What follows belongs to an exercise in optimizing a design on an open flow for small area; a production flow would make more cautious choices. Where RTL was checked, it was by simulation tests only, not by an equivalence proof against the original. Not every run is shown, and edits may drop behaviour that the tests do not exercise. Only the layout flow was run in run 3; the RTL was not checked for function there.

==> flow/design.v <==
module BTN_IF (
    input       wire      Fg_CLK,
    input       wire      Ext_RESETn,
    input       wire      iExtBtn,
    output      wire[2:0] oIntBtn
);
    reg [11:0]          rCnt;
    reg [2:0]           rIntBtn;
    localparam Delay_Time = 12'd2400;
    wire press = rIntBtn[2] & ~rIntBtn[1] & (rCnt == 12'd0);
    assign oIntBtn = {2'b00, press};
    always @(posedge Fg_CLK or negedge Ext_RESETn) begin
        if (~Ext_RESETn)
            rCnt <= 12'd0;
        else if (rCnt == 12'd0)
            rCnt <= {11'd0, press};
        else
            rCnt <= (rCnt != Delay_Time) ? rCnt + 12'd1 : 12'd0;
    end
    always @(posedge Fg_CLK or negedge Ext_RESETn) begin
        if (~Ext_RESETn)
            rIntBtn <= 3'b111;
        else
            rIntBtn <= {rIntBtn[1], rIntBtn[0], iExtBtn};
    end
endmodule
module SamplingCtrl (
    input   wire        Fg_CLK,
    input   wire  [2:0] oIntBtn,
    input   wire        Fg_RESETn,
    output  wire        DDSEnable,
    output  wire        DDSReady,
    output  wire  [2:0] DDSMode,
    output  wire  [2:0] DDSModeD     
);
    reg [2:0]  rDDSMode;
    reg [2:0]  rModeD;       
    reg [13:0] rCnt;
    reg        rDDSEnable;
    reg        rPulse_In;
    reg        begin_ready;
    reg        rDDSReady;
    reg [6:0]  rCnt_Ready;
    wire btn_ev = |oIntBtn;
    reg [13:0] rValue;
    always @(*) begin
        case (rModeD)
            3'd1:    rValue = 14'd9;
            3'd2:    rValue = 14'd99;
            3'd3:    rValue = 14'd999;
            3'd4:    rValue = 14'd9999;
            default: rValue = 14'd0;
        endcase
    end
    assign DDSMode   = rDDSMode;
    assign DDSModeD  = rModeD;
    assign DDSReady  = rDDSReady;
    assign DDSEnable = rDDSEnable;
    always @(posedge Fg_CLK or negedge Fg_RESETn) begin
        if (~Fg_RESETn) begin
            rCnt       <= 14'd0;
            rModeD     <= 3'd0;
            rDDSEnable <= 1'b0;
            rDDSMode   <= 3'd0;
            rPulse_In  <= 1'b0;
        end else begin
            rCnt       <= (rCnt < rValue) ? rCnt + 14'd1 : 14'd0;
            rModeD     <= rDDSMode;
            rDDSEnable <= (rCnt == rValue);
            if ((btn_ev && rDDSMode == 3'd0) || (rDDSEnable && rPulse_In))
                rDDSMode <= (rDDSMode < 3'd4) ? rDDSMode + 3'd1 : 3'd0;
            if (btn_ev)
                rPulse_In <= 1'b1;
            else if (rDDSEnable)
                rPulse_In <= 1'b0;
        end
    end
    always @(posedge Fg_CLK or negedge Fg_RESETn) begin
        if (~Fg_RESETn) begin
            begin_ready <= 1'b1;
            rCnt_Ready  <= 7'd0;
            rDDSReady   <= 1'b0;
        end else begin
            begin_ready <= (rCnt_Ready < 7'd80) && begin_ready;
            if (begin_ready)
                rCnt_Ready <= (rCnt_Ready < 7'd80) ? rCnt_Ready + 7'd1 : 7'd0;
            rDDSReady <= !(rCnt_Ready < 7'd80);
        end
    end
endmodule
module Oscillator (
    input   wire        Fg_CLK,
    input   wire        Fg_RESETn,
    input   wire        DDSEnable,
    input   wire        DDSReady,
    input   wire [31:0] init_1,
    input   wire [31:0] init_2,
    output  wire [31:0] out_1,
    output  wire [31:0] out_2
);
    reg [31:0] r_out_1;
    reg [31:0] r_out_2;
    assign out_1 = r_out_1;
    assign out_2 = r_out_2;
    wire [31:0] yp = r_out_1 ^ 32'h80000000;
    wire [31:0] yn = r_out_1 ^ 32'h7fffffff;
    wire [31:0] zn = r_out_2 ^ 32'h7fffffff;
    wire [60:0] c = ({29'd0,yp} << 30) + ({29'd0,yn} << 24) + ({29'd0,yn} << 21)
                  + ({29'd0,yn} << 19) + ({29'd0,yn} << 17) + ({29'd0,yn} << 14)
                  + ({29'd0,yn} << 11) + ({29'd0,yp} << 5)  + ({29'd0,yp} << 3)
                  + ({29'd0,yn} << 1)  + ({29'd0,zn} << 29) + 61'h0f6adbeb212a4802;
    wire [31:0] r_out = c[60:29];
    always @(posedge Fg_CLK or negedge Fg_RESETn) begin
        if (~Fg_RESETn) begin
            r_out_1 <= 32'd0;
            r_out_2 <= 32'd0;
        end else if (DDSReady) begin
            r_out_1 <= init_1;
            r_out_2 <= 32'd0;
        end else if (DDSEnable) begin
            r_out_1 <= r_out;
            r_out_2 <= r_out_1;
        end
    end
endmodule
module Interpolator (
    input   wire        Fg_CLK,
    input   wire        Fg_RESETn,
    input   wire [31:0] out_1,       
    input   wire [31:0] out_2,       
    input   wire [2:0]  DDSModeD,    
    input   wire        DDSEnable,
    output  wire [11:0] InterpOut
);
    reg [29:0] Out;
    reg [11:0] rInterpOut;
    reg        Enable_delay;
    assign InterpOut = rInterpOut;
    wire signed [31:0] d = out_1 - out_2;
    wire [31:0] xm1 = d;
    wire [33:0] xm3 = ({{2{d[31]}},d} << 0) + ({{2{d[31]}},d} << 1);
    wire [34:0] xm5 = ({{3{d[31]}},d} << 0) + ({{3{d[31]}},d} << 2);
    reg [58:0] row0;
    always @(*) case (DDSModeD)
      3'd1: row0 = ({59'd0, (xm3 ^ {1'b1,33'd0})} << 0);
      3'd2: row0 = ({59'd0, (xm5 ^ {1'b1,34'd0})} << 0);
      3'd3: row0 = ({59'd0, (xm3 ^ {1'b1,33'd0})} << 1);
      3'd4: row0 = ({59'd0, (xm1 ^ {1'b1,31'd0})} << 0);
      default: row0 = ({59'd0, (xm1 ^ {1'b1,31'd0})} << 0);
    endcase
    reg [58:0] row1;
    always @(*) case (DDSModeD)
      3'd1: row1 = ({59'd0, (xm3 ^ {1'b1,33'd0})} << 4);
      3'd2: row1 = ({59'd0, (xm1 ^ {1'b0,{31{1'b1}}})} << 7);
      3'd3: row1 = ({59'd0, (xm1 ^ {1'b1,31'd0})} << 5);
      3'd4: row1 = ({59'd0, (xm5 ^ {1'b0,{34{1'b1}}})} << 1);
      default: row1 = 59'd0;
    endcase
    reg [58:0] row2;
    always @(*) case (DDSModeD)
      3'd1: row2 = ({59'd0, (xm3 ^ {1'b1,33'd0})} << 8);
      3'd2: row2 = ({59'd0, (xm5 ^ {1'b0,{34{1'b1}}})} << 10);
      3'd3: row2 = ({59'd0, (xm1 ^ {1'b1,31'd0})} << 8);
      3'd4: row2 = ({59'd0, (xm1 ^ {1'b0,{31{1'b1}}})} << 6);
      default: row2 = 59'd0;
    endcase
    reg [58:0] row3;
    always @(*) case (DDSModeD)
      3'd1: row3 = ({59'd0, (xm3 ^ {1'b1,33'd0})} << 12);
      3'd2: row3 = ({59'd0, (xm1 ^ {1'b1,31'd0})} << 17);
      3'd3: row3 = ({59'd0, (xm3 ^ {1'b1,33'd0})} << 12);
      3'd4: row3 = ({59'd0, (xm1 ^ {1'b1,31'd0})} << 9);
      default: row3 = 59'd0;
    endcase
    reg [58:0] row4;
    always @(*) case (DDSModeD)
      3'd1: row4 = ({59'd0, (xm3 ^ {1'b1,33'd0})} << 16);
      3'd2: row4 = ({59'd0, (xm5 ^ {1'b1,34'd0})} << 20);
      3'd3: row4 = ({59'd0, (xm1 ^ {1'b1,31'd0})} << 19);
      3'd4: row4 = ({59'd0, (xm5 ^ {1'b1,34'd0})} << 12);
      default: row4 = 59'd0;
    endcase
    reg [58:0] row5;
    always @(*) case (DDSModeD)
      3'd1: row5 = ({59'd0, (xm3 ^ {1'b1,33'd0})} << 20);
      3'd2: row5 = 59'd0;
      3'd3: row5 = 59'd0;
      3'd4: row5 = ({59'd0, (xm1 ^ {1'b1,31'd0})} << 15);
      default: row5 = 59'd0;
    endcase
    reg [58:0] row6;
    always @(*) case (DDSModeD)
      3'd1: row6 = ({59'd0, (xm3 ^ {1'b1,33'd0})} << 24);
      3'd2: row6 = 59'd0;
      3'd3: row6 = 59'd0;
      3'd4: row6 = 59'd0;
      default: row6 = 59'd0;
    endcase
    reg [58:0] kc;
    always @(*) case (DDSModeD)
      3'd1: kc = 59'h5ddddde00000000;
      3'd2: kc = 59'h7beefbc00000480;
      3'd3: kc = 59'h7fbdf6c00000000;
      3'd4: kc = 59'h7ff7ed780000042;
      default: kc = 59'h7ffffff80000000;
    endcase
    wire [58:0] p = row0 + row1 + row2 + row3 + row4 + row5 + row6 + kc;
    wire [29:0] delta = p[58:29];
    always @(posedge Fg_CLK or negedge Fg_RESETn) begin
        if (~Fg_RESETn) begin
            Enable_delay <= 1'b0;
            Out          <= 30'd0;
            rInterpOut   <= 12'd0;
        end else begin
            Enable_delay <= DDSEnable;
            Out          <= Enable_delay ? out_2[29:0] : Out + delta;
            rInterpOut   <= Out[29:18];
        end
    end
endmodule
module dds_core (
    input   wire        clk,         
    input   wire        rst_n,       
    input   wire        btn,         
    output  wire [11:0] dac_out,     
    output  wire [2:0]  mode         
);
    wire    [2:0]  oIntBtn;
    wire           wDDSEnable;
    wire    [2:0]  wDDSMode;
    wire    [2:0]  wDDSModeD;
    wire           wDDSReady;
    wire    [31:0] wout_1;
    wire    [31:0] wout_2;
    assign mode = wDDSMode;
    BTN_IF m_BtnIf (
        .Fg_CLK(clk), .Ext_RESETn(rst_n), .iExtBtn(btn), .oIntBtn(oIntBtn)
    );
    SamplingCtrl m_samp (
        .Fg_CLK(clk), .oIntBtn(oIntBtn), .Fg_RESETn(rst_n),
        .DDSEnable(wDDSEnable), .DDSReady(wDDSReady),
        .DDSMode(wDDSMode), .DDSModeD(wDDSModeD)
    );
    Oscillator m_osc (
        .Fg_CLK(clk), .Fg_RESETn(rst_n),
        .DDSEnable(wDDSEnable), .DDSReady(wDDSReady),
        .init_1(32'd96878045),       
        .init_2(32'd1054193702),     
        .out_1(wout_1), .out_2(wout_2)
    );
    Interpolator m_interp (
        .Fg_CLK(clk), .Fg_RESETn(rst_n),
        .out_1(wout_1), .out_2(wout_2),
        .DDSModeD(wDDSModeD), .DDSEnable(wDDSEnable),
        .InterpOut(dac_out)
    );
endmodule
==> flow/run.sh <==
#!/bin/bash
# synth_recipe.tcl (not shown) runs the flow's synth.tcl, then flattens the netlist and writes it again
# the make line also repeats each setting of config.mk as NAME=value (left out here)
make -C /OpenROAD-flow-scripts/flow DESIGN_CONFIG=/design/flow/config.mk WORK_HOME=/design/flow/orfs CLKGATE_MAP_FILE= SYNTH_SCRIPT=/design/flow/synth_recipe.tcl finish
==> flow/config.mk <==
export PLATFORM = sky130hd
export DESIGN_NAME = dds_core
export DESIGN_NICKNAME = dds_core
export VERILOG_FILES = /design/flow/design.v
export SDC_FILE = /design/flow/constraint.sdc
export NUM_CORES = 4
export LEC_CHECK = 0
export CAP_MARGIN = 20
export CORE_MARGIN = 2
export CORE_UTILIZATION = 40
export PLACE_DENSITY = 0.6
export SLEW_MARGIN = 20
==> flow/constraint.sdc <==
create_clock -name core_clock -period 15.0 [get_ports {clk}]
set_input_delay 3.0000 -clock core_clock [delete_from_list [all_inputs] [get_ports {clk}]]
set_output_delay 3.0000 -clock core_clock [all_outputs]
set_load 0.01 [all_outputs]
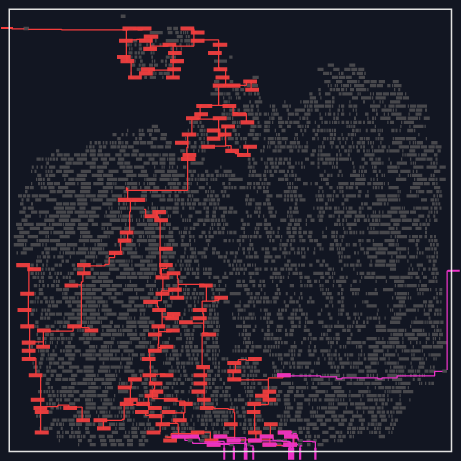
Run 1: wires at chosen ports, followed through buffers
Scale: 1.5 px per micron.
magenta -> dac_out  # bits 12, direction output, edge 11 south, 1 east, end cells 12, buffers 12, wire 366 microns
red -> rst_n  # bits 1, direction input, edge west, end cells 153, buffers 4, wire 1,610 microns
IO Pins: 18
I/O Buffers: 17

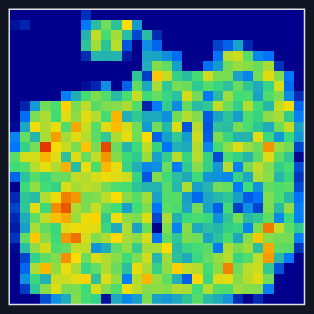
Run 1: local utilization
Scale: 1 px per micron. The die is cut into 29 by 29 equal tiles; dark blue is low, red is high, 0 to 100% covered.
nearly empty tiles = 21%
tiles over 75% full = 4.3%
emptiest ninth of the die = north-west
final core utilization: 42.9%
initial cell density of the core: 40.3%
CORE AREA: 0.0834 sq mm

==> flow_metrics.env, run 1 <==
export IMPL_async_reset_ff_share_pct=100
export IMPL_slew_viol_final=0
export IMPL_htreeDepth=4
export IMPL_antenna_found_initial=0
export IMPL_grt_max_degree=71
export IMPL_synthTopCellsByArea="fa_1, ha_1, dfrtp_1"
export IMPL_grt_overflow_total=0
export IMPL_cp_required_ps=15350
export IMPL_postCtsSetupRepairBufs=0
export IMPL_fillCellCount=8263
export IMPL_r2r_slack_ps=640
export IMPL_syn_num_nets=4691
export IMPL_wl_met1_mm=49.4
export IMPL_min_delay_worst_endpoint="m_BtnIf.rIntBtn[1]$_DFF_PN1_"
export IMPL_synth_area_mux_share_pct=1.81
export IMPL_syn_to_final_growth_pct=6.47
export IMPL_vias=28700
export IMPL_root_buffer="clkbuf_16"
export IMPL_min_delay_start="m_BtnIf.rIntBtn[0]$_DFF_PN1_"
export IMPL_status="finished clean"
export IMPL_cts_buffer_depth=2
export IMPL_synth_most_common_cell="inv_1"
export IMPL_cp_num_buf_inv=7
export IMPL_gp_congestion=0.999
export IMPL_synth_edf_count=0
export IMPL_path_clk_slew_ps=80
export IMPL_cp_top_family="compound AO/OA/AOI/OAI gates"
export IMPL_grt_busiest_layer="met2"
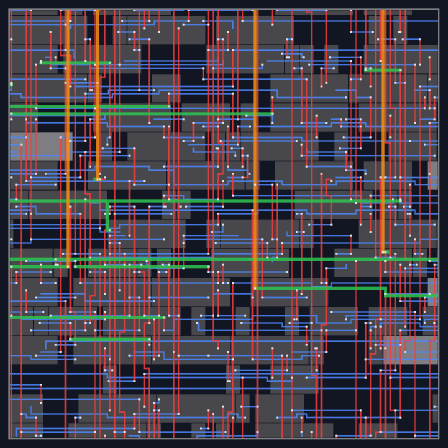
Run 1: a small window of the routed layout
Window x 53 to 93, y 53 to 93 microns. Cells in grey, sequential cells in the stronger grey; small squares are vias.
blue -> metal 1
orange -> metal 4
green -> metal 3
red -> metal 2
cells with their middle in the window = 90
sequential cells in the window = 2
netlist names of flops here include = m_osc.r_out_1 (1), m_osc.r_out_2 (1)
most frequent = fa_1 (38), inv_1 (34), ha_1 (11)

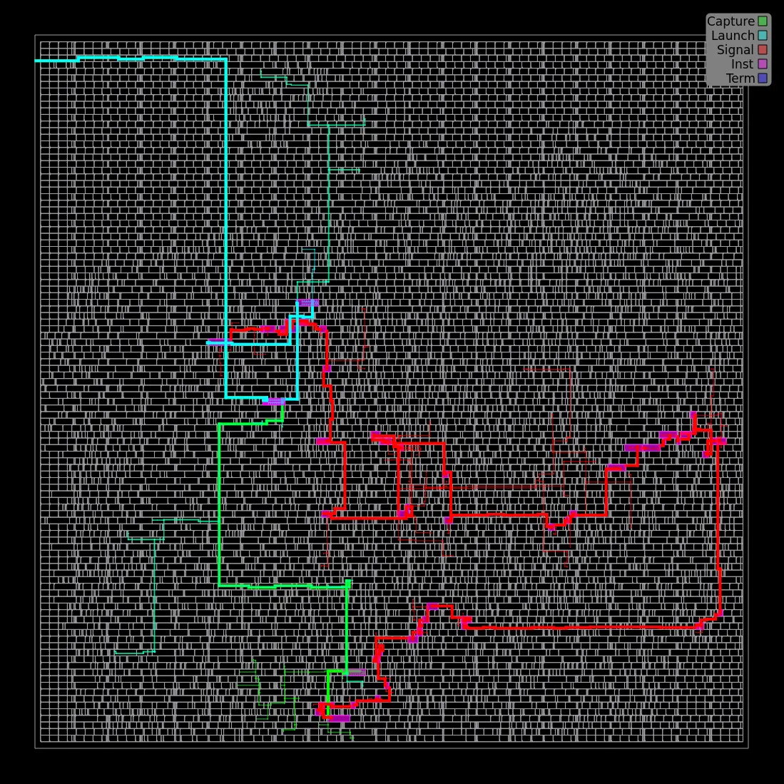
Run 1: critical path on the layout
Final Non-Filler Cells: 4,861
setup ws final: 638 ps
minimum clock period: 14,360 ps
final setup TNS: 0 ps

-- run 1: cell type report --
type | instances | share of cell area [%]
diodes | 1 | 0.00699
clock buffers | 18 | 1.23
clock inverters | 14 | 0.476
inverters | 534 | 5.63
multi-input cells | 2987 | 76.4
flip-flops and latches | 153 | 10.7
well taps | 1080 | 3.78
repair buffers | 74 | 1.73
-- run 1: what timing repair did --
action / 4_1_cts / 5_1_grt
endpoints found under the setup margin: 0 / 1
gates resized for setup: 0 / 4
hold buffers: 0 / 0
-- run 1: through the flow --
step | setup WS, ps | cell area (sq um) | utilization (%) | hold slack, ps
floorplan | 3350 | 33600 | - | 345
global placement | 1010 | 35100 | 42.1 | 346
detailed placement | 866 | 35100 | 42.1 | 347
CTS | 839 | 35700 | 42.8 | 357
global route | 72.7 | 35800 | 42.9 | 360
finish | 638 | 35800 | 42.9 | 357
--- run 2 (changed files replaced; the others as in run 1) ---
==> flow/design.v <==
module BTN_IF (
    input       wire      Fg_CLK,
    input       wire      Ext_RESETn,
    input       wire      iExtBtn,
    output      wire[2:0] oIntBtn
);
    reg [11:0]          rCnt;
    reg [2:0]           rIntBtn;
    localparam Delay_Time = 12'd2400;
    wire press = rIntBtn[2] & ~rIntBtn[1] & (rCnt == 12'd0);
    assign oIntBtn = {2'b00, press};
    always @(posedge Fg_CLK or negedge Ext_RESETn) begin
        if (~Ext_RESETn)
            rCnt <= 12'd0;
        else if (rCnt == 12'd0)
            rCnt <= {11'd0, press};
        else
            rCnt <= (rCnt != Delay_Time) ? rCnt + 12'd1 : 12'd0;
    end
    always @(posedge Fg_CLK or negedge Ext_RESETn) begin
        if (~Ext_RESETn)
            rIntBtn <= 3'b111;
        else
            rIntBtn <= {rIntBtn[1], rIntBtn[0], iExtBtn};
    end
endmodule
module SamplingCtrl (
    input   wire        Fg_CLK,
    input   wire  [2:0] oIntBtn,
    input   wire        Fg_RESETn,
    output  wire        DDSEnable,
    output  wire        DDSReady,
    output  wire  [2:0] DDSMode,
    output  wire  [2:0] DDSModeD     
);
    reg [2:0]  rDDSMode;
    reg [2:0]  rModeD;       
    reg [13:0] rCnt;
    reg        rDDSEnable;
    reg        rPulse_In;
    reg        begin_ready;
    reg        rDDSReady;
    reg [6:0]  rCnt_Ready;
    wire btn_ev = |oIntBtn;
    reg [13:0] rValue;
    always @(*) begin
        case (rModeD)
            3'd1:    rValue = 14'd9;
            3'd2:    rValue = 14'd99;
            3'd3:    rValue = 14'd999;
            3'd4:    rValue = 14'd9999;
            default: rValue = 14'd0;
        endcase
    end
    assign DDSMode   = rDDSMode;
    assign DDSModeD  = rModeD;
    assign DDSReady  = rDDSReady;
    assign DDSEnable = rDDSEnable;
    always @(posedge Fg_CLK or negedge Fg_RESETn) begin
        if (~Fg_RESETn) begin
            rCnt       <= 14'd0;
            rModeD     <= 3'd0;
            rDDSEnable <= 1'b0;
            rDDSMode   <= 3'd0;
            rPulse_In  <= 1'b0;
        end else begin
            rCnt       <= (rCnt < rValue) ? rCnt + 14'd1 : 14'd0;
            rModeD     <= rDDSMode;
            rDDSEnable <= (rCnt == rValue);
            if ((btn_ev && rDDSMode == 3'd0) || (rDDSEnable && rPulse_In))
                rDDSMode <= (rDDSMode < 3'd4) ? rDDSMode + 3'd1 : 3'd0;
            if (btn_ev)
                rPulse_In <= 1'b1;
            else if (rDDSEnable)
                rPulse_In <= 1'b0;
        end
    end
    always @(posedge Fg_CLK or negedge Fg_RESETn) begin
        if (~Fg_RESETn) begin
            begin_ready <= 1'b1;
            rCnt_Ready  <= 7'd0;
            rDDSReady   <= 1'b0;
        end else begin
            begin_ready <= (rCnt_Ready < 7'd80) && begin_ready;
            if (begin_ready)
                rCnt_Ready <= (rCnt_Ready < 7'd80) ? rCnt_Ready + 7'd1 : 7'd0;
            rDDSReady <= !(rCnt_Ready < 7'd80);
        end
    end
endmodule
module Oscillator (
    input   wire        Fg_CLK,
    input   wire        Fg_RESETn,
    input   wire        DDSEnable,
    input   wire        DDSReady,
    input   wire [31:0] init_1,
    input   wire [31:0] r_out,       
    output  wire [31:0] out_1,
    output  wire [31:0] out_2
);
    reg [31:0] r_out_1;
    reg [31:0] r_out_2;
    assign out_1 = r_out_1;
    assign out_2 = r_out_2;
    always @(posedge Fg_CLK or negedge Fg_RESETn) begin
        if (~Fg_RESETn) begin
            r_out_1 <= 32'd0;
            r_out_2 <= 32'd0;
        end else if (DDSReady) begin
            r_out_1 <= init_1;
            r_out_2 <= 32'd0;
        end else if (DDSEnable) begin
            r_out_1 <= r_out;
            r_out_2 <= r_out_1;
        end
    end
endmodule
module SharedMul (
    input   wire [31:0] y1,
    input   wire [31:0] y2,
    input   wire        osc,         
    input   wire [2:0]  mode,
    output  wire [31:0] r_out,       
    output  wire [29:0] dprod        
);
    wire [31:0] d = y1 - y2;
    wire [31:0] mx = osc ? y1 : d;
    wire [2:0] msel = osc ? 3'd5 : mode;
    wire [60:0] zrow = osc ? {(y2 ^ 32'h7fffffff), 29'd0} : 61'd0;
    wire [31:0] xm1 = mx;
    wire [33:0] xm3 = ({{2{mx[31]}},mx} << 0) + ({{2{mx[31]}},mx} << 1);
    reg [60:0] row0;
    always @(*) case (msel)
      3'd5: row0 = ({61'd0, (xm3 ^ {1'b1,33'd0})} << 1);
      3'd1: row0 = ({61'd0, (xm3 ^ {1'b1,33'd0})} << 0);
      3'd2: row0 = ({61'd0, (xm1 ^ {1'b1,31'd0})} << 0);
      3'd3: row0 = ({61'd0, (xm3 ^ {1'b1,33'd0})} << 1);
      3'd4: row0 = ({61'd0, (xm1 ^ {1'b1,31'd0})} << 0);
      default: row0 = ({61'd0, (xm1 ^ {1'b1,31'd0})} << 0);
    endcase
    reg [60:0] row1;
    always @(*) case (msel)
      3'd5: row1 = ({61'd0, (xm1 ^ {1'b1,31'd0})} << 5);
      3'd1: row1 = ({61'd0, (xm3 ^ {1'b1,33'd0})} << 4);
      3'd2: row1 = ({61'd0, (xm1 ^ {1'b1,31'd0})} << 2);
      3'd3: row1 = ({61'd0, (xm1 ^ {1'b1,31'd0})} << 5);
      3'd4: row1 = ({61'd0, (xm3 ^ {1'b1,33'd0})} << 1);
      default: row1 = 61'd0;
    endcase
    reg [60:0] row2;
    always @(*) case (msel)
      3'd5: row2 = ({61'd0, (xm1 ^ {1'b0,{31{1'b1}}})} << 11);
      3'd1: row2 = ({61'd0, (xm3 ^ {1'b1,33'd0})} << 8);
      3'd2: row2 = ({61'd0, (xm1 ^ {1'b1,31'd0})} << 7);
      3'd3: row2 = ({61'd0, (xm1 ^ {1'b1,31'd0})} << 8);
      3'd4: row2 = ({61'd0, (xm3 ^ {1'b1,33'd0})} << 4);
      default: row2 = 61'd0;
    endcase
    reg [60:0] row3;
    always @(*) case (msel)
      3'd5: row3 = ({61'd0, (xm1 ^ {1'b0,{31{1'b1}}})} << 14);
      3'd1: row3 = ({61'd0, (xm3 ^ {1'b1,33'd0})} << 12);
      3'd2: row3 = ({61'd0, (xm3 ^ {1'b1,33'd0})} << 8);
      3'd3: row3 = ({61'd0, (xm3 ^ {1'b1,33'd0})} << 12);
      3'd4: row3 = ({61'd0, (xm3 ^ {1'b1,33'd0})} << 7);
      default: row3 = 61'd0;
    endcase
    reg [60:0] row4;
    always @(*) case (msel)
      3'd5: row4 = ({61'd0, (xm3 ^ {1'b1,33'd0})} << 17);
      3'd1: row4 = ({61'd0, (xm3 ^ {1'b1,33'd0})} << 16);
      3'd2: row4 = ({61'd0, (xm3 ^ {1'b0,{33{1'b1}}})} << 11);
      3'd3: row4 = ({61'd0, (xm1 ^ {1'b1,31'd0})} << 19);
      3'd4: row4 = ({61'd0, (xm1 ^ {1'b1,31'd0})} << 12);
      default: row4 = 61'd0;
    endcase
    reg [60:0] row5;
    always @(*) case (msel)
      3'd5: row5 = ({61'd0, (xm3 ^ {1'b0,{33{1'b1}}})} << 20);
      3'd1: row5 = ({61'd0, (xm3 ^ {1'b1,33'd0})} << 20);
      3'd2: row5 = ({61'd0, (xm1 ^ {1'b1,31'd0})} << 17);
      3'd3: row5 = 61'd0;
      3'd4: row5 = ({61'd0, (xm3 ^ {1'b1,33'd0})} << 14);
      default: row5 = 61'd0;
    endcase
    reg [60:0] row6;
    always @(*) case (msel)
      3'd5: row6 = ({61'd0, (xm1 ^ {1'b0,{31{1'b1}}})} << 24);
      3'd1: row6 = ({61'd0, (xm3 ^ {1'b1,33'd0})} << 24);
      3'd2: row6 = ({61'd0, (xm1 ^ {1'b1,31'd0})} << 20);
      3'd3: row6 = 61'd0;
      3'd4: row6 = 61'd0;
      default: row6 = 61'd0;
    endcase
    reg [60:0] row7;
    always @(*) case (msel)
      3'd5: row7 = ({61'd0, (xm1 ^ {1'b1,31'd0})} << 30);
      3'd1: row7 = 61'd0;
      3'd2: row7 = ({61'd0, (xm1 ^ {1'b1,31'd0})} << 22);
      3'd3: row7 = 61'd0;
      3'd4: row7 = 61'd0;
      default: row7 = 61'd0;
    endcase
    reg [60:0] kc;
    always @(*) case (msel)
      3'd5: kc = 61'hf5bdbec21104800;
      3'd1: kc = 61'h1dddddde00000000;
      3'd2: kc = 61'h1fd6edbd80000800;
      3'd3: kc = 61'h1ffbdf6c00000000;
      3'd4: kc = 61'h1fff76db80000000;
      default: kc = 61'h1fffffff80000000;
    endcase
    wire [60:0] prod = row0 + row1 + row2 + row3 + row4 + row5 + row6 + row7 + kc + zrow;
    assign r_out = prod[60:29];
    assign dprod = prod[58:29];
endmodule
module Interpolator (
    input   wire        Fg_CLK,
    input   wire        Fg_RESETn,
    input   wire [31:0] out_2,       
    input   wire [29:0] dprod,       
    input   wire [2:0]  DDSMode,
    input   wire        DDSEnable,
    input   wire        DDSReady,
    output  wire [11:0] InterpOut
);
    reg [29:0] Out;
    reg [29:0] dreg;
    reg [11:0] rInterpOut;
    reg        Enable_delay;
    assign InterpOut = rInterpOut;
    reg [29:0] dready;
    always @(*) begin
        case (DDSMode)
            3'd1:    dready = 30'd9687804;
            3'd2:    dready = 30'd968780;
            3'd3:    dready = 30'd96877;
            3'd4:    dready = 30'd9687;
            default: dready = 30'd0;
        endcase
    end
    always @(posedge Fg_CLK or negedge Fg_RESETn) begin
        if (~Fg_RESETn) begin
            Enable_delay <= 1'b0;
            dreg         <= 30'd0;
            Out          <= 30'd0;
            rInterpOut   <= 12'd0;
        end else begin
            Enable_delay <= DDSEnable;
            dreg         <= DDSReady ? dready : dprod;
            Out          <= Enable_delay ? out_2[29:0] : Out + dreg;
            rInterpOut   <= Out[29:18];
        end
    end
endmodule
module dds_core (
    input   wire        clk,         
    input   wire        rst_n,       
    input   wire        btn,         
    output  wire [11:0] dac_out,     
    output  wire [2:0]  mode         
);
    wire    [2:0]  oIntBtn;
    wire           wDDSEnable;
    wire    [2:0]  wDDSMode;
    wire    [2:0]  wDDSModeD;
    wire           wDDSReady;
    wire    [31:0] wout_1;
    wire    [31:0] wout_2;
    wire    [31:0] wr_out;
    wire    [29:0] wdprod;
    assign mode = wDDSMode;
    BTN_IF m_BtnIf (
        .Fg_CLK(clk), .Ext_RESETn(rst_n), .iExtBtn(btn), .oIntBtn(oIntBtn)
    );
    SamplingCtrl m_samp (
        .Fg_CLK(clk), .oIntBtn(oIntBtn), .Fg_RESETn(rst_n),
        .DDSEnable(wDDSEnable), .DDSReady(wDDSReady),
        .DDSMode(wDDSMode), .DDSModeD(wDDSModeD)
    );
    SharedMul m_mul (
        .y1(wout_1), .y2(wout_2), .osc(wDDSEnable), .mode(wDDSMode),
        .r_out(wr_out), .dprod(wdprod)
    );
    Oscillator m_osc (
        .Fg_CLK(clk), .Fg_RESETn(rst_n),
        .DDSEnable(wDDSEnable), .DDSReady(wDDSReady),
        .init_1(32'd96878045),       
        .r_out(wr_out),
        .out_1(wout_1), .out_2(wout_2)
    );
    Interpolator m_interp (
        .Fg_CLK(clk), .Fg_RESETn(rst_n),
        .out_2(wout_2), .dprod(wdprod),
        .DDSMode(wDDSMode), .DDSEnable(wDDSEnable), .DDSReady(wDDSReady),
        .InterpOut(dac_out)
    );
endmodule
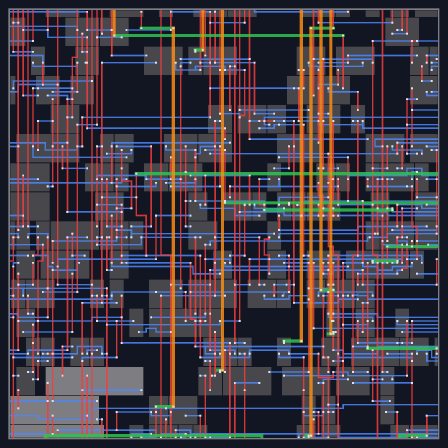
Run 2: a small window of the routed layout
Window x 45 to 85, y 45 to 85 microns. Cells in grey, sequential cells in the stronger grey; small squares are vias.
orange -> metal 4
red -> metal 2
green -> metal 3
blue -> metal 1
cells with their middle in the window = 111
sequential cells in the window = 2
netlist names of flops here include = m_osc.r_out_2 (2)
most frequent = nand2_1 (19), a21oi_1 (11), nor2_1 (9)

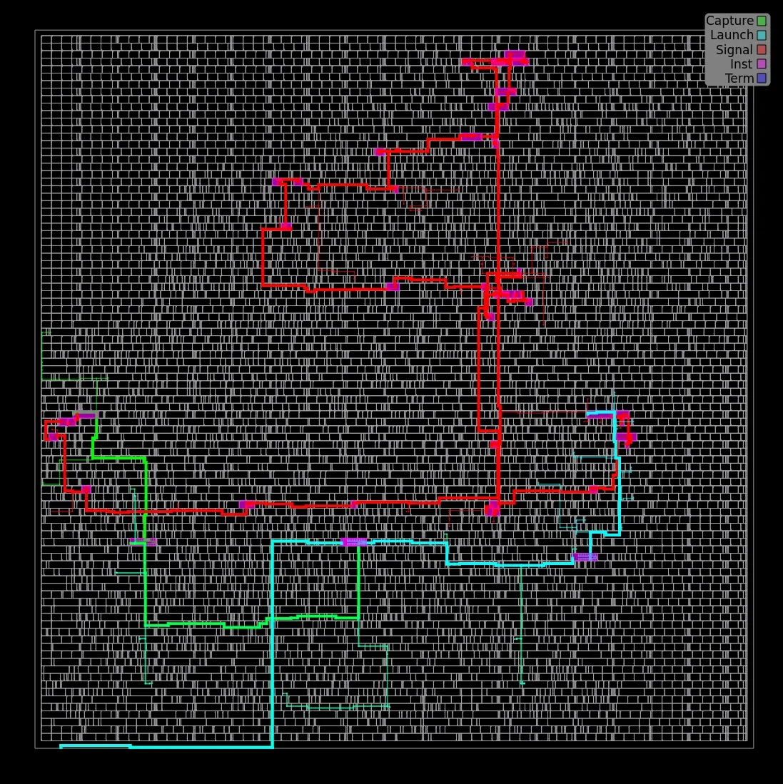
Run 2: critical path on the layout
setup ws final: 1840 ps
minimum clock period: 13,160 ps
Final Non-Filler Cells: 3,925
final core utilization: 42.8%

==> flow_metrics.env, run 2 <==
export IMPL_status="finished clean"
export IMPL_synth_area_mux_share_pct=0.961
export IMPL_num_io_pins=18
export IMPL_port_buffers=17
export IMPL_grt_busiest_layer="met2"
export IMPL_syn_num_nets=3642
export IMPL_vias=23400
export IMPL_slew_viol_final=0
export IMPL_synth_most_common_cell="nand2_1"
export IMPL_postCtsSetupRepairBufs=0
export IMPL_min_delay_start="m_BtnIf.rIntBtn[0]$_DFF_PN1_"
export IMPL_path_clk_slew_ps=80
export IMPL_synthTopCellsByArea="fa_1, dfrtp_1, ha_1"
export IMPL_cp_required_ps=15360
export IMPL_synth_edf_count=0
export IMPL_cts_buffer_depth=2
export IMPL_syn_to_final_growth_pct=6.41
export IMPL_worst_hold_slack_ps=359
export IMPL_ctsHoldBuffers=0
export IMPL_htreeDepth=4
export IMPL_min_delay_worst_endpoint="m_BtnIf.rIntBtn[1]$_DFF_PN1_"
export IMPL_postCtsResizedCells=0
export IMPL_grt_max_degree=115
export IMPL_setup_tns_ps=0
export IMPL_antenna_found_initial=2
export IMPL_gp_congestion=1.00
export IMPL_r2r_slack_ps=1840
export IMPL_root_buffer="clkbuf_16"
export IMPL_final_area_sq_mm=0.0280
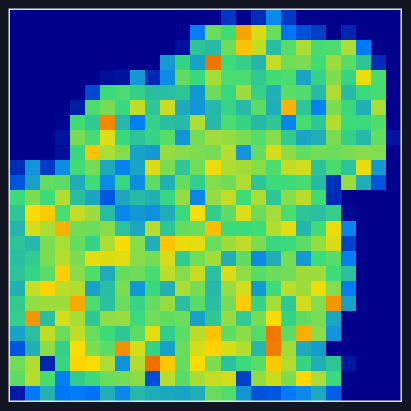
Run 2: local utilization
Scale: 1.5 px per micron. The die is cut into 26 by 26 equal tiles; dark blue is low, red is high, 0 to 100% covered.
tiles over 75% full = 4.0%
mean over tiles = 40%
nearly empty tiles = 21%
emptiest ninth of the die = north-west
fullest tile = 87%
CORE AREA: 0.0654 sq mm
initial cell density of the core: 40.2%

==> run 2: cell types whose count changed after synthesis, moves of 32 or more <==
cell	previous run	this run
mux2i_1	55	23
nor2_1	275	229
fa_1	415	248
nand2_1	252	355
a21o_1	97	53
ha_1	481	289
inv_1	515	335
xnor2_1	128	81
==> run 2: cell type report <==
class,instances,area (sq um)
multi-input cells,2437,19900
inverters,339,1270
diodes,2,5.00
repair buffers,68,557
flip-flops and latches,183,4590
well taps,864,1080
clock inverters,15,140
clock buffers,17,425
fillers,6606,37400
==> run 2: per-layer routing <==
layer,part of all wire [%],vias to the layer above
met5,0,-
met4,5.6,0
met3,8.1,298
met2,44,1113
met1,43,11300
li1,-,10700
==> run 2: critical path: cells and delay by family, from the launching register on <==
kind / cells / cell delay, ps
AND/OR/NAND/NOR: 8 / 1550
buffers and inverters: 4 / 560
adder cells (fa/ha/maj): 9 / 3510
flip-flops: 1 / 410
multiplexers: 1 / 230
XOR/XNOR: 2 / 940
AO/OA/AOI/OAI: 16 / 5870
## Run 3: files that changed since run 2, shown whole
==> flow/design.v <==
module BTN_IF (
    input       wire      Fg_CLK,
    input       wire      Ext_RESETn,
    input       wire      iExtBtn,
    output      wire[2:0] oIntBtn
);
    reg [24:0]          rCnt;  
    reg [2:0]           rIntBtn;
    localparam Delay_Time = 25'd2400;
    assign oIntBtn = (rIntBtn[2] & ~rIntBtn[1] & (rCnt == 25'd0)) ? 1'd1 : 1'd0;
    always @(posedge Fg_CLK or negedge Ext_RESETn) begin    : u_rCNT
    if (~Ext_RESETn) begin
        rCnt <= 25'd0;
    end
    else begin   
        if(rCnt == 25'd0) begin
            rCnt <= (oIntBtn == 1'd1) ? 25'd1 : 25'd0;  
        end
        else begin 
            rCnt <= (rCnt != Delay_Time) ? rCnt+25'd1 : 25'd0;
        end
    end
    end
    always @(posedge Fg_CLK or negedge Ext_RESETn) begin  : u_rIntBtn
    if (~Ext_RESETn) begin
        rIntBtn <= 3'b111;
    end
    else    begin
        rIntBtn <=  {rIntBtn[1],rIntBtn[0],iExtBtn};
    end
    end
endmodule
module SamplingCtrl (
    input   wire    Fg_CLK,
    input   wire    [2:0]oIntBtn,
    input   wire    Fg_RESETn,
    output  wire    DDSEnable,  
    output  wire    DDSReady,
    output  wire    [2:0]DDSMode
);
    reg [2:0] rDDSMode;
    reg [13:0]rValue;
    reg [13:0] rCnt;
    reg rDDSEnable;
    reg begin_ready;
    reg rDDSReady;
    reg [6:0] rCnt_Ready;
    reg rPulse_In;
    assign  DDSMode = rDDSMode;
    assign  DDSReady = rDDSReady;
    assign  DDSEnable = rDDSEnable;
    always @(posedge Fg_CLK or negedge  Fg_RESETn) begin  : u_rCnt
        if (~Fg_RESETn) begin
            rCnt <= 13'd0;
        end
        else    begin
        rCnt <= (rCnt < rValue) ? rCnt + 13'd1 : 13'd0;
    end
    end
    always @(posedge Fg_CLK or negedge Fg_RESETn) begin : u_rValue
    if(~Fg_RESETn) begin
            rValue <= 13'd0;
    end
    else begin
            case (rDDSMode)
                0: rValue   <=  0;
                1: rValue   <=  9;
                2: rValue   <=  99;
                3: rValue   <=  999;
                4:rValue    <=  9999;
                default: rValue <= 0;
            endcase
    end
    end
    always @(posedge Fg_CLK or negedge Fg_RESETn) begin : u_rDDSEnable
    if (~Fg_RESETn) begin
        rDDSEnable <= 1'd0;
    end
    else begin
        rDDSEnable <= (rCnt == rValue) ? 1 : 0;
    end
    end
    always @(posedge Fg_CLK or negedge  Fg_RESETn) begin : u_rDDSMode
    if(~Fg_RESETn) begin
        rDDSMode <= 3'd0;
    end
    else begin
    if((oIntBtn && rDDSMode == 0) || (rDDSEnable && rPulse_In)) begin
        rDDSMode <= (rDDSMode < 3'd4) ? rDDSMode + 3'd1 : 3'd0;
    end
    end 
    end
    always @(posedge Fg_CLK or negedge  Fg_RESETn) begin : u_rPulse_In
    if(~Fg_RESETn) begin
        rPulse_In <= 1'd0;
    end
    else begin
        if(oIntBtn) begin
            rPulse_In <= 1'd1;
        end
            else if (rDDSEnable == 1) begin
                rPulse_In <= 1'd0;
            end
            else
                rPulse_In = rPulse_In;
    end
    end
    always @(posedge Fg_CLK or negedge Fg_RESETn) begin : u_rbegin_ready
    if (!Fg_RESETn) begin
        begin_ready <= 1'd1;
    end else begin
        begin_ready <= (rCnt_Ready < 80 &&  begin_ready == 1) ? 1'd1 : 0;
    end
    end
    always @(posedge Fg_CLK or negedge Fg_RESETn) begin : u_rCnt_Ready
    if (~Fg_RESETn) begin
        rCnt_Ready <= 7'd0;
    end
    else begin
        if (begin_ready == 1'd1) begin
            rCnt_Ready <= (rCnt_Ready < 80) ? rCnt_Ready + 7'd1 :  7'd0;
        end
    end
    end
    always @(posedge Fg_CLK or negedge Fg_RESETn) begin : u_rDDSReady
    if (~Fg_RESETn) begin
        rDDSReady <= 1'd0;
    end
    else begin 
        if(rCnt_Ready < 80) begin
            rDDSReady <= 1'd0;
        end 
        else    begin
            rDDSReady <= 1'd1;
        end
    end
    end
endmodule
module Oscillator(
    input   wire        Fg_CLK,
    input   wire        Fg_RESETn,
    input   wire        DDSEnable,
    input   wire        DDSReady,
    input   wire[31:0]  init_1,
    input   wire[31:0]  init_2,
    output  wire[31:0]  out_1, 
    output  wire[31:0]  out_2
); 
reg [31:0] r_out_1;
reg [31:0] r_out_2;
reg [31:0] r_out1_a;
reg [31:0] r_out;
reg [31:0] a;
reg [63:0] c;
assign  out_1 = r_out_1;
assign  out_2 = r_out_2;
always @(posedge Fg_CLK or negedge Fg_RESETn) begin :u_r_out_1
    if (~Fg_RESETn) begin
        r_out_1 <= 0;
    end
    else if(DDSReady) begin
        r_out_1 <= init_1;  
    end
    else if(DDSEnable) begin
        r_out_1 <= r_out;
    end
end
always @(posedge Fg_CLK or negedge  Fg_RESETn) begin : u_r_out_2
    if (~Fg_RESETn) begin
        r_out_2 <= 0;
    end
    else if(DDSReady) begin
        r_out_2 <= 0;
    end
    else if(DDSEnable) begin
        r_out_2 <= r_out_1;
    end
end
always @(posedge Fg_CLK or negedge  Fg_RESETn) begin    
    if (~Fg_RESETn) begin
        a <= 0;
    end
    else if(DDSReady) begin
        a <= init_2; 
    end
end
always @(*) begin 
   c <= $signed(a)*$signed(r_out_1);
    r_out1_a <= c[60:29];
end
always @(*) begin 
    r_out <= r_out1_a - r_out_2;
end
endmodule
module Interpolator (
    input   wire        Fg_CLK,
    input   wire        Fg_RESETn,
    input   wire [31:0] out_1,   
    input   wire [31:0] out_2,  
    input   wire [2:0]  DDSMode,
    input   wire        DDSEnable,
    output  wire [11:0] InterpOut
);
    reg [31:0] N;
    reg [63:0] delta;
    reg [32:0] Out;
    reg [11:0] rInterpOut;
    reg Enable_delay;
    assign  InterpOut = rInterpOut;
    always @(posedge Fg_CLK or negedge Fg_RESETn) begin 
    if (~Fg_RESETn) begin
        N <= 0;
    end
        else    begin
            case (DDSMode)
                0: N <= 32'd1; 
                1: N <= 32'd53687091;    
                2: N <= 32'd5368709;
                3: N <= 32'd536870;
                4: N <= 32'd53687;
                default: N <= 32'd1;
            endcase
        end
    end
    always @(*) begin
         delta <= $signed(out_1-out_2) * $signed(N);
    end
    always @(posedge Fg_CLK or negedge Fg_RESETn) begin 
    if (~Fg_RESETn) begin
        Enable_delay <= 0;
    end
    else
        Enable_delay <= DDSEnable;
    end
    always @(posedge Fg_CLK or negedge Fg_RESETn) begin
    if(~Fg_RESETn) begin
        Out <= 0;
    end
    else begin 
        if (Enable_delay) begin    
            Out <= out_2;
        end
         else begin
            Out <= $signed(Out) + delta[60:29];
        end
    end
    end
    always @(posedge Fg_CLK or negedge Fg_RESETn) begin
    if (~Fg_RESETn) begin
        rInterpOut <= 0;
    end
    else    
        rInterpOut <= Out[29:18]; 
    end
endmodule
module dds_core (
    input   wire        clk,         
    input   wire        rst_n,       
    input   wire        btn,         
    output  wire [11:0] dac_out,     
    output  wire [2:0]  mode         
);
    wire    [2:0]oIntBtn;
    wire    wDDSEnable;
    wire    [2:0]wDDSMode;
    wire    wDDSReady;
    wire    [31:0]wout_1;
    wire    [31:0]wout_2;
    wire    [11:0]wOUT;
    assign dac_out = wOUT;
    assign mode    = wDDSMode;
    BTN_IF m_BtnIf (
        .iExtBtn(btn),
        .Fg_CLK(clk),
        .oIntBtn(oIntBtn),
        .Ext_RESETn(rst_n)
    );
    SamplingCtrl m_samp(
        .Fg_CLK(clk),
        .oIntBtn(oIntBtn),
        .Fg_RESETn(rst_n),
        .DDSEnable(wDDSEnable),
        .DDSReady(wDDSReady),
        .DDSMode(wDDSMode)
    );
    Oscillator m_osc(
        .Fg_CLK(clk),
        .Fg_RESETn(rst_n),
        .DDSEnable(wDDSEnable),
        .DDSReady(wDDSReady),
        .init_1(32'd96878045), 
        .init_2(32'd1054193702), 
        .out_1(wout_1),
        .out_2(wout_2)
    );
    Interpolator m_interp(
        .Fg_CLK(clk),
        .Fg_RESETn(rst_n),
        .out_1(wout_1),
        .out_2(wout_2),
        .DDSMode(wDDSMode),
        .DDSEnable(wDDSEnable),
        .InterpOut(wOUT)
    );
endmodule
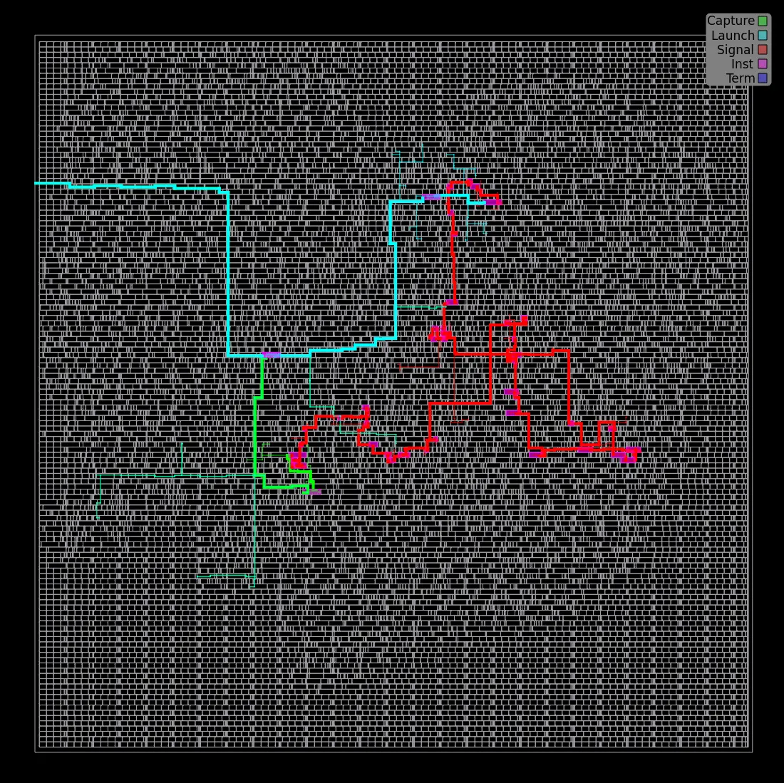
Run 3: critical path on the layout
final core utilization: 42.5%
minimum clock period: 12,490 ps
setup ws final: 2510 ps

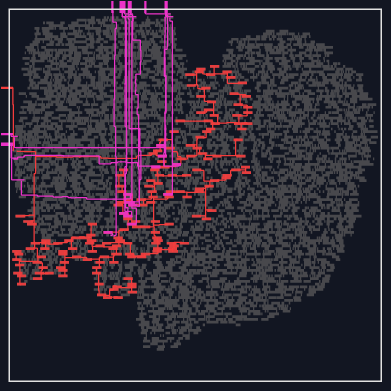
Run 3: wires at chosen ports, followed through buffers
Scale: 1 px per micron.
magenta -> dac_out  # bits 12, direction output, edge 9 north, 3 west, end cells 12, buffers 12, wire 2,430 microns
red -> rst_n  # bits 1, direction input, edge west, end cells 178, buffers 2, wire 1,750 microns

==> flow_metrics.env, run 3 <==
export IMPL_path_clk_slew_ps=90
export IMPL_vias=36300
export IMPL_final_area_sq_mm=0.0567
export IMPL_maxUsedRoutingLayer="met4"
export IMPL_synth_most_common_cell="inv_1"
export IMPL_syn_to_final_growth_pct=5.55
export IMPL_clkCellAreaFrac_pct=1.03
export IMPL_root_buffer="clkbuf_16"
export IMPL_grt_max_degree=111
export IMPL_synthTopCellsByArea="fa_1, ha_1, inv_1"
export IMPL_regArea_sq_mm=0.00447
export IMPL_ctsHoldBuffers=0
export IMPL_status="finished clean"
export IMPL_async_reset_ff_share_pct=100
export IMPL_wl_met2_mm=69.4
export IMPL_nClkBuffers=17
export IMPL_flops_and_latches=178
export IMPL_setup_tns_ps=0
export IMPL_htreeDepth=4
export IMPL_die_width_microns=371
export IMPL_initial_utilization_pct=40.3
export IMPL_grt_overflow_total=0
export IMPL_largest_cell_class="multi-input combinational cells"
export IMPL_synth_edf_count=0
export IMPL_inv_count=1567
export IMPL_dp_cells=7195
export IMPL_nWellTaps=1768
export IMPL_postCtsSetupRepairBufs=0
export IMPL_cts_buffer_depth=2
export IMPL_num_nonclk_buffers=62
export IMPL_multi_input_cells=3620
export IMPL_synth_area_leader_cell="fa_1"
export IMPL_cp_top_family="adder cells"
export IMPL_port_buffers=17
export IMPL_fillCellCount=13200
export IMPL_place_area_sq_mm=0.0561
export IMPL_multi_input_area_share_pct=75.9
export IMPL_wl_met1_mm=64.4
export IMPL_seq_share_pct=7.88
export IMPL_worst_hold_slack_ps=358
export IMPL_postCtsResizedCells=0
export IMPL_num_antenna_cells=1
export IMPL_grt_busiest_layer="met2"
export IMPL_num_io_pins=18
export IMPL_cp_num_buf_inv=5
export IMPL_multi_input_comb_area_sq_mm=0.0431
export IMPL_synth_area_mux_share_pct=1.08
export IMPL_gp_congestion=0.946
export IMPL_buf_share_pct=0.902
export IMPL_cp_required_ps=15330
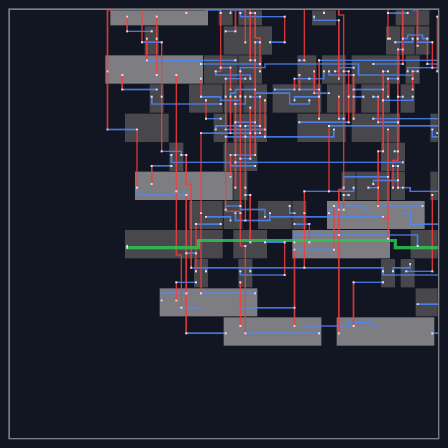
Run 3: a small window of the routed layout
Window x 73 to 113, y 73 to 113 microns. Cells in grey, sequential cells in the stronger grey; small squares are vias.
green -> metal 3
blue -> metal 1
red -> metal 2
most frequent = nor2_1 (13), dfrtp_1 (8), xor2_1 (6)
sequential cells in the window = 8
cells with their middle in the window = 55
netlist names of flops here include = m_samp.rCnt (8)

run 3: cell types whose count changed after synthesis, sizes merged, moves of 23 or more:
cell,previous run,this run
o21ai,188,142
a21oi,217,140
o211ai,39,8
inv,337,1566
nor2,230,163
nand2,356,313
xnor2,84,135
ha,289,742
clkbuf,114,91
mux2i,23,49
and2,33,185
fa,248,1170
run 3: path summary, 6_finish.rpt:
check                                        startpoint                           end  slack (ps)  cells past startpoint
max                        m_osc.r_out_2[1]$_DFFE_PN0P_    m_interp.Out[29]$_DFF_PN0_        2510                     49
min                        m_BtnIf.rIntBtn[0]$_DFF_PN1_  m_BtnIf.rIntBtn[1]$_DFF_PN1_         360                      0
max reg2reg                m_osc.r_out_2[1]$_DFFE_PN0P_    m_interp.Out[29]$_DFF_PN0_        2510                     49
min reg2reg                m_BtnIf.rIntBtn[0]$_DFF_PN1_  m_BtnIf.rIntBtn[1]$_DFF_PN1_         360                      0
max in group asynchronous                         rst_n        m_osc.a[1]$_DFFE_PN0P_       10920                      2
min in group asynchronous                         rst_n    m_BtnIf.rCnt[23]$_DFF_PN0_        2660                      1
==> run 4: too many edits to list; what changed since run 3 <==
flow/design.v: 305 -> 2441 lines; modules unchanged: 0
  BTN_IF: edited, 32 -> 26 lines
  SamplingCtrl: edited, 106 -> 64 lines
  Oscillator: edited, 56 -> 27 lines
  SharedMul: new, 2009 lines
  Interpolator: edited, 61 -> 272 lines
  dds_core: edited, 50 -> 43 lines
==> module Interpolator as of run 4 <==
module Interpolator (
    input   wire        Fg_CLK,
    input   wire        Fg_RESETn,
    input   wire [31:0] out_2,       
    input   wire [29:0] dprod,       
    input   wire [2:0]  DDSMode,
    input   wire        DDSEnable,
    input   wire        DDSReady,
    output  wire [11:0] InterpOut
);
    reg [29:0] Out;
    reg [29:0] dreg;
    reg [11:0] rInterpOut;
    reg        Enable_delay;
    assign InterpOut = rInterpOut;
    reg [29:0] dready;
    always @(*) begin
        case (DDSMode)
            3'd1:    dready = 30'd9687804;
            3'd2:    dready = 30'd968780;
            3'd3:    dready = 30'd96877;
            3'd4:    dready = 30'd9687;
            default: dready = 30'd0;
        endcase
    end
    wire acc_g0 = Out[0] & dreg[0];
    wire acc_p0 = Out[0] ^ dreg[0];
    wire acc_g1 = Out[1] & dreg[1];
    wire acc_p1 = Out[1] ^ dreg[1];
    wire acc_g2 = Out[2] & dreg[2];
    wire acc_p2 = Out[2] ^ dreg[2];
    wire acc_g3 = Out[3] & dreg[3];
    wire acc_p3 = Out[3] ^ dreg[3];
    wire acc_g4 = Out[4] & dreg[4];
    wire acc_p4 = Out[4] ^ dreg[4];
    wire acc_g5 = Out[5] & dreg[5];
    wire acc_p5 = Out[5] ^ dreg[5];
    wire acc_g6 = Out[6] & dreg[6];
    wire acc_p6 = Out[6] ^ dreg[6];
    wire acc_g7 = Out[7] & dreg[7];
    wire acc_p7 = Out[7] ^ dreg[7];
    wire acc_g8 = Out[8] & dreg[8];
    wire acc_p8 = Out[8] ^ dreg[8];
    wire acc_g9 = Out[9] & dreg[9];
    wire acc_p9 = Out[9] ^ dreg[9];
    wire acc_g10 = Out[10] & dreg[10];
    wire acc_p10 = Out[10] ^ dreg[10];
    wire acc_g11 = Out[11] & dreg[11];
    wire acc_p11 = Out[11] ^ dreg[11];
    wire acc_g12 = Out[12] & dreg[12];
    wire acc_p12 = Out[12] ^ dreg[12];
    wire acc_g13 = Out[13] & dreg[13];
    wire acc_p13 = Out[13] ^ dreg[13];
    wire acc_g14 = Out[14] & dreg[14];
    wire acc_p14 = Out[14] ^ dreg[14];
    wire acc_g15 = Out[15] & dreg[15];
    wire acc_p15 = Out[15] ^ dreg[15];
    wire acc_g16 = Out[16] & dreg[16];
    wire acc_p16 = Out[16] ^ dreg[16];
    wire acc_g17 = Out[17] & dreg[17];
    wire acc_p17 = Out[17] ^ dreg[17];
    wire acc_g18 = Out[18] & dreg[18];
    wire acc_p18 = Out[18] ^ dreg[18];
    wire acc_g19 = Out[19] & dreg[19];
    wire acc_p19 = Out[19] ^ dreg[19];
    wire acc_g20 = Out[20] & dreg[20];
    wire acc_p20 = Out[20] ^ dreg[20];
    wire acc_g21 = Out[21] & dreg[21];
    wire acc_p21 = Out[21] ^ dreg[21];
    wire acc_g22 = Out[22] & dreg[22];
    wire acc_p22 = Out[22] ^ dreg[22];
    wire acc_g23 = Out[23] & dreg[23];
    wire acc_p23 = Out[23] ^ dreg[23];
    wire acc_g24 = Out[24] & dreg[24];
    wire acc_p24 = Out[24] ^ dreg[24];
    wire acc_g25 = Out[25] & dreg[25];
    wire acc_p25 = Out[25] ^ dreg[25];
    wire acc_g26 = Out[26] & dreg[26];
    wire acc_p26 = Out[26] ^ dreg[26];
    wire acc_g27 = Out[27] & dreg[27];
    wire acc_p27 = Out[27] ^ dreg[27];
    wire acc_g28 = Out[28] & dreg[28];
    wire acc_p28 = Out[28] ^ dreg[28];
    wire acc_g29 = Out[29] & dreg[29];
    wire acc_p29 = Out[29] ^ dreg[29];
    wire acc_G1 = acc_g1 | (acc_p1 & acc_g0);
    wire acc_P1 = acc_p1 & acc_p0;
    wire acc_G2 = acc_g3 | (acc_p3 & acc_g2);
    wire acc_P2 = acc_p3 & acc_p2;
    wire acc_G3 = acc_g5 | (acc_p5 & acc_g4);
    wire acc_P3 = acc_p5 & acc_p4;
    wire acc_G4 = acc_g7 | (acc_p7 & acc_g6);
    wire acc_P4 = acc_p7 & acc_p6;
    wire acc_G5 = acc_g9 | (acc_p9 & acc_g8);
    wire acc_P5 = acc_p9 & acc_p8;
    wire acc_G6 = acc_g11 | (acc_p11 & acc_g10);
    wire acc_P6 = acc_p11 & acc_p10;
    wire acc_G7 = acc_g13 | (acc_p13 & acc_g12);
    wire acc_P7 = acc_p13 & acc_p12;
    wire acc_G8 = acc_g15 | (acc_p15 & acc_g14);
    wire acc_P8 = acc_p15 & acc_p14;
    wire acc_G9 = acc_g17 | (acc_p17 & acc_g16);
    wire acc_P9 = acc_p17 & acc_p16;
    wire acc_G10 = acc_g19 | (acc_p19 & acc_g18);
    wire acc_P10 = acc_p19 & acc_p18;
    wire acc_G11 = acc_g21 | (acc_p21 & acc_g20);
    wire acc_P11 = acc_p21 & acc_p20;
    wire acc_G12 = acc_g23 | (acc_p23 & acc_g22);
    wire acc_P12 = acc_p23 & acc_p22;
    wire acc_G13 = acc_g25 | (acc_p25 & acc_g24);
    wire acc_P13 = acc_p25 & acc_p24;
    wire acc_G14 = acc_g27 | (acc_p27 & acc_g26);
    wire acc_P14 = acc_p27 & acc_p26;
    wire acc_G15 = acc_g29 | (acc_p29 & acc_g28);
    wire acc_P15 = acc_p29 & acc_p28;
    wire acc_G16 = acc_g2 | (acc_p2 & acc_G1);
    wire acc_P16 = acc_p2 & acc_P1;
    wire acc_G17 = acc_G2 | (acc_P2 & acc_G1);
    wire acc_P17 = acc_P2 & acc_P1;
    wire acc_G18 = acc_g6 | (acc_p6 & acc_G3);
    wire acc_P18 = acc_p6 & acc_P3;
    wire acc_G19 = acc_G4 | (acc_P4 & acc_G3);
    wire acc_P19 = acc_P4 & acc_P3;
    wire acc_G20 = acc_g10 | (acc_p10 & acc_G5);
    wire acc_P20 = acc_p10 & acc_P5;
    wire acc_G21 = acc_G6 | (acc_P6 & acc_G5);
    wire acc_P21 = acc_P6 & acc_P5;
    wire acc_G22 = acc_g14 | (acc_p14 & acc_G7);
    wire acc_P22 = acc_p14 & acc_P7;
    wire acc_G23 = acc_G8 | (acc_P8 & acc_G7);
    wire acc_P23 = acc_P8 & acc_P7;
    wire acc_G24 = acc_g18 | (acc_p18 & acc_G9);
    wire acc_P24 = acc_p18 & acc_P9;
    wire acc_G25 = acc_G10 | (acc_P10 & acc_G9);
    wire acc_P25 = acc_P10 & acc_P9;
    wire acc_G26 = acc_g22 | (acc_p22 & acc_G11);
    wire acc_P26 = acc_p22 & acc_P11;
    wire acc_G27 = acc_G12 | (acc_P12 & acc_G11);
    wire acc_P27 = acc_P12 & acc_P11;
    wire acc_G28 = acc_g26 | (acc_p26 & acc_G13);
    wire acc_P28 = acc_p26 & acc_P13;
    wire acc_G29 = acc_G14 | (acc_P14 & acc_G13);
    wire acc_P29 = acc_P14 & acc_P13;
    wire acc_G30 = acc_g4 | (acc_p4 & acc_G17);
    wire acc_P30 = acc_p4 & acc_P17;
    wire acc_G31 = acc_G3 | (acc_P3 & acc_G17);
    wire acc_P31 = acc_P3 & acc_P17;
    wire acc_G32 = acc_G18 | (acc_P18 & acc_G17);
    wire acc_P32 = acc_P18 & acc_P17;
    wire acc_G33 = acc_G19 | (acc_P19 & acc_G17);
    wire acc_P33 = acc_P19 & acc_P17;
    wire acc_G34 = acc_g12 | (acc_p12 & acc_G21);
    wire acc_P34 = acc_p12 & acc_P21;
    wire acc_G35 = acc_G7 | (acc_P7 & acc_G21);
    wire acc_P35 = acc_P7 & acc_P21;
    wire acc_G36 = acc_G22 | (acc_P22 & acc_G21);
    wire acc_P36 = acc_P22 & acc_P21;
    wire acc_G37 = acc_G23 | (acc_P23 & acc_G21);
    wire acc_P37 = acc_P23 & acc_P21;
    wire acc_G38 = acc_g20 | (acc_p20 & acc_G25);
    wire acc_P38 = acc_p20 & acc_P25;
    wire acc_G39 = acc_G11 | (acc_P11 & acc_G25);
    wire acc_P39 = acc_P11 & acc_P25;
    wire acc_G40 = acc_G26 | (acc_P26 & acc_G25);
    wire acc_P40 = acc_P26 & acc_P25;
    wire acc_G41 = acc_G27 | (acc_P27 & acc_G25);
    wire acc_P41 = acc_P27 & acc_P25;
    wire acc_G42 = acc_g28 | (acc_p28 & acc_G29);
    wire acc_P42 = acc_p28 & acc_P29;
    wire acc_G43 = acc_G15 | (acc_P15 & acc_G29);
    wire acc_P43 = acc_P15 & acc_P29;
    wire acc_G44 = acc_g8 | (acc_p8 & acc_G33);
    wire acc_P44 = acc_p8 & acc_P33;
    wire acc_G45 = acc_G5 | (acc_P5 & acc_G33);
    wire acc_P45 = acc_P5 & acc_P33;
    wire acc_G46 = acc_G20 | (acc_P20 & acc_G33);
    wire acc_P46 = acc_P20 & acc_P33;
    wire acc_G47 = acc_G21 | (acc_P21 & acc_G33);
    wire acc_P47 = acc_P21 & acc_P33;
    wire acc_G48 = acc_G34 | (acc_P34 & acc_G33);
    wire acc_P48 = acc_P34 & acc_P33;
    wire acc_G49 = acc_G35 | (acc_P35 & acc_G33);
    wire acc_P49 = acc_P35 & acc_P33;
    wire acc_G50 = acc_G36 | (acc_P36 & acc_G33);
    wire acc_P50 = acc_P36 & acc_P33;
    wire acc_G51 = acc_G37 | (acc_P37 & acc_G33);
    wire acc_P51 = acc_P37 & acc_P33;
    wire acc_G52 = acc_g24 | (acc_p24 & acc_G41);
    wire acc_P52 = acc_p24 & acc_P41;
    wire acc_G53 = acc_G13 | (acc_P13 & acc_G41);
    wire acc_P53 = acc_P13 & acc_P41;
    wire acc_G54 = acc_G28 | (acc_P28 & acc_G41);
    wire acc_P54 = acc_P28 & acc_P41;
    wire acc_G55 = acc_G29 | (acc_P29 & acc_G41);
    wire acc_P55 = acc_P29 & acc_P41;
    wire acc_G56 = acc_G42 | (acc_P42 & acc_G41);
    wire acc_P56 = acc_P42 & acc_P41;
    wire acc_G57 = acc_G43 | (acc_P43 & acc_G41);
    wire acc_P57 = acc_P43 & acc_P41;
    wire acc_G58 = acc_g16 | (acc_p16 & acc_G51);
    wire acc_P58 = acc_p16 & acc_P51;
    wire acc_G59 = acc_G9 | (acc_P9 & acc_G51);
    wire acc_P59 = acc_P9 & acc_P51;
    wire acc_G60 = acc_G24 | (acc_P24 & acc_G51);
    wire acc_P60 = acc_P24 & acc_P51;
    wire acc_G61 = acc_G25 | (acc_P25 & acc_G51);
    wire acc_P61 = acc_P25 & acc_P51;
    wire acc_G62 = acc_G38 | (acc_P38 & acc_G51);
    wire acc_P62 = acc_P38 & acc_P51;
    wire acc_G63 = acc_G39 | (acc_P39 & acc_G51);
    wire acc_P63 = acc_P39 & acc_P51;
    wire acc_G64 = acc_G40 | (acc_P40 & acc_G51);
    wire acc_P64 = acc_P40 & acc_P51;
    wire acc_G65 = acc_G41 | (acc_P41 & acc_G51);
    wire acc_P65 = acc_P41 & acc_P51;
    wire acc_G66 = acc_G52 | (acc_P52 & acc_G51);
    wire acc_P66 = acc_P52 & acc_P51;
    wire acc_G67 = acc_G53 | (acc_P53 & acc_G51);
    wire acc_P67 = acc_P53 & acc_P51;
    wire acc_G68 = acc_G54 | (acc_P54 & acc_G51);
    wire acc_P68 = acc_P54 & acc_P51;
    wire acc_G69 = acc_G55 | (acc_P55 & acc_G51);
    wire acc_P69 = acc_P55 & acc_P51;
    wire acc_G70 = acc_G56 | (acc_P56 & acc_G51);
    wire acc_P70 = acc_P56 & acc_P51;
    wire acc_G71 = acc_G57 | (acc_P57 & acc_G51);
    wire acc_P71 = acc_P57 & acc_P51;
    wire acc_s0 = acc_p0;
    wire acc_s1 = acc_p1 ^ acc_g0;
    wire acc_s2 = acc_p2 ^ acc_G1;
    wire acc_s3 = acc_p3 ^ acc_G16;
    wire acc_s4 = acc_p4 ^ acc_G17;
    wire acc_s5 = acc_p5 ^ acc_G30;
    wire acc_s6 = acc_p6 ^ acc_G31;
    wire acc_s7 = acc_p7 ^ acc_G32;
    wire acc_s8 = acc_p8 ^ acc_G33;
    wire acc_s9 = acc_p9 ^ acc_G44;
    wire acc_s10 = acc_p10 ^ acc_G45;
    wire acc_s11 = acc_p11 ^ acc_G46;
    wire acc_s12 = acc_p12 ^ acc_G47;
    wire acc_s13 = acc_p13 ^ acc_G48;
    wire acc_s14 = acc_p14 ^ acc_G49;
    wire acc_s15 = acc_p15 ^ acc_G50;
    wire acc_s16 = acc_p16 ^ acc_G51;
    wire acc_s17 = acc_p17 ^ acc_G58;
    wire acc_s18 = acc_p18 ^ acc_G59;
    wire acc_s19 = acc_p19 ^ acc_G60;
    wire acc_s20 = acc_p20 ^ acc_G61;
    wire acc_s21 = acc_p21 ^ acc_G62;
    wire acc_s22 = acc_p22 ^ acc_G63;
    wire acc_s23 = acc_p23 ^ acc_G64;
    wire acc_s24 = acc_p24 ^ acc_G65;
    wire acc_s25 = acc_p25 ^ acc_G66;
    wire acc_s26 = acc_p26 ^ acc_G67;
    wire acc_s27 = acc_p27 ^ acc_G68;
    wire acc_s28 = acc_p28 ^ acc_G69;
    wire acc_s29 = acc_p29 ^ acc_G70;
    wire [29:0] Out_next = {acc_s29, acc_s28, acc_s27, acc_s26, acc_s25, acc_s24, acc_s23, acc_s22, acc_s21, acc_s20, acc_s19, acc_s18, acc_s17, acc_s16, acc_s15, acc_s14, acc_s13, acc_s12, acc_s11, acc_s10, acc_s9, acc_s8, acc_s7, acc_s6, acc_s5, acc_s4, acc_s3, acc_s2, acc_s1, acc_s0};
    always @(posedge Fg_CLK or negedge Fg_RESETn) begin
        if (~Fg_RESETn) begin
            Enable_delay <= 1'b0;
            dreg         <= 30'd0;
            Out          <= 30'd0;
            rInterpOut   <= 12'd0;
        end else begin
            Enable_delay <= DDSEnable;
            dreg         <= DDSReady ? dready : dprod;
            Out          <= Enable_delay ? out_2[29:0] : Out_next;
            rInterpOut   <= Out[29:18];
        end
    end
endmodule
==> module SamplingCtrl as of run 4 <==
module SamplingCtrl (
    input   wire        Fg_CLK,
    input   wire  [2:0] oIntBtn,
    input   wire        Fg_RESETn,
    output  wire        DDSEnable,
    output  wire        DDSReady,
    output  wire  [2:0] DDSMode,
    output  wire  [2:0] DDSModeD     
);
    reg [2:0]  rDDSMode;
    reg [2:0]  rModeD;       
    reg [13:0] rCnt;
    reg        rDDSEnable;
    reg        rPulse_In;
    reg        begin_ready;
    reg        rDDSReady;
    reg [6:0]  rCnt_Ready;
    wire btn_ev = |oIntBtn;
    reg [13:0] rValue;
    always @(*) begin
        case (rModeD)
            3'd1:    rValue = 14'd9;
            3'd2:    rValue = 14'd99;
            3'd3:    rValue = 14'd999;
            3'd4:    rValue = 14'd9999;
            default: rValue = 14'd0;
        endcase
    end
    assign DDSMode   = rDDSMode;
    assign DDSModeD  = rModeD;
    assign DDSReady  = rDDSReady;
    assign DDSEnable = rDDSEnable;
    always @(posedge Fg_CLK or negedge Fg_RESETn) begin
        if (~Fg_RESETn) begin
            rCnt       <= 14'd0;
            rModeD     <= 3'd0;
            rDDSEnable <= 1'b0;
            rDDSMode   <= 3'd0;
            rPulse_In  <= 1'b0;
        end else begin
            rCnt       <= (rCnt < rValue) ? rCnt + 14'd1 : 14'd0;
            rModeD     <= rDDSMode;
            rDDSEnable <= (rCnt == rValue);
            if ((btn_ev && rDDSMode == 3'd0) || (rDDSEnable && rPulse_In))
                rDDSMode <= (rDDSMode < 3'd4) ? rDDSMode + 3'd1 : 3'd0;
            if (btn_ev)
                rPulse_In <= 1'b1;
            else if (rDDSEnable)
                rPulse_In <= 1'b0;
        end
    end
    always @(posedge Fg_CLK or negedge Fg_RESETn) begin
        if (~Fg_RESETn) begin
            begin_ready <= 1'b1;
            rCnt_Ready  <= 7'd0;
            rDDSReady   <= 1'b0;
        end else begin
            begin_ready <= (rCnt_Ready < 7'd80) && begin_ready;
            if (begin_ready)
                rCnt_Ready <= (rCnt_Ready < 7'd80) ? rCnt_Ready + 7'd1 : 7'd0;
            rDDSReady <= !(rCnt_Ready < 7'd80);
        end
    end
endmodule
==> module Oscillator as of run 4 <==
module Oscillator (
    input   wire        Fg_CLK,
    input   wire        Fg_RESETn,
    input   wire        DDSEnable,
    input   wire        DDSReady,
    input   wire [31:0] init_1,
    input   wire [31:0] r_out,       
    output  wire [31:0] out_1,
    output  wire [31:0] out_2
);
    reg [31:0] r_out_1;
    reg [31:0] r_out_2;
    assign out_1 = r_out_1;
    assign out_2 = r_out_2;
    always @(posedge Fg_CLK or negedge Fg_RESETn) begin
        if (~Fg_RESETn) begin
            r_out_1 <= 32'd0;
            r_out_2 <= 32'd0;
        end else if (DDSReady) begin
            r_out_1 <= init_1;
            r_out_2 <= 32'd0;
        end else if (DDSEnable) begin
            r_out_1 <= r_out;
            r_out_2 <= r_out_1;
        end
    end
endmodule
==> module BTN_IF as of run 4 <==
module BTN_IF (
    input       wire      Fg_CLK,
    input       wire      Ext_RESETn,
    input       wire      iExtBtn,
    output      wire[2:0] oIntBtn
);
    reg [11:0]          rCnt;
    reg [2:0]           rIntBtn;
    localparam Delay_Time = 12'd2400;
    wire press = rIntBtn[2] & ~rIntBtn[1] & (rCnt == 12'd0);
    assign oIntBtn = {2'b00, press};
    always @(posedge Fg_CLK or negedge Ext_RESETn) begin
        if (~Ext_RESETn)
            rCnt <= 12'd0;
        else if (rCnt == 12'd0)
            rCnt <= {11'd0, press};
        else
            rCnt <= (rCnt != Delay_Time) ? rCnt + 12'd1 : 12'd0;
    end
    always @(posedge Fg_CLK or negedge Ext_RESETn) begin
        if (~Ext_RESETn)
            rIntBtn <= 3'b111;
        else
            rIntBtn <= {rIntBtn[1], rIntBtn[0], iExtBtn};
    end
endmodule
--- a/flow/config.mk
+++ b/flow/config.mk
@@ -8,5 +8,5 @@
 export CAP_MARGIN = 20
 export CORE_MARGIN = 2
-export CORE_UTILIZATION = 40
-export PLACE_DENSITY = 0.6
+export CORE_UTILIZATION = 65
+export PLACE_DENSITY = 0.8
 export SLEW_MARGIN = 20
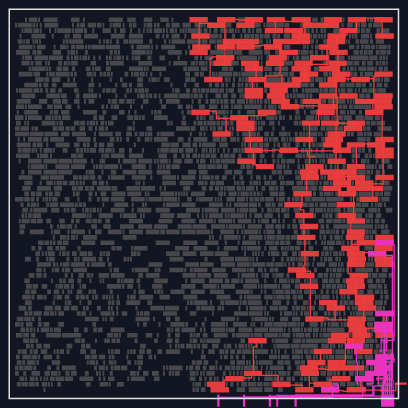
Run 4: wires at chosen ports, followed through buffers
Scale: 2 px per micron.
magenta -> dac_out  # bits 12, direction output, edge south, end cells 12, buffers 12, wire 680 microns
red -> rst_n  # bits 1, direction input, edge east, end cells 183, buffers 3, wire 1,190 microns

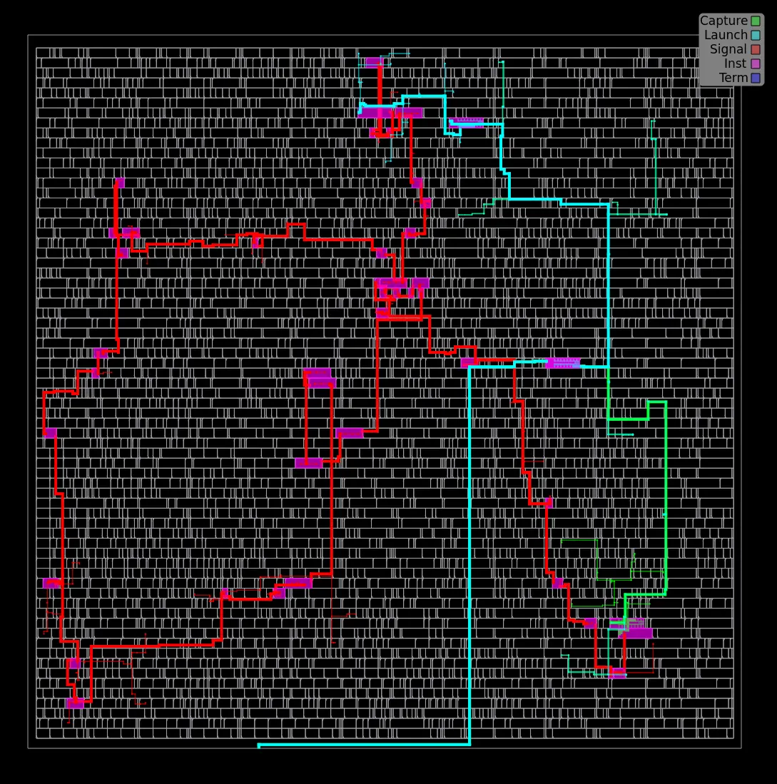
Run 4: critical path on the layout
Final Non-Filler Cells: 3,108
minimum clock period: 12,800 ps

==> flow_metrics.env, run 4 <==
export IMPL_num_io_pins=18
export IMPL_min_delay_start="m_BtnIf.rIntBtn[0]$_DFF_PN1_"
export IMPL_wl_met3_mm=10.7
export IMPL_wl_met2_mm=35.0
export IMPL_worstHoldPathCells=0
export IMPL_place_ws_ps=2470
export IMPL_cp_num_buf_inv=4
export IMPL_dp_cells=3074
export IMPL_regArea_sq_mm=0.00459
export IMPL_vias=21700
export IMPL_htreeDepth=4
export IMPL_synth_most_common_cell="inv_1"
export IMPL_gp_congestion=1.06
export IMPL_syn_to_final_growth_pct=6.21
export IMPL_setup_tns_ps=0
export IMPL_synth_edf_count=0
export IMPL_worstRegToRegCells=40
export IMPL_cts_buffer_depth=2
export IMPL_die_width_microns=194
export IMPL_grt_max_degree=106
export IMPL_synth_area_leader_cell="fa_1"
export IMPL_grt_overflow_total=0
export IMPL_fin_ws_ps=2200
export IMPL_port_buffers=17
export IMPL_syn_num_nets=3114
export IMPL_final_area_sq_mm=0.0249
export IMPL_async_reset_ff_share_pct=100
export IMPL_status="finished clean"
export IMPL_place_area_sq_mm=0.0242
export IMPL_min_delay_worst_endpoint="m_BtnIf.rIntBtn[1]$_DFF_PN1_"
export IMPL_r2r_slack_ps=2200
export IMPL_antenna_found_initial=0
export IMPL_critPathLaunch="m_osc.r_out_1[0]$_DFFE_PN0P_"
export IMPL_wl_met1_mm=31.9
export IMPL_maxUsedRoutingLayer="met4"
export IMPL_fillCellCount=2761
export IMPL_worst_hold_slack_ps=363
export IMPL_postCtsSetupRepairBufs=0
export IMPL_num_antenna_cells=0
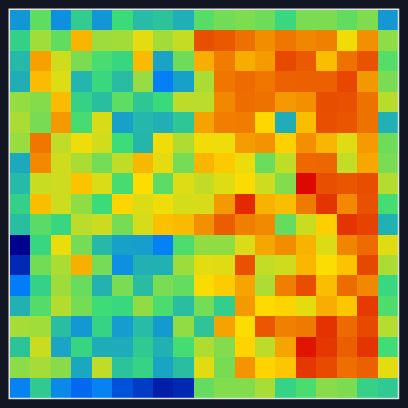
Run 4: local utilization
Scale: 2 px per micron. The die is cut into 19 by 19 equal tiles; dark blue is low, red is high, 0 to 100% covered.
tiles over 75% full = 36%
nearly empty tiles = 0.30%
fullest tile = 99%
initial cell density of the core: 65.9%
final core utilization: 70.0%
CORE AREA: 0.0356 sq mm

## run 4: kinds of logic after synthesis
kind of cell / Yosys count / synth area share (%)
AO/OA/AOI/OAI: 690 / 20.2
XOR/XNOR: 127 / 4.74
adder cells (fa/ha/maj): 460 / 32.8
buffers and inverters: 415 / 6.76
flip-flops: 183 / 19.6
multiplexers: 31 / 1.36
AND/OR/NAND/NOR: 746 / 14.5
## run 4: worst max-delay path by stage
| stage | endpoint | cells after the start |
|---|---|---|
| 3_3_place_gp | m_osc.r_out_1[25]$_DFFE_PN0P_ | 40 |
| 3_5_place_dp | m_osc.r_out_1[25]$_DFFE_PN0P_ | 40 |
| 2_1_floorplan | m_osc.r_out_1[30]$_DFFE_PN0P_ | 40 |
| 6_report | m_osc.r_out_1[25]$_DFFE_PN0P_ | 40 |
| 4_1_cts | m_osc.r_out_1[25]$_DFFE_PN0P_ | 40 |
| 5_1_grt | m_osc.r_out_1[25]$_DFFE_PN0P_ | 40 |
## run 4: layout make-up
type	instances	share of cell area (%)
clock buffer	21	1.85
multi-input combinational	2054	69.6
clock inverter	11	0.638
sequential	183	18.4
timing repair buffer	81	2.70
inverter	297	4.50
tap	461	2.32
==> run 5, diff against run 4 <==
--- a/flow/config.mk
+++ b/flow/config.mk
@@ -7,6 +7,6 @@
 export LEC_CHECK = 0
 export CAP_MARGIN = 20
 export CORE_MARGIN = 2
-export CORE_UTILIZATION = 65
-export PLACE_DENSITY = 0.8
+export CORE_UTILIZATION = 40
+export PLACE_DENSITY = 0.6
 export SLEW_MARGIN = 20
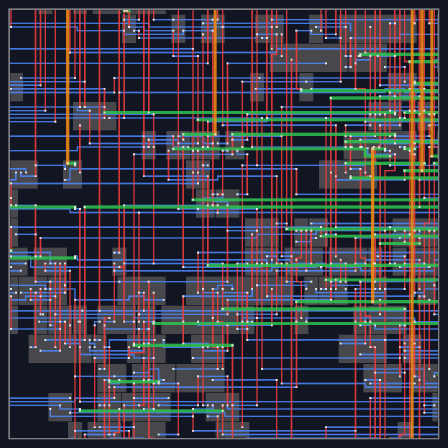
Run 5: a small window of the routed layout
Window x 42 to 82, y 42 to 82 microns. Cells in grey, sequential cells in the stronger grey; small squares are vias.
orange -> metal 4
blue -> metal 1
green -> metal 3
red -> metal 2
sequential cells in the window = 0
cells with their middle in the window = 84
most frequent = nand2_1 (12), nor2_1 (9)

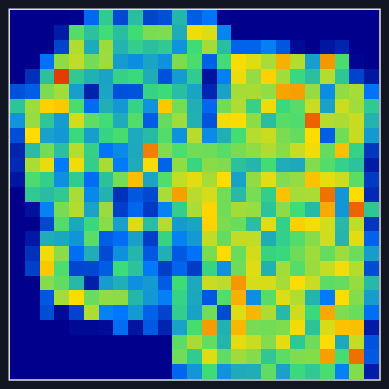
Run 5: local utilization
Scale: 1.5 px per micron. The die is cut into 25 by 25 equal tiles; dark blue is low, red is high, 0 to 100% covered.
initial cell density of the core: 40.6%
CORE AREA: 0.0578 sq mm
final core utilization: 43.8%

==> flow_metrics.env, run 5 <==
export IMPL_worstHoldPathCells=0
export IMPL_dp_cells=3381
export IMPL_cts_buffer_depth=2
export IMPL_maxUsedRoutingLayer="met4"
export IMPL_antenna_found_initial=1
export IMPL_root_buffer="clkbuf_16"
export IMPL_wl_met3_mm=7.90
export IMPL_num_antenna_cells=0
export IMPL_synth_most_common_cell="inv_1"
export IMPL_min_delay_worst_endpoint="m_BtnIf.rIntBtn[1]$_DFF_PN1_"
export IMPL_min_delay_start="m_BtnIf.rIntBtn[0]$_DFF_PN1_"
export IMPL_cp_num_buf_inv=4
export IMPL_grt_overflow_total=0
export IMPL_path_clk_slew_ps=80
export IMPL_port_buffers=17
export IMPL_crit_end="m_osc.r_out_1[25]$_DFFE_PN0P_"
export IMPL_syn_num_nets=3114
export IMPL_synth_area_leader_cell="fa_1"
export IMPL_setup_tns_ps=0
export IMPL_synthTopCellsByArea="fa_1, dfrtp_1, ha_1"
export IMPL_status="finished clean"
export IMPL_vias=20900
export IMPL_die_width_microns=246
export IMPL_grt_max_degree=113
export IMPL_r2r_slack_ps=2030
export IMPL_ctsHoldBuffers=0
export IMPL_async_reset_ff_share_pct=100
export IMPL_critPathLaunch="m_osc.r_out_1[0]$_DFFE_PN0P_"
export IMPL_syn_to_final_growth_pct=7.88
export IMPL_htreeDepth=4
export IMPL_wl_met1_mm=38.3
export IMPL_gp_congestion=0.987
export IMPL_grt_busiest_layer="met2"
export IMPL_postCtsResizedCells=0
export IMPL_cp_required_ps=15330
export IMPL_worstReg2RegStart="m_osc.r_out_1[0]$_DFFE_PN0P_"
export IMPL_fillCellCount=5719
export IMPL_finalCriticalPeriod_ps=12970
export IMPL_worstRegToRegCells=40
export IMPL_postCtsSetupRepairBufs=0
export IMPL_slew_viol_final=0
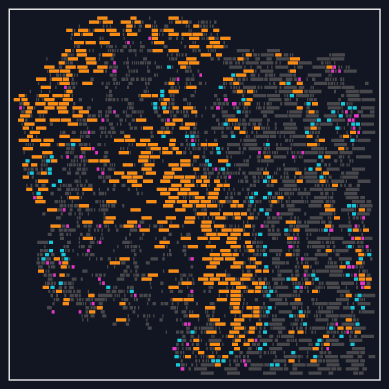
Run 5: selected gate families
Scale: 1.5 px per micron.
orange -> fa/ha/maj cells  # cells 460, where widely spread
magenta -> and/or cells  # cells 85, where widely spread
cyan -> xor and xnor cells  # cells 127, where widely spread
Final Non-Filler Cells: 3,413
fraction of area in multi-input gates: 68.6%
most common cell after layout, fill and taps aside: inv_1

[run 5: final cells by class]
type                            instances  area, sq um  area share [%]
Tap cell                              765          957            3.78
Clock inverter                         13          163           0.643
Inverter                              297         1120            4.43
Clock buffer                           19          453            1.79
Sequential cell                       183         4590            18.2
Multi-Input combinational cell       2054        17300            68.6
Timing Repair Buffer                   82          662            2.62
[run 5: kinds of logic after synthesis]
group | after synthesis | synth area share (%)
fa+ha+maj | 460 | 32.8
flops | 183 | 19.6
mux | 31 | 1.36
simple gates | 746 | 14.5
buf+inv | 415 | 6.76
xor+xnor | 127 | 4.74
compound gates | 690 | 20.2
[run 5: stage by stage]
| step | cell area [sq um] | util, % |
|---|---|---|
| 2_1_floorplan | 23400 | - |
| 3_3_place_gp | 24600 | 42.6 |
| 3_5_place_dp | 24700 | 42.7 |
| 4_1_cts | 25300 | 43.7 |
| 5_1_grt | 25300 | 43.8 |
| 6_report | 25300 | 43.8 |
==> run 6, diff against run 5 <==
--- a/flow/design.v
+++ b/flow/design.v
@@ -121,7 +121,8 @@
     input   wire        osc,         
     input   wire [2:0]  mode,
     output  wire [31:0] r_out,       
-    output  wire [29:0] dprod        
+    output  wire [29:0] dprod,       
+    output  wire [2:0]  dtop         
 );
     wire dsub_g0 = y1[0] & ~y2[0];
     wire dsub_p0 = y1[0] ^ ~y2[0];
@@ -381,6 +382,7 @@
     wire dsub_s30 = dsub_p30 ^ dsub_G78;
     wire dsub_s31 = dsub_p31 ^ dsub_G79;
     wire [31:0] d = {dsub_s31, dsub_s30, dsub_s29, dsub_s28, dsub_s27, dsub_s26, dsub_s25, dsub_s24, dsub_s23, dsub_s22, dsub_s21, dsub_s20, dsub_s19, dsub_s18, dsub_s17, dsub_s16, dsub_s15, dsub_s14, dsub_s13, dsub_s12, dsub_s11, dsub_s10, dsub_s9, dsub_s8, dsub_s7, dsub_s6, dsub_s5, dsub_s4, dsub_s3, dsub_s2, dsub_s1, dsub_s0};
+    assign dtop = d[31:29];
     wire [31:0] mx = osc ? y1 : d;
     wire [2:0] msel = osc ? 3'd5 : mode;
     wire [31:0] xm1 = mx;
@@ -646,44 +648,43 @@
     wire x3_s31 = x3_p31 ^ x3_G79;
     wire x3_s32 = x3_p32 ^ x3_G80;
     wire [33:0] xm3 = {x3_s32, x3_s31, x3_s30, x3_s29, x3_s28, x3_s27, x3_s26, x3_s25, x3_s24, x3_s23, x3_s22, x3_s21, x3_s20, x3_s19, x3_s18, x3_s17, x3_s16, x3_s15, x3_s14, x3_s13, x3_s12, x3_s11, x3_s10, x3_s9, x3_s8, x3_s7, x3_s6, x3_s5, x3_s4, x3_s3, x3_s2, x3_s1, x3_s0, mx[0]};
-    wire s0 = (msel == 3'd0) | (msel == 3'd6) | (msel == 3'd7);
     wire s1 = (msel == 3'd1);
     wire s2 = (msel == 3'd2);
     wire s3 = (msel == 3'd3);
     wire s4 = (msel == 3'd4);
     wire s5 = (msel == 3'd5);
-    wire r0_0 = (s0 & xm1[0]) | (s1 & xm3[0]) | (s2 & xm1[0]) | (s4 & xm1[0]);
-    wire r0_1 = (s0 & xm1[1]) | (s1 & xm3[1]) | (s2 & xm1[1]) | (s3 & xm3[0]) | (s4 & xm1[1]) | (s5 & xm3[0]);
-    wire r0_2 = (s0 & xm1[2]) | (s1 & xm3[2]) | (s2 & xm1[2]) | (s3 & xm3[1]) | (s4 & xm1[2]) | (s5 & xm3[1]);
-    wire r0_3 = (s0 & xm1[3]) | (s1 & xm3[3]) | (s2 & xm1[3]) | (s3 & xm3[2]) | (s4 & xm1[3]) | (s5 & xm3[2]);
-    wire r0_4 = (s0 & xm1[4]) | (s1 & xm3[4]) | (s2 & xm1[4]) | (s3 & xm3[3]) | (s4 & xm1[4]) | (s5 & xm3[3]);
-    wire r0_5 = (s0 & xm1[5]) | (s1 & xm3[5]) | (s2 & xm1[5]) | (s3 & xm3[4]) | (s4 & xm1[5]) | (s5 & xm3[4]);
-    wire r0_6 = (s0 & xm1[6]) | (s1 & xm3[6]) | (s2 & xm1[6]) | (s3 & xm3[5]) | (s4 & xm1[6]) | (s5 & xm3[5]);
-    wire r0_7 = (s0 & xm1[7]) | (s1 & xm3[7]) | (s2 & xm1[7]) | (s3 & xm3[6]) | (s4 & xm1[7]) | (s5 & xm3[6]);
-    wire r0_8 = (s0 & xm1[8]) | (s1 & xm3[8]) | (s2 & xm1[8]) | (s3 & xm3[7]) | (s4 & xm1[8]) | (s5 & xm3[7]);
-    wire r0_9 = (s0 & xm1[9]) | (s1 & xm3[9]) | (s2 & xm1[9]) | (s3 & xm3[8]) | (s4 & xm1[9]) | (s5 & xm3[8]);
-    wire r0_10 = (s0 & xm1[10]) | (s1 & xm3[10]) | (s2 & xm1[10]) | (s3 & xm3[9]) | (s4 & xm1[10]) | (s5 & xm3[9]);
-    wire r0_11 = (s0 & xm1[11]) | (s1 & xm3[11]) | (s2 & xm1[11]) | (s3 & xm3[10]) | (s4 & xm1[11]) | (s5 & xm3[10]);
-    wire r0_12 = (s0 & xm1[12]) | (s1 & xm3[12]) | (s2 & xm1[12]) | (s3 & xm3[11]) | (s4 & xm1[12]) | (s5 & xm3[11]);
-    wire r0_13 = (s0 & xm1[13]) | (s1 & xm3[13]) | (s2 & xm1[13]) | (s3 & xm3[12]) | (s4 & xm1[13]) | (s5 & xm3[12]);
-    wire r0_14 = (s0 & xm1[14]) | (s1 & xm3[14]) | (s2 & xm1[14]) | (s3 & xm3[13]) | (s4 & xm1[14]) | (s5 & xm3[13]);
-    wire r0_15 = (s0 & xm1[15]) | (s1 & xm3[15]) | (s2 & xm1[15]) | (s3 & xm3[14]) | (s4 & xm1[15]) | (s5 & xm3[14]);
-    wire r0_16 = (s0 & xm1[16]) | (s1 & xm3[16]) | (s2 & xm1[16]) | (s3 & xm3[15]) | (s4 & xm1[16]) | (s5 & xm3[15]);
-    wire r0_17 = (s0 & xm1[17]) | (s1 & xm3[17]) | (s2 & xm1[17]) | (s3 & xm3[16]) | (s4 & xm1[17]) | (s5 & xm3[16]);
-    wire r0_18 = (s0 & xm1[18]) | (s1 & xm3[18]) | (s2 & xm1[18]) | (s3 & xm3[17]) | (s4 & xm1[18]) | (s5 & xm3[17]);
-    wire r0_19 = (s0 & xm1[19]) | (s1 & xm3[19]) | (s2 & xm1[19]) | (s3 & xm3[18]) | (s4 & xm1[19]) | (s5 & xm3[18]);
-    wire r0_20 = (s0 & xm1[20]) | (s1 & xm3[20]) | (s2 & xm1[20]) | (s3 & xm3[19]) | (s4 & xm1[20]) | (s5 & xm3[19]);
-    wire r0_21 = (s0 & xm1[21]) | (s1 & xm3[21]) | (s2 & xm1[21]) | (s3 & xm3[20]) | (s4 & xm1[21]) | (s5 & xm3[20]);
-    wire r0_22 = (s0 & xm1[22]) | (s1 & xm3[22]) | (s2 & xm1[22]) | (s3 & xm3[21]) | (s4 & xm1[22]) | (s5 & xm3[21]);
-    wire r0_23 = (s0 & xm1[23]) | (s1 & xm3[23]) | (s2 & xm1[23]) | (s3 & xm3[22]) | (s4 & xm1[23]) | (s5 & xm3[22]);
-    wire r0_24 = (s0 & xm1[24]) | (s1 & xm3[24]) | (s2 & xm1[24]) | (s3 & xm3[23]) | (s4 & xm1[24]) | (s5 & xm3[23]);
-    wire r0_25 = (s0 & xm1[25]) | (s1 & xm3[25]) | (s2 & xm1[25]) | (s3 & xm3[24]) | (s4 & xm1[25]) | (s5 & xm3[24]);
-    wire r0_26 = (s0 & xm1[26]) | (s1 & xm3[26]) | (s2 & xm1[26]) | (s3 & xm3[25]) | (s4 & xm1[26]) | (s5 & xm3[25]);
-    wire r0_27 = (s0 & xm1[27]) | (s1 & xm3[27]) | (s2 & xm1[27]) | (s3 & xm3[26]) | (s4 & xm1[27]) | (s5 & xm3[26]);
-    wire r0_28 = (s0 & xm1[28]) | (s1 & xm3[28]) | (s2 & xm1[28]) | (s3 & xm3[27]) | (s4 & xm1[28]) | (s5 & xm3[27]);
-    wire r0_29 = (s0 & xm1[29]) | (s1 & xm3[29]) | (s2 & xm1[29]) | (s3 & xm3[28]) | (s4 & xm1[29]) | (s5 & xm3[28]);
-    wire r0_30 = (s0 & xm1[30]) | (s1 & xm3[30]) | (s2 & xm1[30]) | (s3 & xm3[29]) | (s4 & xm1[30]) | (s5 & xm3[29]);
-    wire r0_31 = (s0 & ~xm1[31]) | (s1 & xm3[31]) | (s2 & ~xm1[31]) | (s3 & xm3[30]) | (s4 & ~xm1[31]) | (s5 & xm3[30]);
+    wire r0_0 = (s1 & xm3[0]) | (s2 & xm1[0]) | (s4 & xm1[0]);
+    wire r0_1 = (s1 & xm3[1]) | (s2 & xm1[1]) | (s3 & xm3[0]) | (s4 & xm1[1]) | (s5 & xm3[0]);
+    wire r0_2 = (s1 & xm3[2]) | (s2 & xm1[2]) | (s3 & xm3[1]) | (s4 & xm1[2]) | (s5 & xm3[1]);
+    wire r0_3 = (s1 & xm3[3]) | (s2 & xm1[3]) | (s3 & xm3[2]) | (s4 & xm1[3]) | (s5 & xm3[2]);
+    wire r0_4 = (s1 & xm3[4]) | (s2 & xm1[4]) | (s3 & xm3[3]) | (s4 & xm1[4]) | (s5 & xm3[3]);
+    wire r0_5 = (s1 & xm3[5]) | (s2 & xm1[5]) | (s3 & xm3[4]) | (s4 & xm1[5]) | (s5 & xm3[4]);
+    wire r0_6 = (s1 & xm3[6]) | (s2 & xm1[6]) | (s3 & xm3[5]) | (s4 & xm1[6]) | (s5 & xm3[5]);
+    wire r0_7 = (s1 & xm3[7]) | (s2 & xm1[7]) | (s3 & xm3[6]) | (s4 & xm1[7]) | (s5 & xm3[6]);
+    wire r0_8 = (s1 & xm3[8]) | (s2 & xm1[8]) | (s3 & xm3[7]) | (s4 & xm1[8]) | (s5 & xm3[7]);
+    wire r0_9 = (s1 & xm3[9]) | (s2 & xm1[9]) | (s3 & xm3[8]) | (s4 & xm1[9]) | (s5 & xm3[8]);
+    wire r0_10 = (s1 & xm3[10]) | (s2 & xm1[10]) | (s3 & xm3[9]) | (s4 & xm1[10]) | (s5 & xm3[9]);
+    wire r0_11 = (s1 & xm3[11]) | (s2 & xm1[11]) | (s3 & xm3[10]) | (s4 & xm1[11]) | (s5 & xm3[10]);
+    wire r0_12 = (s1 & xm3[12]) | (s2 & xm1[12]) | (s3 & xm3[11]) | (s4 & xm1[12]) | (s5 & xm3[11]);
+    wire r0_13 = (s1 & xm3[13]) | (s2 & xm1[13]) | (s3 & xm3[12]) | (s4 & xm1[13]) | (s5 & xm3[12]);
+    wire r0_14 = (s1 & xm3[14]) | (s2 & xm1[14]) | (s3 & xm3[13]) | (s4 & xm1[14]) | (s5 & xm3[13]);
+    wire r0_15 = (s1 & xm3[15]) | (s2 & xm1[15]) | (s3 & xm3[14]) | (s4 & xm1[15]) | (s5 & xm3[14]);
+    wire r0_16 = (s1 & xm3[16]) | (s2 & xm1[16]) | (s3 & xm3[15]) | (s4 & xm1[16]) | (s5 & xm3[15]);
+    wire r0_17 = (s1 & xm3[17]) | (s2 & xm1[17]) | (s3 & xm3[16]) | (s4 & xm1[17]) | (s5 & xm3[16]);
+    wire r0_18 = (s1 & xm3[18]) | (s2 & xm1[18]) | (s3 & xm3[17]) | (s4 & xm1[18]) | (s5 & xm3[17]);
+    wire r0_19 = (s1 & xm3[19]) | (s2 & xm1[19]) | (s3 & xm3[18]) | (s4 & xm1[19]) | (s5 & xm3[18]);
+    wire r0_20 = (s1 & xm3[20]) | (s2 & xm1[20]) | (s3 & xm3[19]) | (s4 & xm1[20]) | (s5 & xm3[19]);
+    wire r0_21 = (s1 & xm3[21]) | (s2 & xm1[21]) | (s3 & xm3[20]) | (s4 & xm1[21]) | (s5 & xm3[20]);
+    wire r0_22 = (s1 & xm3[22]) | (s2 & xm1[22]) | (s3 & xm3[21]) | (s4 & xm1[22]) | (s5 & xm3[21]);
+    wire r0_23 = (s1 & xm3[23]) | (s2 & xm1[23]) | (s3 & xm3[22]) | (s4 & xm1[23]) | (s5 & xm3[22]);
+    wire r0_24 = (s1 & xm3[24]) | (s2 & xm1[24]) | (s3 & xm3[23]) | (s4 & xm1[24]) | (s5 & xm3[23]);
+    wire r0_25 = (s1 & xm3[25]) | (s2 & xm1[25]) | (s3 & xm3[24]) | (s4 & xm1[25]) | (s5 & xm3[24]);
+    wire r0_26 = (s1 & xm3[26]) | (s2 & xm1[26]) | (s3 & xm3[25]) | (s4 & xm1[26]) | (s5 & xm3[25]);
+    wire r0_27 = (s1 & xm3[27]) | (s2 & xm1[27]) | (s3 & xm3[26]) | (s4 & xm1[27]) | (s5 & xm3[26]);
+    wire r0_28 = (s1 & xm3[28]) | (s2 & xm1[28]) | (s3 & xm3[27]) | (s4 & xm1[28]) | (s5 & xm3[27]);
+    wire r0_29 = (s1 & xm3[29]) | (s2 & xm1[29]) | (s3 & xm3[28]) | (s4 & xm1[29]) | (s5 & xm3[28]);
+    wire r0_30 = (s1 & xm3[30]) | (s2 & xm1[30]) | (s3 & xm3[29]) | (s4 & xm1[30]) | (s5 & xm3[29]);
+    wire r0_31 = (s1 & xm3[31]) | (s2 & ~xm1[31]) | (s3 & xm3[30]) | (s4 & ~xm1[31]) | (s5 & xm3[30]);
     wire r0_32 = (s1 & xm3[32]) | (s3 & xm3[31]) | (s5 & xm3[31]);
     wire r0_33 = (s1 & ~xm3[33]) | (s3 & xm3[32]) | (s5 & xm3[32]);
     wire r0_34 = (s3 & ~xm3[33]) | (s5 & ~xm3[33]);
@@ -996,29 +997,29 @@
     wire kc_20 = s5;
     wire kc_24 = s5;
     wire kc_29 = s5;
-    wire kc_31 = s0 | s2 | s4;
-    wire kc_32 = s0 | s2 | s4;
-    wire kc_33 = s0 | s1 | s4;
-    wire kc_34 = s0 | s1 | s2 | s3 | s5;
-    wire kc_36 = s0 | s1 | s2 | s4;
-    wire kc_37 = s0 | s2 | s3 | s5;
-    wire kc_38 = s0 | s1 | s3 | s4 | s5;
-    wire kc_39 = s0 | s1 | s2 | s4 | s5;
-    wire kc_40 = s0 | s1 | s2 | s3 | s5;
-    wire kc_41 = s0 | s3 | s4 | s5;
-    wire kc_42 = s0 | s1 | s2 | s3 | s4;
-    wire kc_43 = s0 | s1 | s2 | s3 | s5;
-    wire kc_44 = s0 | s1 | s3 | s4 | s5;
-    wire kc_45 = s0 | s2 | s4;
-    wire kc_47 = s0 | s1 | s2 | s3 | s5;
-    wire kc_48 = s0 | s1 | s3 | s4 | s5;
-    wire kc_49 = s0 | s2 | s3 | s4 | s5;
-    wire kc_50 = s0 | s1 | s2 | s4;
-    wire kc_51 = s0 | s1 | s3 | s4 | s5;
-    wire kc_53 = s0 | s3 | s4;
-    wire kc_55 = s0 | s1 | s2 | s3 | s4;
-    wire kc_57 = s0 | s2 | s3 | s4 | s5;
-    wire kc_60 = s0 | s1 | s2 | s3 | s4;
+    wire kc_31 = s2 | s4;
+    wire kc_32 = s2 | s4;
+    wire kc_33 = s1 | s4;
+    wire kc_34 = s1 | s2 | s3 | s5;
+    wire kc_36 = s1 | s2 | s4;
+    wire kc_37 = s2 | s3 | s5;
+    wire kc_38 = s1 | s3 | s4 | s5;
+    wire kc_39 = s1 | s2 | s4 | s5;
+    wire kc_40 = s1 | s2 | s3 | s5;
+    wire kc_41 = s3 | s4 | s5;
+    wire kc_42 = s1 | s2 | s3 | s4;
+    wire kc_43 = s1 | s2 | s3 | s5;
+    wire kc_44 = s1 | s3 | s4 | s5;
+    wire kc_45 = s2 | s4;
+    wire kc_47 = s1 | s2 | s3 | s5;
+    wire kc_48 = s1 | s3 | s4 | s5;
+    wire kc_49 = s2 | s3 | s4 | s5;
+    wire kc_50 = s1 | s2 | s4;
+    wire kc_51 = s1 | s3 | s4 | s5;
+    wire kc_53 = s3 | s4;
+    wire kc_55 = s1 | s2 | s3 | s4;
+    wire kc_57 = s2 | s3 | s4 | s5;
+    wire kc_60 = s1 | s2 | s3 | s4;
     wire t1, t2;
     assign {t2, t1} = {1'b0,r0_4} + {1'b0,r1_4};
     wire t3, t4;
@@ -2129,6 +2130,7 @@
     input   wire        Fg_RESETn,
     input   wire [31:0] out_2,       
     input   wire [29:0] dprod,       
+    input   wire [2:0]  dtop,        
     input   wire [2:0]  DDSMode,
     input   wire        DDSEnable,
     input   wire        DDSReady,
@@ -2382,15 +2384,16 @@
     wire acc_s28 = acc_p28 ^ acc_G69;
     wire acc_s29 = acc_p29 ^ acc_G70;
     wire [29:0] Out_next = {acc_s29, acc_s28, acc_s27, acc_s26, acc_s25, acc_s24, acc_s23, acc_s22, acc_s21, acc_s20, acc_s19, acc_s18, acc_s17, acc_s16, acc_s15, acc_s14, acc_s13, acc_s12, acc_s11, acc_s10, acc_s9, acc_s8, acc_s7, acc_s6, acc_s5, acc_s4, acc_s3, acc_s2, acc_s1, acc_s0};
+    always @(posedge Fg_CLK)
+        dreg <= (DDSMode == 3'd0 || DDSMode > 3'd4) ? {{27{dtop[2]}}, dtop}    
+                                                    : (dprod | ({30{DDSReady}} & dready));
     always @(posedge Fg_CLK or negedge Fg_RESETn) begin
         if (~Fg_RESETn) begin
-            Enable_delay <= 1'b0;
-            dreg         <= 30'd0;
+            Enable_delay <= 1'b1;
             Out          <= 30'd0;
             rInterpOut   <= 12'd0;
         end else begin
             Enable_delay <= DDSEnable;
-            dreg         <= DDSReady ? dready : dprod;
             Out          <= Enable_delay ? out_2[29:0] : Out_next;
             rInterpOut   <= Out[29:18];
         end
@@ -2412,6 +2415,7 @@
     wire    [31:0] wout_2;
     wire    [31:0] wr_out;
     wire    [29:0] wdprod;
+    wire    [2:0]  wdtop;
     assign mode = wDDSMode;
     BTN_IF m_BtnIf (
         .Fg_CLK(clk), .Ext_RESETn(rst_n), .iExtBtn(btn), .oIntBtn(oIntBtn)
@@ -2423,7 +2427,7 @@
     );
     SharedMul m_mul (
         .y1(wout_1), .y2(wout_2), .osc(wDDSEnable), .mode(wDDSMode),
-        .r_out(wr_out), .dprod(wdprod)
+        .r_out(wr_out), .dprod(wdprod), .dtop(wdtop)
     );
     Oscillator m_osc (
         .Fg_CLK(clk), .Fg_RESETn(rst_n),
@@ -2434,7 +2438,7 @@
     );
     Interpolator m_interp (
         .Fg_CLK(clk), .Fg_RESETn(rst_n),
-        .out_2(wout_2), .dprod(wdprod),
+        .out_2(wout_2), .dprod(wdprod), .dtop(wdtop),
         .DDSMode(wDDSMode), .DDSEnable(wDDSEnable), .DDSReady(wDDSReady),
         .InterpOut(dac_out)
     );
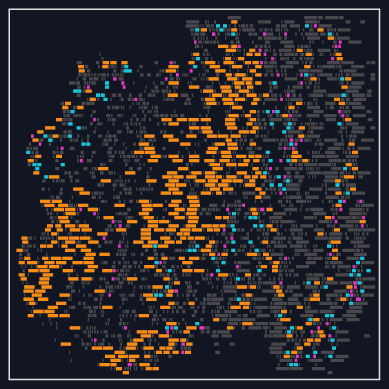
Run 6: selected gate families
Scale: 1.5 px per micron.
fraction of area in multi-input gates: 68.9%
Final Non-Filler Cells: 3,467

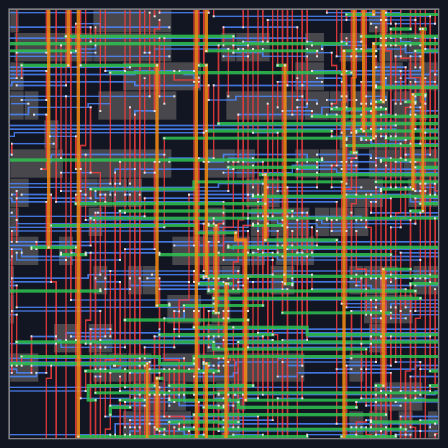
Run 6: a small window of the routed layout
Window x 41 to 81, y 41 to 81 microns. Cells in grey, sequential cells in the stronger grey; small squares are vias.
red -> metal 2
blue -> metal 1
orange -> metal 4
green -> metal 3
sequential cells in the window = 0
most frequent = nor2_1 (25), a2111oi_0 (11), fa_1 (10)
cells with their middle in the window = 98

==> flow_metrics.env, run 6 <==
export IMPL_gp_congestion=1.02
export IMPL_synth_xor_area_share_pct=4.29
export IMPL_final_area_sq_mm=0.0253
export IMPL_maxUsedRoutingLayer="met4"
export IMPL_initial_utilization_pct=40.5
export IMPL_r2r_end="m_osc.r_out_1[23]$_DFFE_PN0P_"
export IMPL_multi_input_comb_area_sq_mm=0.0174
export IMPL_num_io_pins=18
export IMPL_synth_area_mux_share_pct=1.06
export IMPL_critPathLaunch="m_osc.r_out_1[0]$_DFFE_PN0P_"
export IMPL_crit_end="m_osc.r_out_1[23]$_DFFE_PN0P_"
export IMPL_antenna_found_initial=0
export IMPL_synth_top_family_by_area="adder cells"
export IMPL_syn_num_nets=3166
export IMPL_worstReg2RegStart="m_osc.r_out_1[0]$_DFFE_PN0P_"
export IMPL_dp_cells=3435
export IMPL_cp_top_family="compound AO/OA/AOI/OAI gates"
export IMPL_r2r_slack_ps=1840
export IMPL_min_delay_start="m_BtnIf.rIntBtn[0]$_DFF_PN1_"
export IMPL_ctsHoldBuffers=0
export IMPL_num_antenna_cells=0
export IMPL_postCtsResizedCells=0
export IMPL_slew_viol_final=0
export IMPL_core_area_sq_mm=0.0578
export IMPL_worstRegToRegCells=46
export IMPL_synth_edf_count=0
export IMPL_wl_met1_mm=37.9
export IMPL_setup_tns_ps=0
export IMPL_final_common_cell="inv_1"
export IMPL_synth_compound_area_share_pct=21.0
export IMPL_fillCellCount=5696
export IMPL_grt_max_degree=86
export IMPL_status="finished clean"
export IMPL_min_delay_worst_endpoint="m_BtnIf.rIntBtn[1]$_DFF_PN1_"
export IMPL_async_reset_ff_share_pct=83.6
export IMPL_grt_busiest_layer="met2"
export IMPL_place_area_sq_mm=0.0247
export IMPL_wl_met3_mm=8.18
export IMPL_path_clk_slew_ps=80
export IMPL_die_width_microns=246
export IMPL_worstHoldPathCells=0
export IMPL_synth_most_common_cell="inv_1"
export IMPL_regArea_sq_mm=0.00444
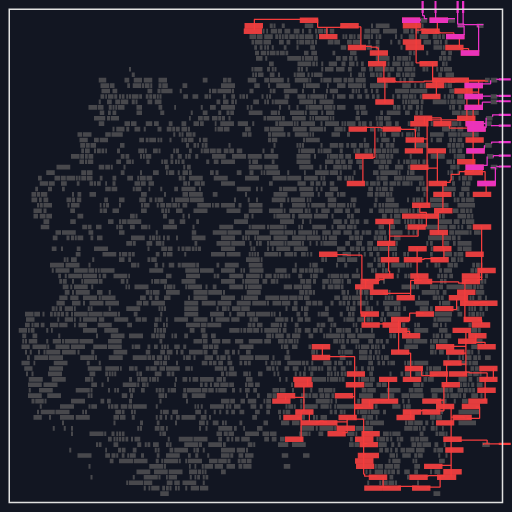
Run 6: wires at chosen ports, followed through buffers
Scale: 2 px per micron.
magenta -> dac_out  # bits 12, direction output, edge 8 east, 4 north, end cells 12, buffers 12, wire 138 microns
red -> rst_n  # bits 1, direction input, edge east, end cells 153, buffers 2, wire 1,390 microns

[run 6: changes by cell type after synthesis, sizes merged, moves of 9 or more]
| cell | before | now |
|---|---|---|
| dfrtp | 179 | 148 |
| a21oi | 159 | 189 |
| dfxtp | 0 | 30 |
| xnor2 | 80 | 66 |
| a221oi | 42 | 30 |
| and3 | 18 | 29 |
| a31oi | 4 | 14 |
| o21bai | 20 | 10 |
| clkbuf | 92 | 101 |
| o22ai | 33 | 42 |
[run 6: cell families after synthesis]
logic type                 count (synthesis)
AOI/OAI and AO/OA                        733
muxes                                     24
and+or+nand+nor                          760
xor gates and xnor gates                 113
DFF                                      183
adders and majority gates                461
buffers and inverters                    428
[run 6: area by class of cell]
cell class                      instances  area share [%]
Multi-Input combinational cell       2091            68.9
Sequential cell                       183            17.6
Inverter                              307            4.56
Tap cell                              765            3.79
Timing Repair Buffer                   89            2.82
Clock buffer                           17            1.68
Clock inverter                         15           0.658
[run 6: metrics by stage]
stage	utilization [%]	worst slack, ps
final	43.7	1840
after global routing	43.7	1260
after CTS	43.7	2060
after detailed placement	42.7	2090
after global placement	42.6	2530
after floorplan	-	4390
## Run 7: large edit since run 6, in outline
flow/design.v: 2445 -> 2313 lines; modules unchanged: 4
  SharedMul: edited, 2010 -> 1918 lines
  Interpolator: edited, 274 -> 234 lines
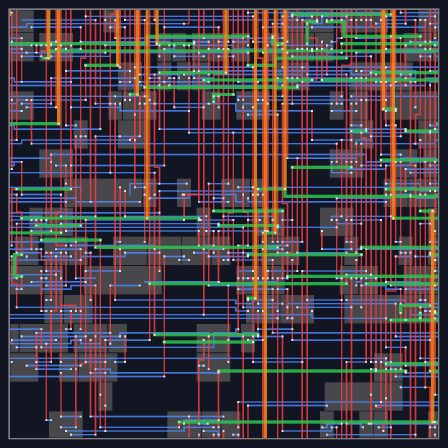
Run 7: a small window of the routed layout
Window x 41 to 81, y 41 to 81 microns. Cells in grey, sequential cells in the stronger grey; small squares are vias.
green -> metal 3
blue -> metal 1
orange -> metal 4
red -> metal 2
most frequent = nor2_1 (23), a21oi_1 (9), a211oi_1 (6)
sequential cells in the window = 0
cells with their middle in the window = 99

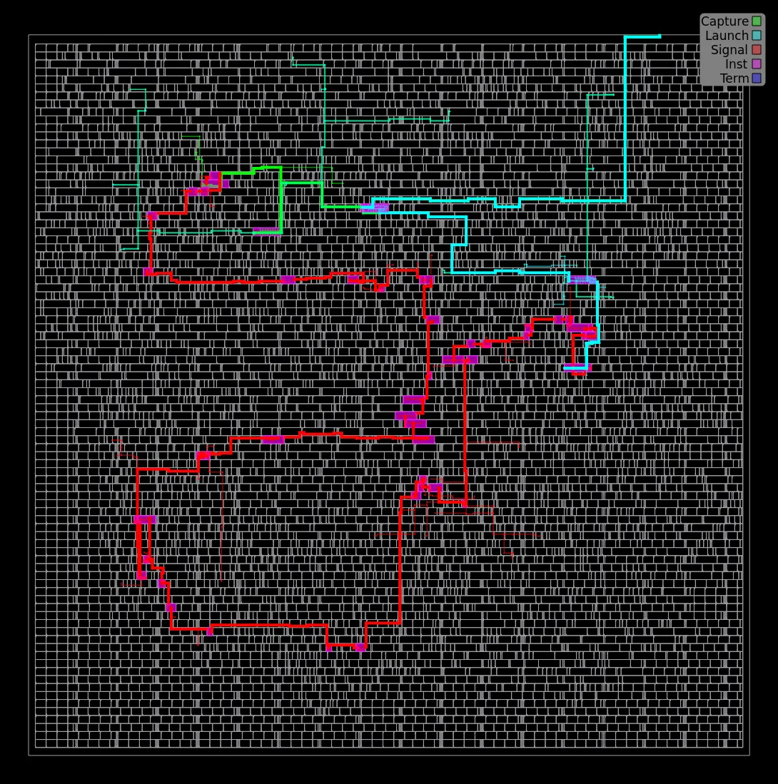
Run 7: critical path on the layout
final core utilization: 43.2%
minimum clock period: 14,400 ps
Final Non-Filler Cells: 3,365
setup ws final: 604 ps

==> flow_metrics.env, run 7 <==
export IMPL_grt_overflow_total=0
export IMPL_syn_to_final_growth_pct=7.00
export IMPL_worstHoldPathCells=0
export IMPL_gp_congestion=1.01
export IMPL_crit_end="m_osc.r_out_1[30]$_DFFE_PN0P_"
export IMPL_min_delay_start="m_BtnIf.rIntBtn[0]$_DFF_PN1_"
export IMPL_synth_simple_gate_area_share_pct=14.5
export IMPL_r2r_end="m_osc.r_out_1[30]$_DFFE_PN0P_"
export IMPL_status="finished clean"
export IMPL_synth_edf_count=0
export IMPL_post_synth_fa_ha_maj_area_fraction_pct=35.5
export IMPL_setup_tns_ps=0
export IMPL_synthTopCellsByArea="fa_1, dfrtp_1, ha_1"
export IMPL_antenna_found_initial=0
export IMPL_path_clk_slew_ps=70
export IMPL_worst_hold_slack_ps=357
export IMPL_grt_max_degree=92
export IMPL_num_io_pins=18
export IMPL_min_delay_worst_endpoint="m_BtnIf.rIntBtn[1]$_DFF_PN1_"
export IMPL_vias=20700
export IMPL_synth_most_common_cell="inv_1"
export IMPL_synth_area_mux_share_pct=1.41
export IMPL_synth_area_leader_cell="fa_1"
export IMPL_ctsHoldBuffers=0
export IMPL_core_area_sq_mm=0.0576
export IMPL_num_antenna_cells=0
export IMPL_r2r_slack_ps=600
export IMPL_postCtsResizedCells=0
export IMPL_die_width_microns=245
export IMPL_worstReg2RegStart="m_osc.r_out_1[0]$_DFFE_PN0P_"
export IMPL_root_buffer="clkbuf_16"
export IMPL_final_common_cell="inv_1"
export IMPL_cts_buffer_depth=2
export IMPL_synth_top_family_by_area="adder cells"
export IMPL_dp_cells=3333
export IMPL_worstRegToRegCells=44
export IMPL_initial_utilization_pct=40.4
export IMPL_synth_compound_area_share_pct=18.6
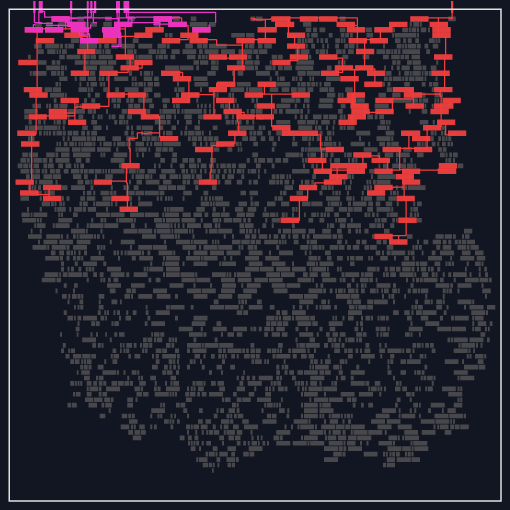
Run 7: wires at chosen ports, followed through buffers
Scale: 2 px per micron.

-- run 7: cells by family after synthesis --
family / Yosys count
buf+inv: 433
fa+ha+maj: 489
mux: 31
compound gates: 646
simple gates: 745
xor+xnor: 103
flops: 183
-- run 7: critical path, delay by kind of cell (launching register included) --
family	cells	cell delay, ps
AO/OA/AOI/OAI	23	6380
XOR/XNOR	1	690
buffers and inverters	4	690
flip-flops	1	400
AND/OR/NAND/NOR	4	730
adder cells (fa/ha/maj)	11	4810
multiplexers	1	570
-- run 7: routing by layer --
metal	wire length [microns]	vias up	track usage, %
met1	34600	10300	38.5
met2	39600	1120	47.0
met5	0	-	0
met4	4230	0	12.1
met3	7220	273	5.29
li1	-	8982	-
-- run 7: cell type report --
cell class	instances	area, sq um
Multi-Input combinational cell	2014	17200
Inverter	303	1140
Sequential cell	183	4440
Tap cell	765	957
Clock buffer	17	425
Timing Repair Buffer	68	554
Fill cell	5668	32700
Clock inverter	15	141
--- run 8: outline of the changes from run 7 ---
flow/design.v: 2313 -> 2309 lines; modules unchanged: 3
  SharedMul: edited, 1918 -> 1917 lines
  Interpolator: edited, 234 -> 232 lines
  dds_core: edited, 44 -> 43 lines
==> module dds_core as of run 8 <==
module dds_core (
    input   wire        clk,         
    input   wire        rst_n,       
    input   wire        btn,         
    output  wire [11:0] dac_out,     
    output  wire [2:0]  mode         
);
    wire    [2:0]  oIntBtn;
    wire           wDDSEnable;
    wire    [2:0]  wDDSMode;
    wire    [2:0]  wDDSModeD;
    wire           wDDSReady;
    wire    [31:0] wout_1;
    wire    [31:0] wout_2;
    wire    [31:0] wr_out;
    wire    [29:0] wdprod;
    assign mode = wDDSMode;
    BTN_IF m_BtnIf (
        .Fg_CLK(clk), .Ext_RESETn(rst_n), .iExtBtn(btn), .oIntBtn(oIntBtn)
    );
    SamplingCtrl m_samp (
        .Fg_CLK(clk), .oIntBtn(oIntBtn), .Fg_RESETn(rst_n),
        .DDSEnable(wDDSEnable), .DDSReady(wDDSReady),
        .DDSMode(wDDSMode), .DDSModeD(wDDSModeD)
    );
    SharedMul m_mul (
        .y1(wout_1), .y2(wout_2), .osc(wDDSEnable), .mode(wDDSMode),
        .r_out(wr_out), .dprod(wdprod)
    );
    Oscillator m_osc (
        .Fg_CLK(clk), .Fg_RESETn(rst_n),
        .DDSEnable(wDDSEnable), .DDSReady(wDDSReady),
        .init_1(32'd96878045),       
        .r_out(wr_out),
        .out_1(wout_1), .out_2(wout_2)
    );
    Interpolator m_interp (
        .Fg_CLK(clk), .Fg_RESETn(rst_n),
        .out_2(wout_2), .dprod(wdprod),
        .DDSMode(wDDSMode), .DDSEnable(wDDSEnable), .DDSReady(wDDSReady),
        .InterpOut(dac_out)
    );
endmodule
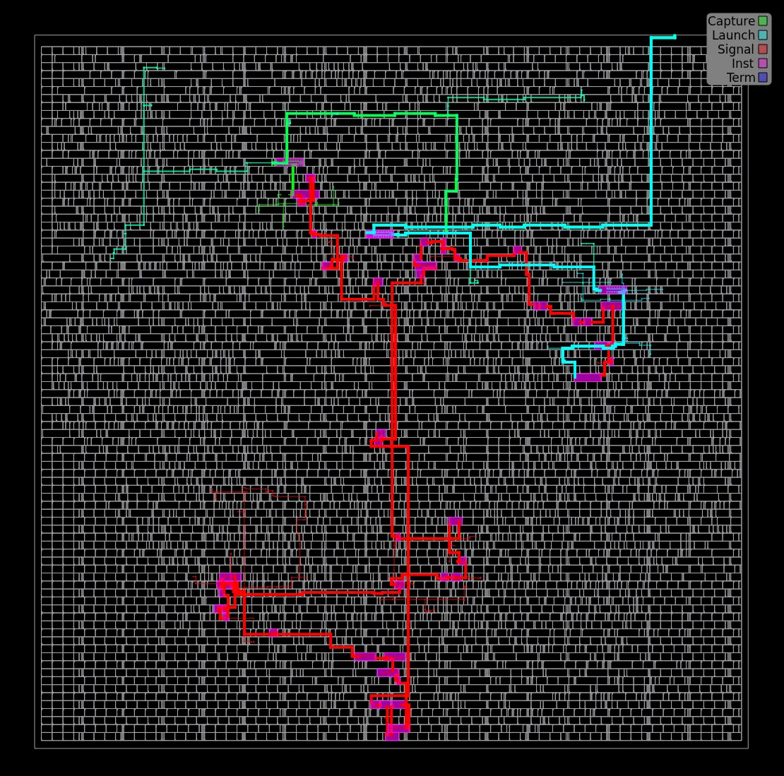
Run 8: critical path on the layout
minimum clock period: 14,200 ps
final core utilization: 43.7%
Final Non-Filler Cells: 3,336

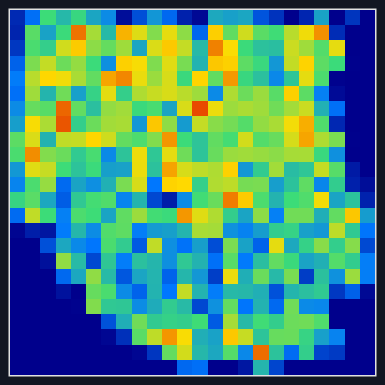
Run 8: local utilization
Scale: 1.5 px per micron. The die is cut into 24 by 24 equal tiles; dark blue is low, red is high, 0 to 100% covered.
fullest tile = 92%
tiles over 75% full = 6.4%
nearly empty tiles = 16%
mean over tiles = 40%
emptiest ninth of the die = south-west
initial cell density of the core: 40.5%
CORE AREA: 0.0565 sq mm

==> flow_metrics.env, run 8 <==
export IMPL_status="finished clean"
export IMPL_cp_num_buf_inv=5
export IMPL_synthTopCellsByArea="fa_1, dfrtp_1, ha_1"
export IMPL_final_area_sq_mm=0.0247
export IMPL_crit_end="m_osc.r_out_1[17]$_DFFE_PN0P_"
export IMPL_synth_compound_area_share_pct=17.3
export IMPL_min_delay_worst_endpoint="m_BtnIf.rIntBtn[1]$_DFF_PN1_"
export IMPL_synth_simple_gate_area_share_pct=14.8
export IMPL_num_io_pins=18
export IMPL_htreeDepth=4
export IMPL_ctsHoldBuffers=0
export IMPL_antenna_found_initial=0
export IMPL_die_width_microns=243
export IMPL_cp_top_family="compound AO/OA/AOI/OAI gates"
export IMPL_grt_use_met2_pct=45.6
export IMPL_synth_xor_area_share_pct=4.24
export IMPL_min_delay_start="m_BtnIf.rIntBtn[0]$_DFF_PN1_"
export IMPL_syn_num_nets=3078
export IMPL_r2r_end="m_osc.r_out_1[17]$_DFFE_PN0P_"
export IMPL_worst_hold_slack_ps=359
export IMPL_synth_top_family_by_area="adder cells"
export IMPL_cp_required_ps=15300
export IMPL_use_met1_pct=38.6
export IMPL_gp_congestion=1.02
export IMPL_worstReg2RegStart="m_osc.r_out_1[0]$_DFFE_PN0P_"
export IMPL_postCtsSetupRepairBufs=0
export IMPL_place_ws_ps=1220
export IMPL_synth_top_cell_area_share_pct=25.2
export IMPL_critPathLaunch="m_osc.r_out_1[0]$_DFFE_PN0P_"
export IMPL_r2r_slack_ps=800
export IMPL_vias_per_cell=6.11
export IMPL_vias=20400
export IMPL_post_synth_fa_ha_maj_area_fraction_pct=36.0
export IMPL_postCtsResizedCells=0
export IMPL_num_antenna_cells=0
export IMPL_slew_viol_final=0
export IMPL_synth_area_leader_cell="fa_1"
export IMPL_port_buffers=17
export IMPL_skew_ps=16.7
export IMPL_cts_buffer_depth=2
export IMPL_path_clk_slew_ps=70
export IMPL_setup_tns_ps=0
export IMPL_grt_max_degree=95
export IMPL_synth_area_mux_share_pct=1.48
export IMPL_cp_depth=48
export IMPL_async_reset_ff_share_pct=83.6
export IMPL_fin_ws_ps=804
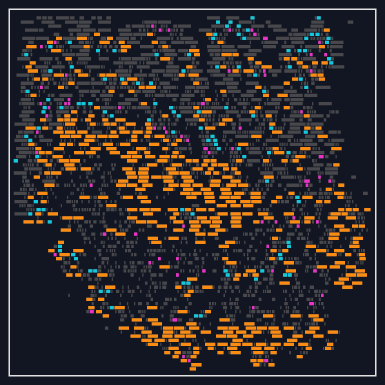
Run 8: selected gate families
Scale: 1.5 px per micron.
magenta -> and/or cells  # cells 69, where widely spread
orange -> fa/ha/maj cells  # cells 487, where widely spread
cyan -> xor and xnor cells  # cells 111, where widely spread
most common cell after layout, fill and taps aside: fa_1
fraction of area in multi-input gates: 68.8%

run 8: changes by cell type in the layout (fill, tap and decap cells not counted), sizes merged, moves of 9 or more:
| cell | change |
|---|---|
| nor2 | +10 |
| o22ai | +9 |
| inv | -13 |
| and2 | -9 |
| a21o | -22 |
| o21a | +11 |
| nand2 | +13 |
| nand2b | +10 |
| a31oi | -13 |
run 8: cell type report:
cell class                      count  area (sq um)
Inverter                          295          1110
Multi-Input combinational cell   1996         17000
Timing Repair Buffer               74           604
Sequential cell                   183          4440
Tap cell                          756           946
Fill cell                        5560         31800
Clock inverter                     11           135
Clock buffer                       21           470
run 8: kinds of logic after synthesis:
logic type               after synthesis
XOR/XNOR                             111
adder cells (fa/ha/maj)              487
AO/OA/AOI/OAI                        604
flip-flops                           183
multiplexers                          32
buffers and inverters                410
AND/OR/NAND/NOR                      762
run 8: metal layers:
layer	share of wire, %	vias up
met1	41	10200
li1	-	8849
met3	8.8	273
met2	45	1069
met4	5.5	0
met5	0	-

## what the ideal ports hide
The flow's constraints put no driver on any port. The routed layouts listed below were extracted and timed again, unchanged, in two steps. Step 1 assumes that a clkbuf_16 drives the clock port and a buf_2 every other input. Step 2, shift: input delay + t, output delay - t, t = (earliest + latest rising clock arrival at the registers) / 2. This alone moves slack from input paths to output paths. Three values: ideal ports, drivers, drivers and shift; two values: the first two.
run | t (ns) | setup slack, ns | cell pins on the clock port's net
run 1 | 0.518 | 0.638 / 0.638 / 0.638 | 1
run 2 | 0.496 | 1.835 / 1.835 / 1.835 | 1
run 3 | 0.534 | 2.512 / 2.512 / 2.512 | 1
run 4 | 0.488 | 2.198 / 2.198 / 2.198 | 1
run 5 | 0.491 | 2.032 / 2.032 / 2.032 | 1
run 6 | 0.492 | 1.839 / 1.839 / 1.839 | 1
run 7 | 0.506 | 0.604 / 0.604 / 0.604 | 1
run 8 | 0.494 | 0.804 / 0.804 / 0.804 | 1
After both steps every run listed still meets setup and hold.
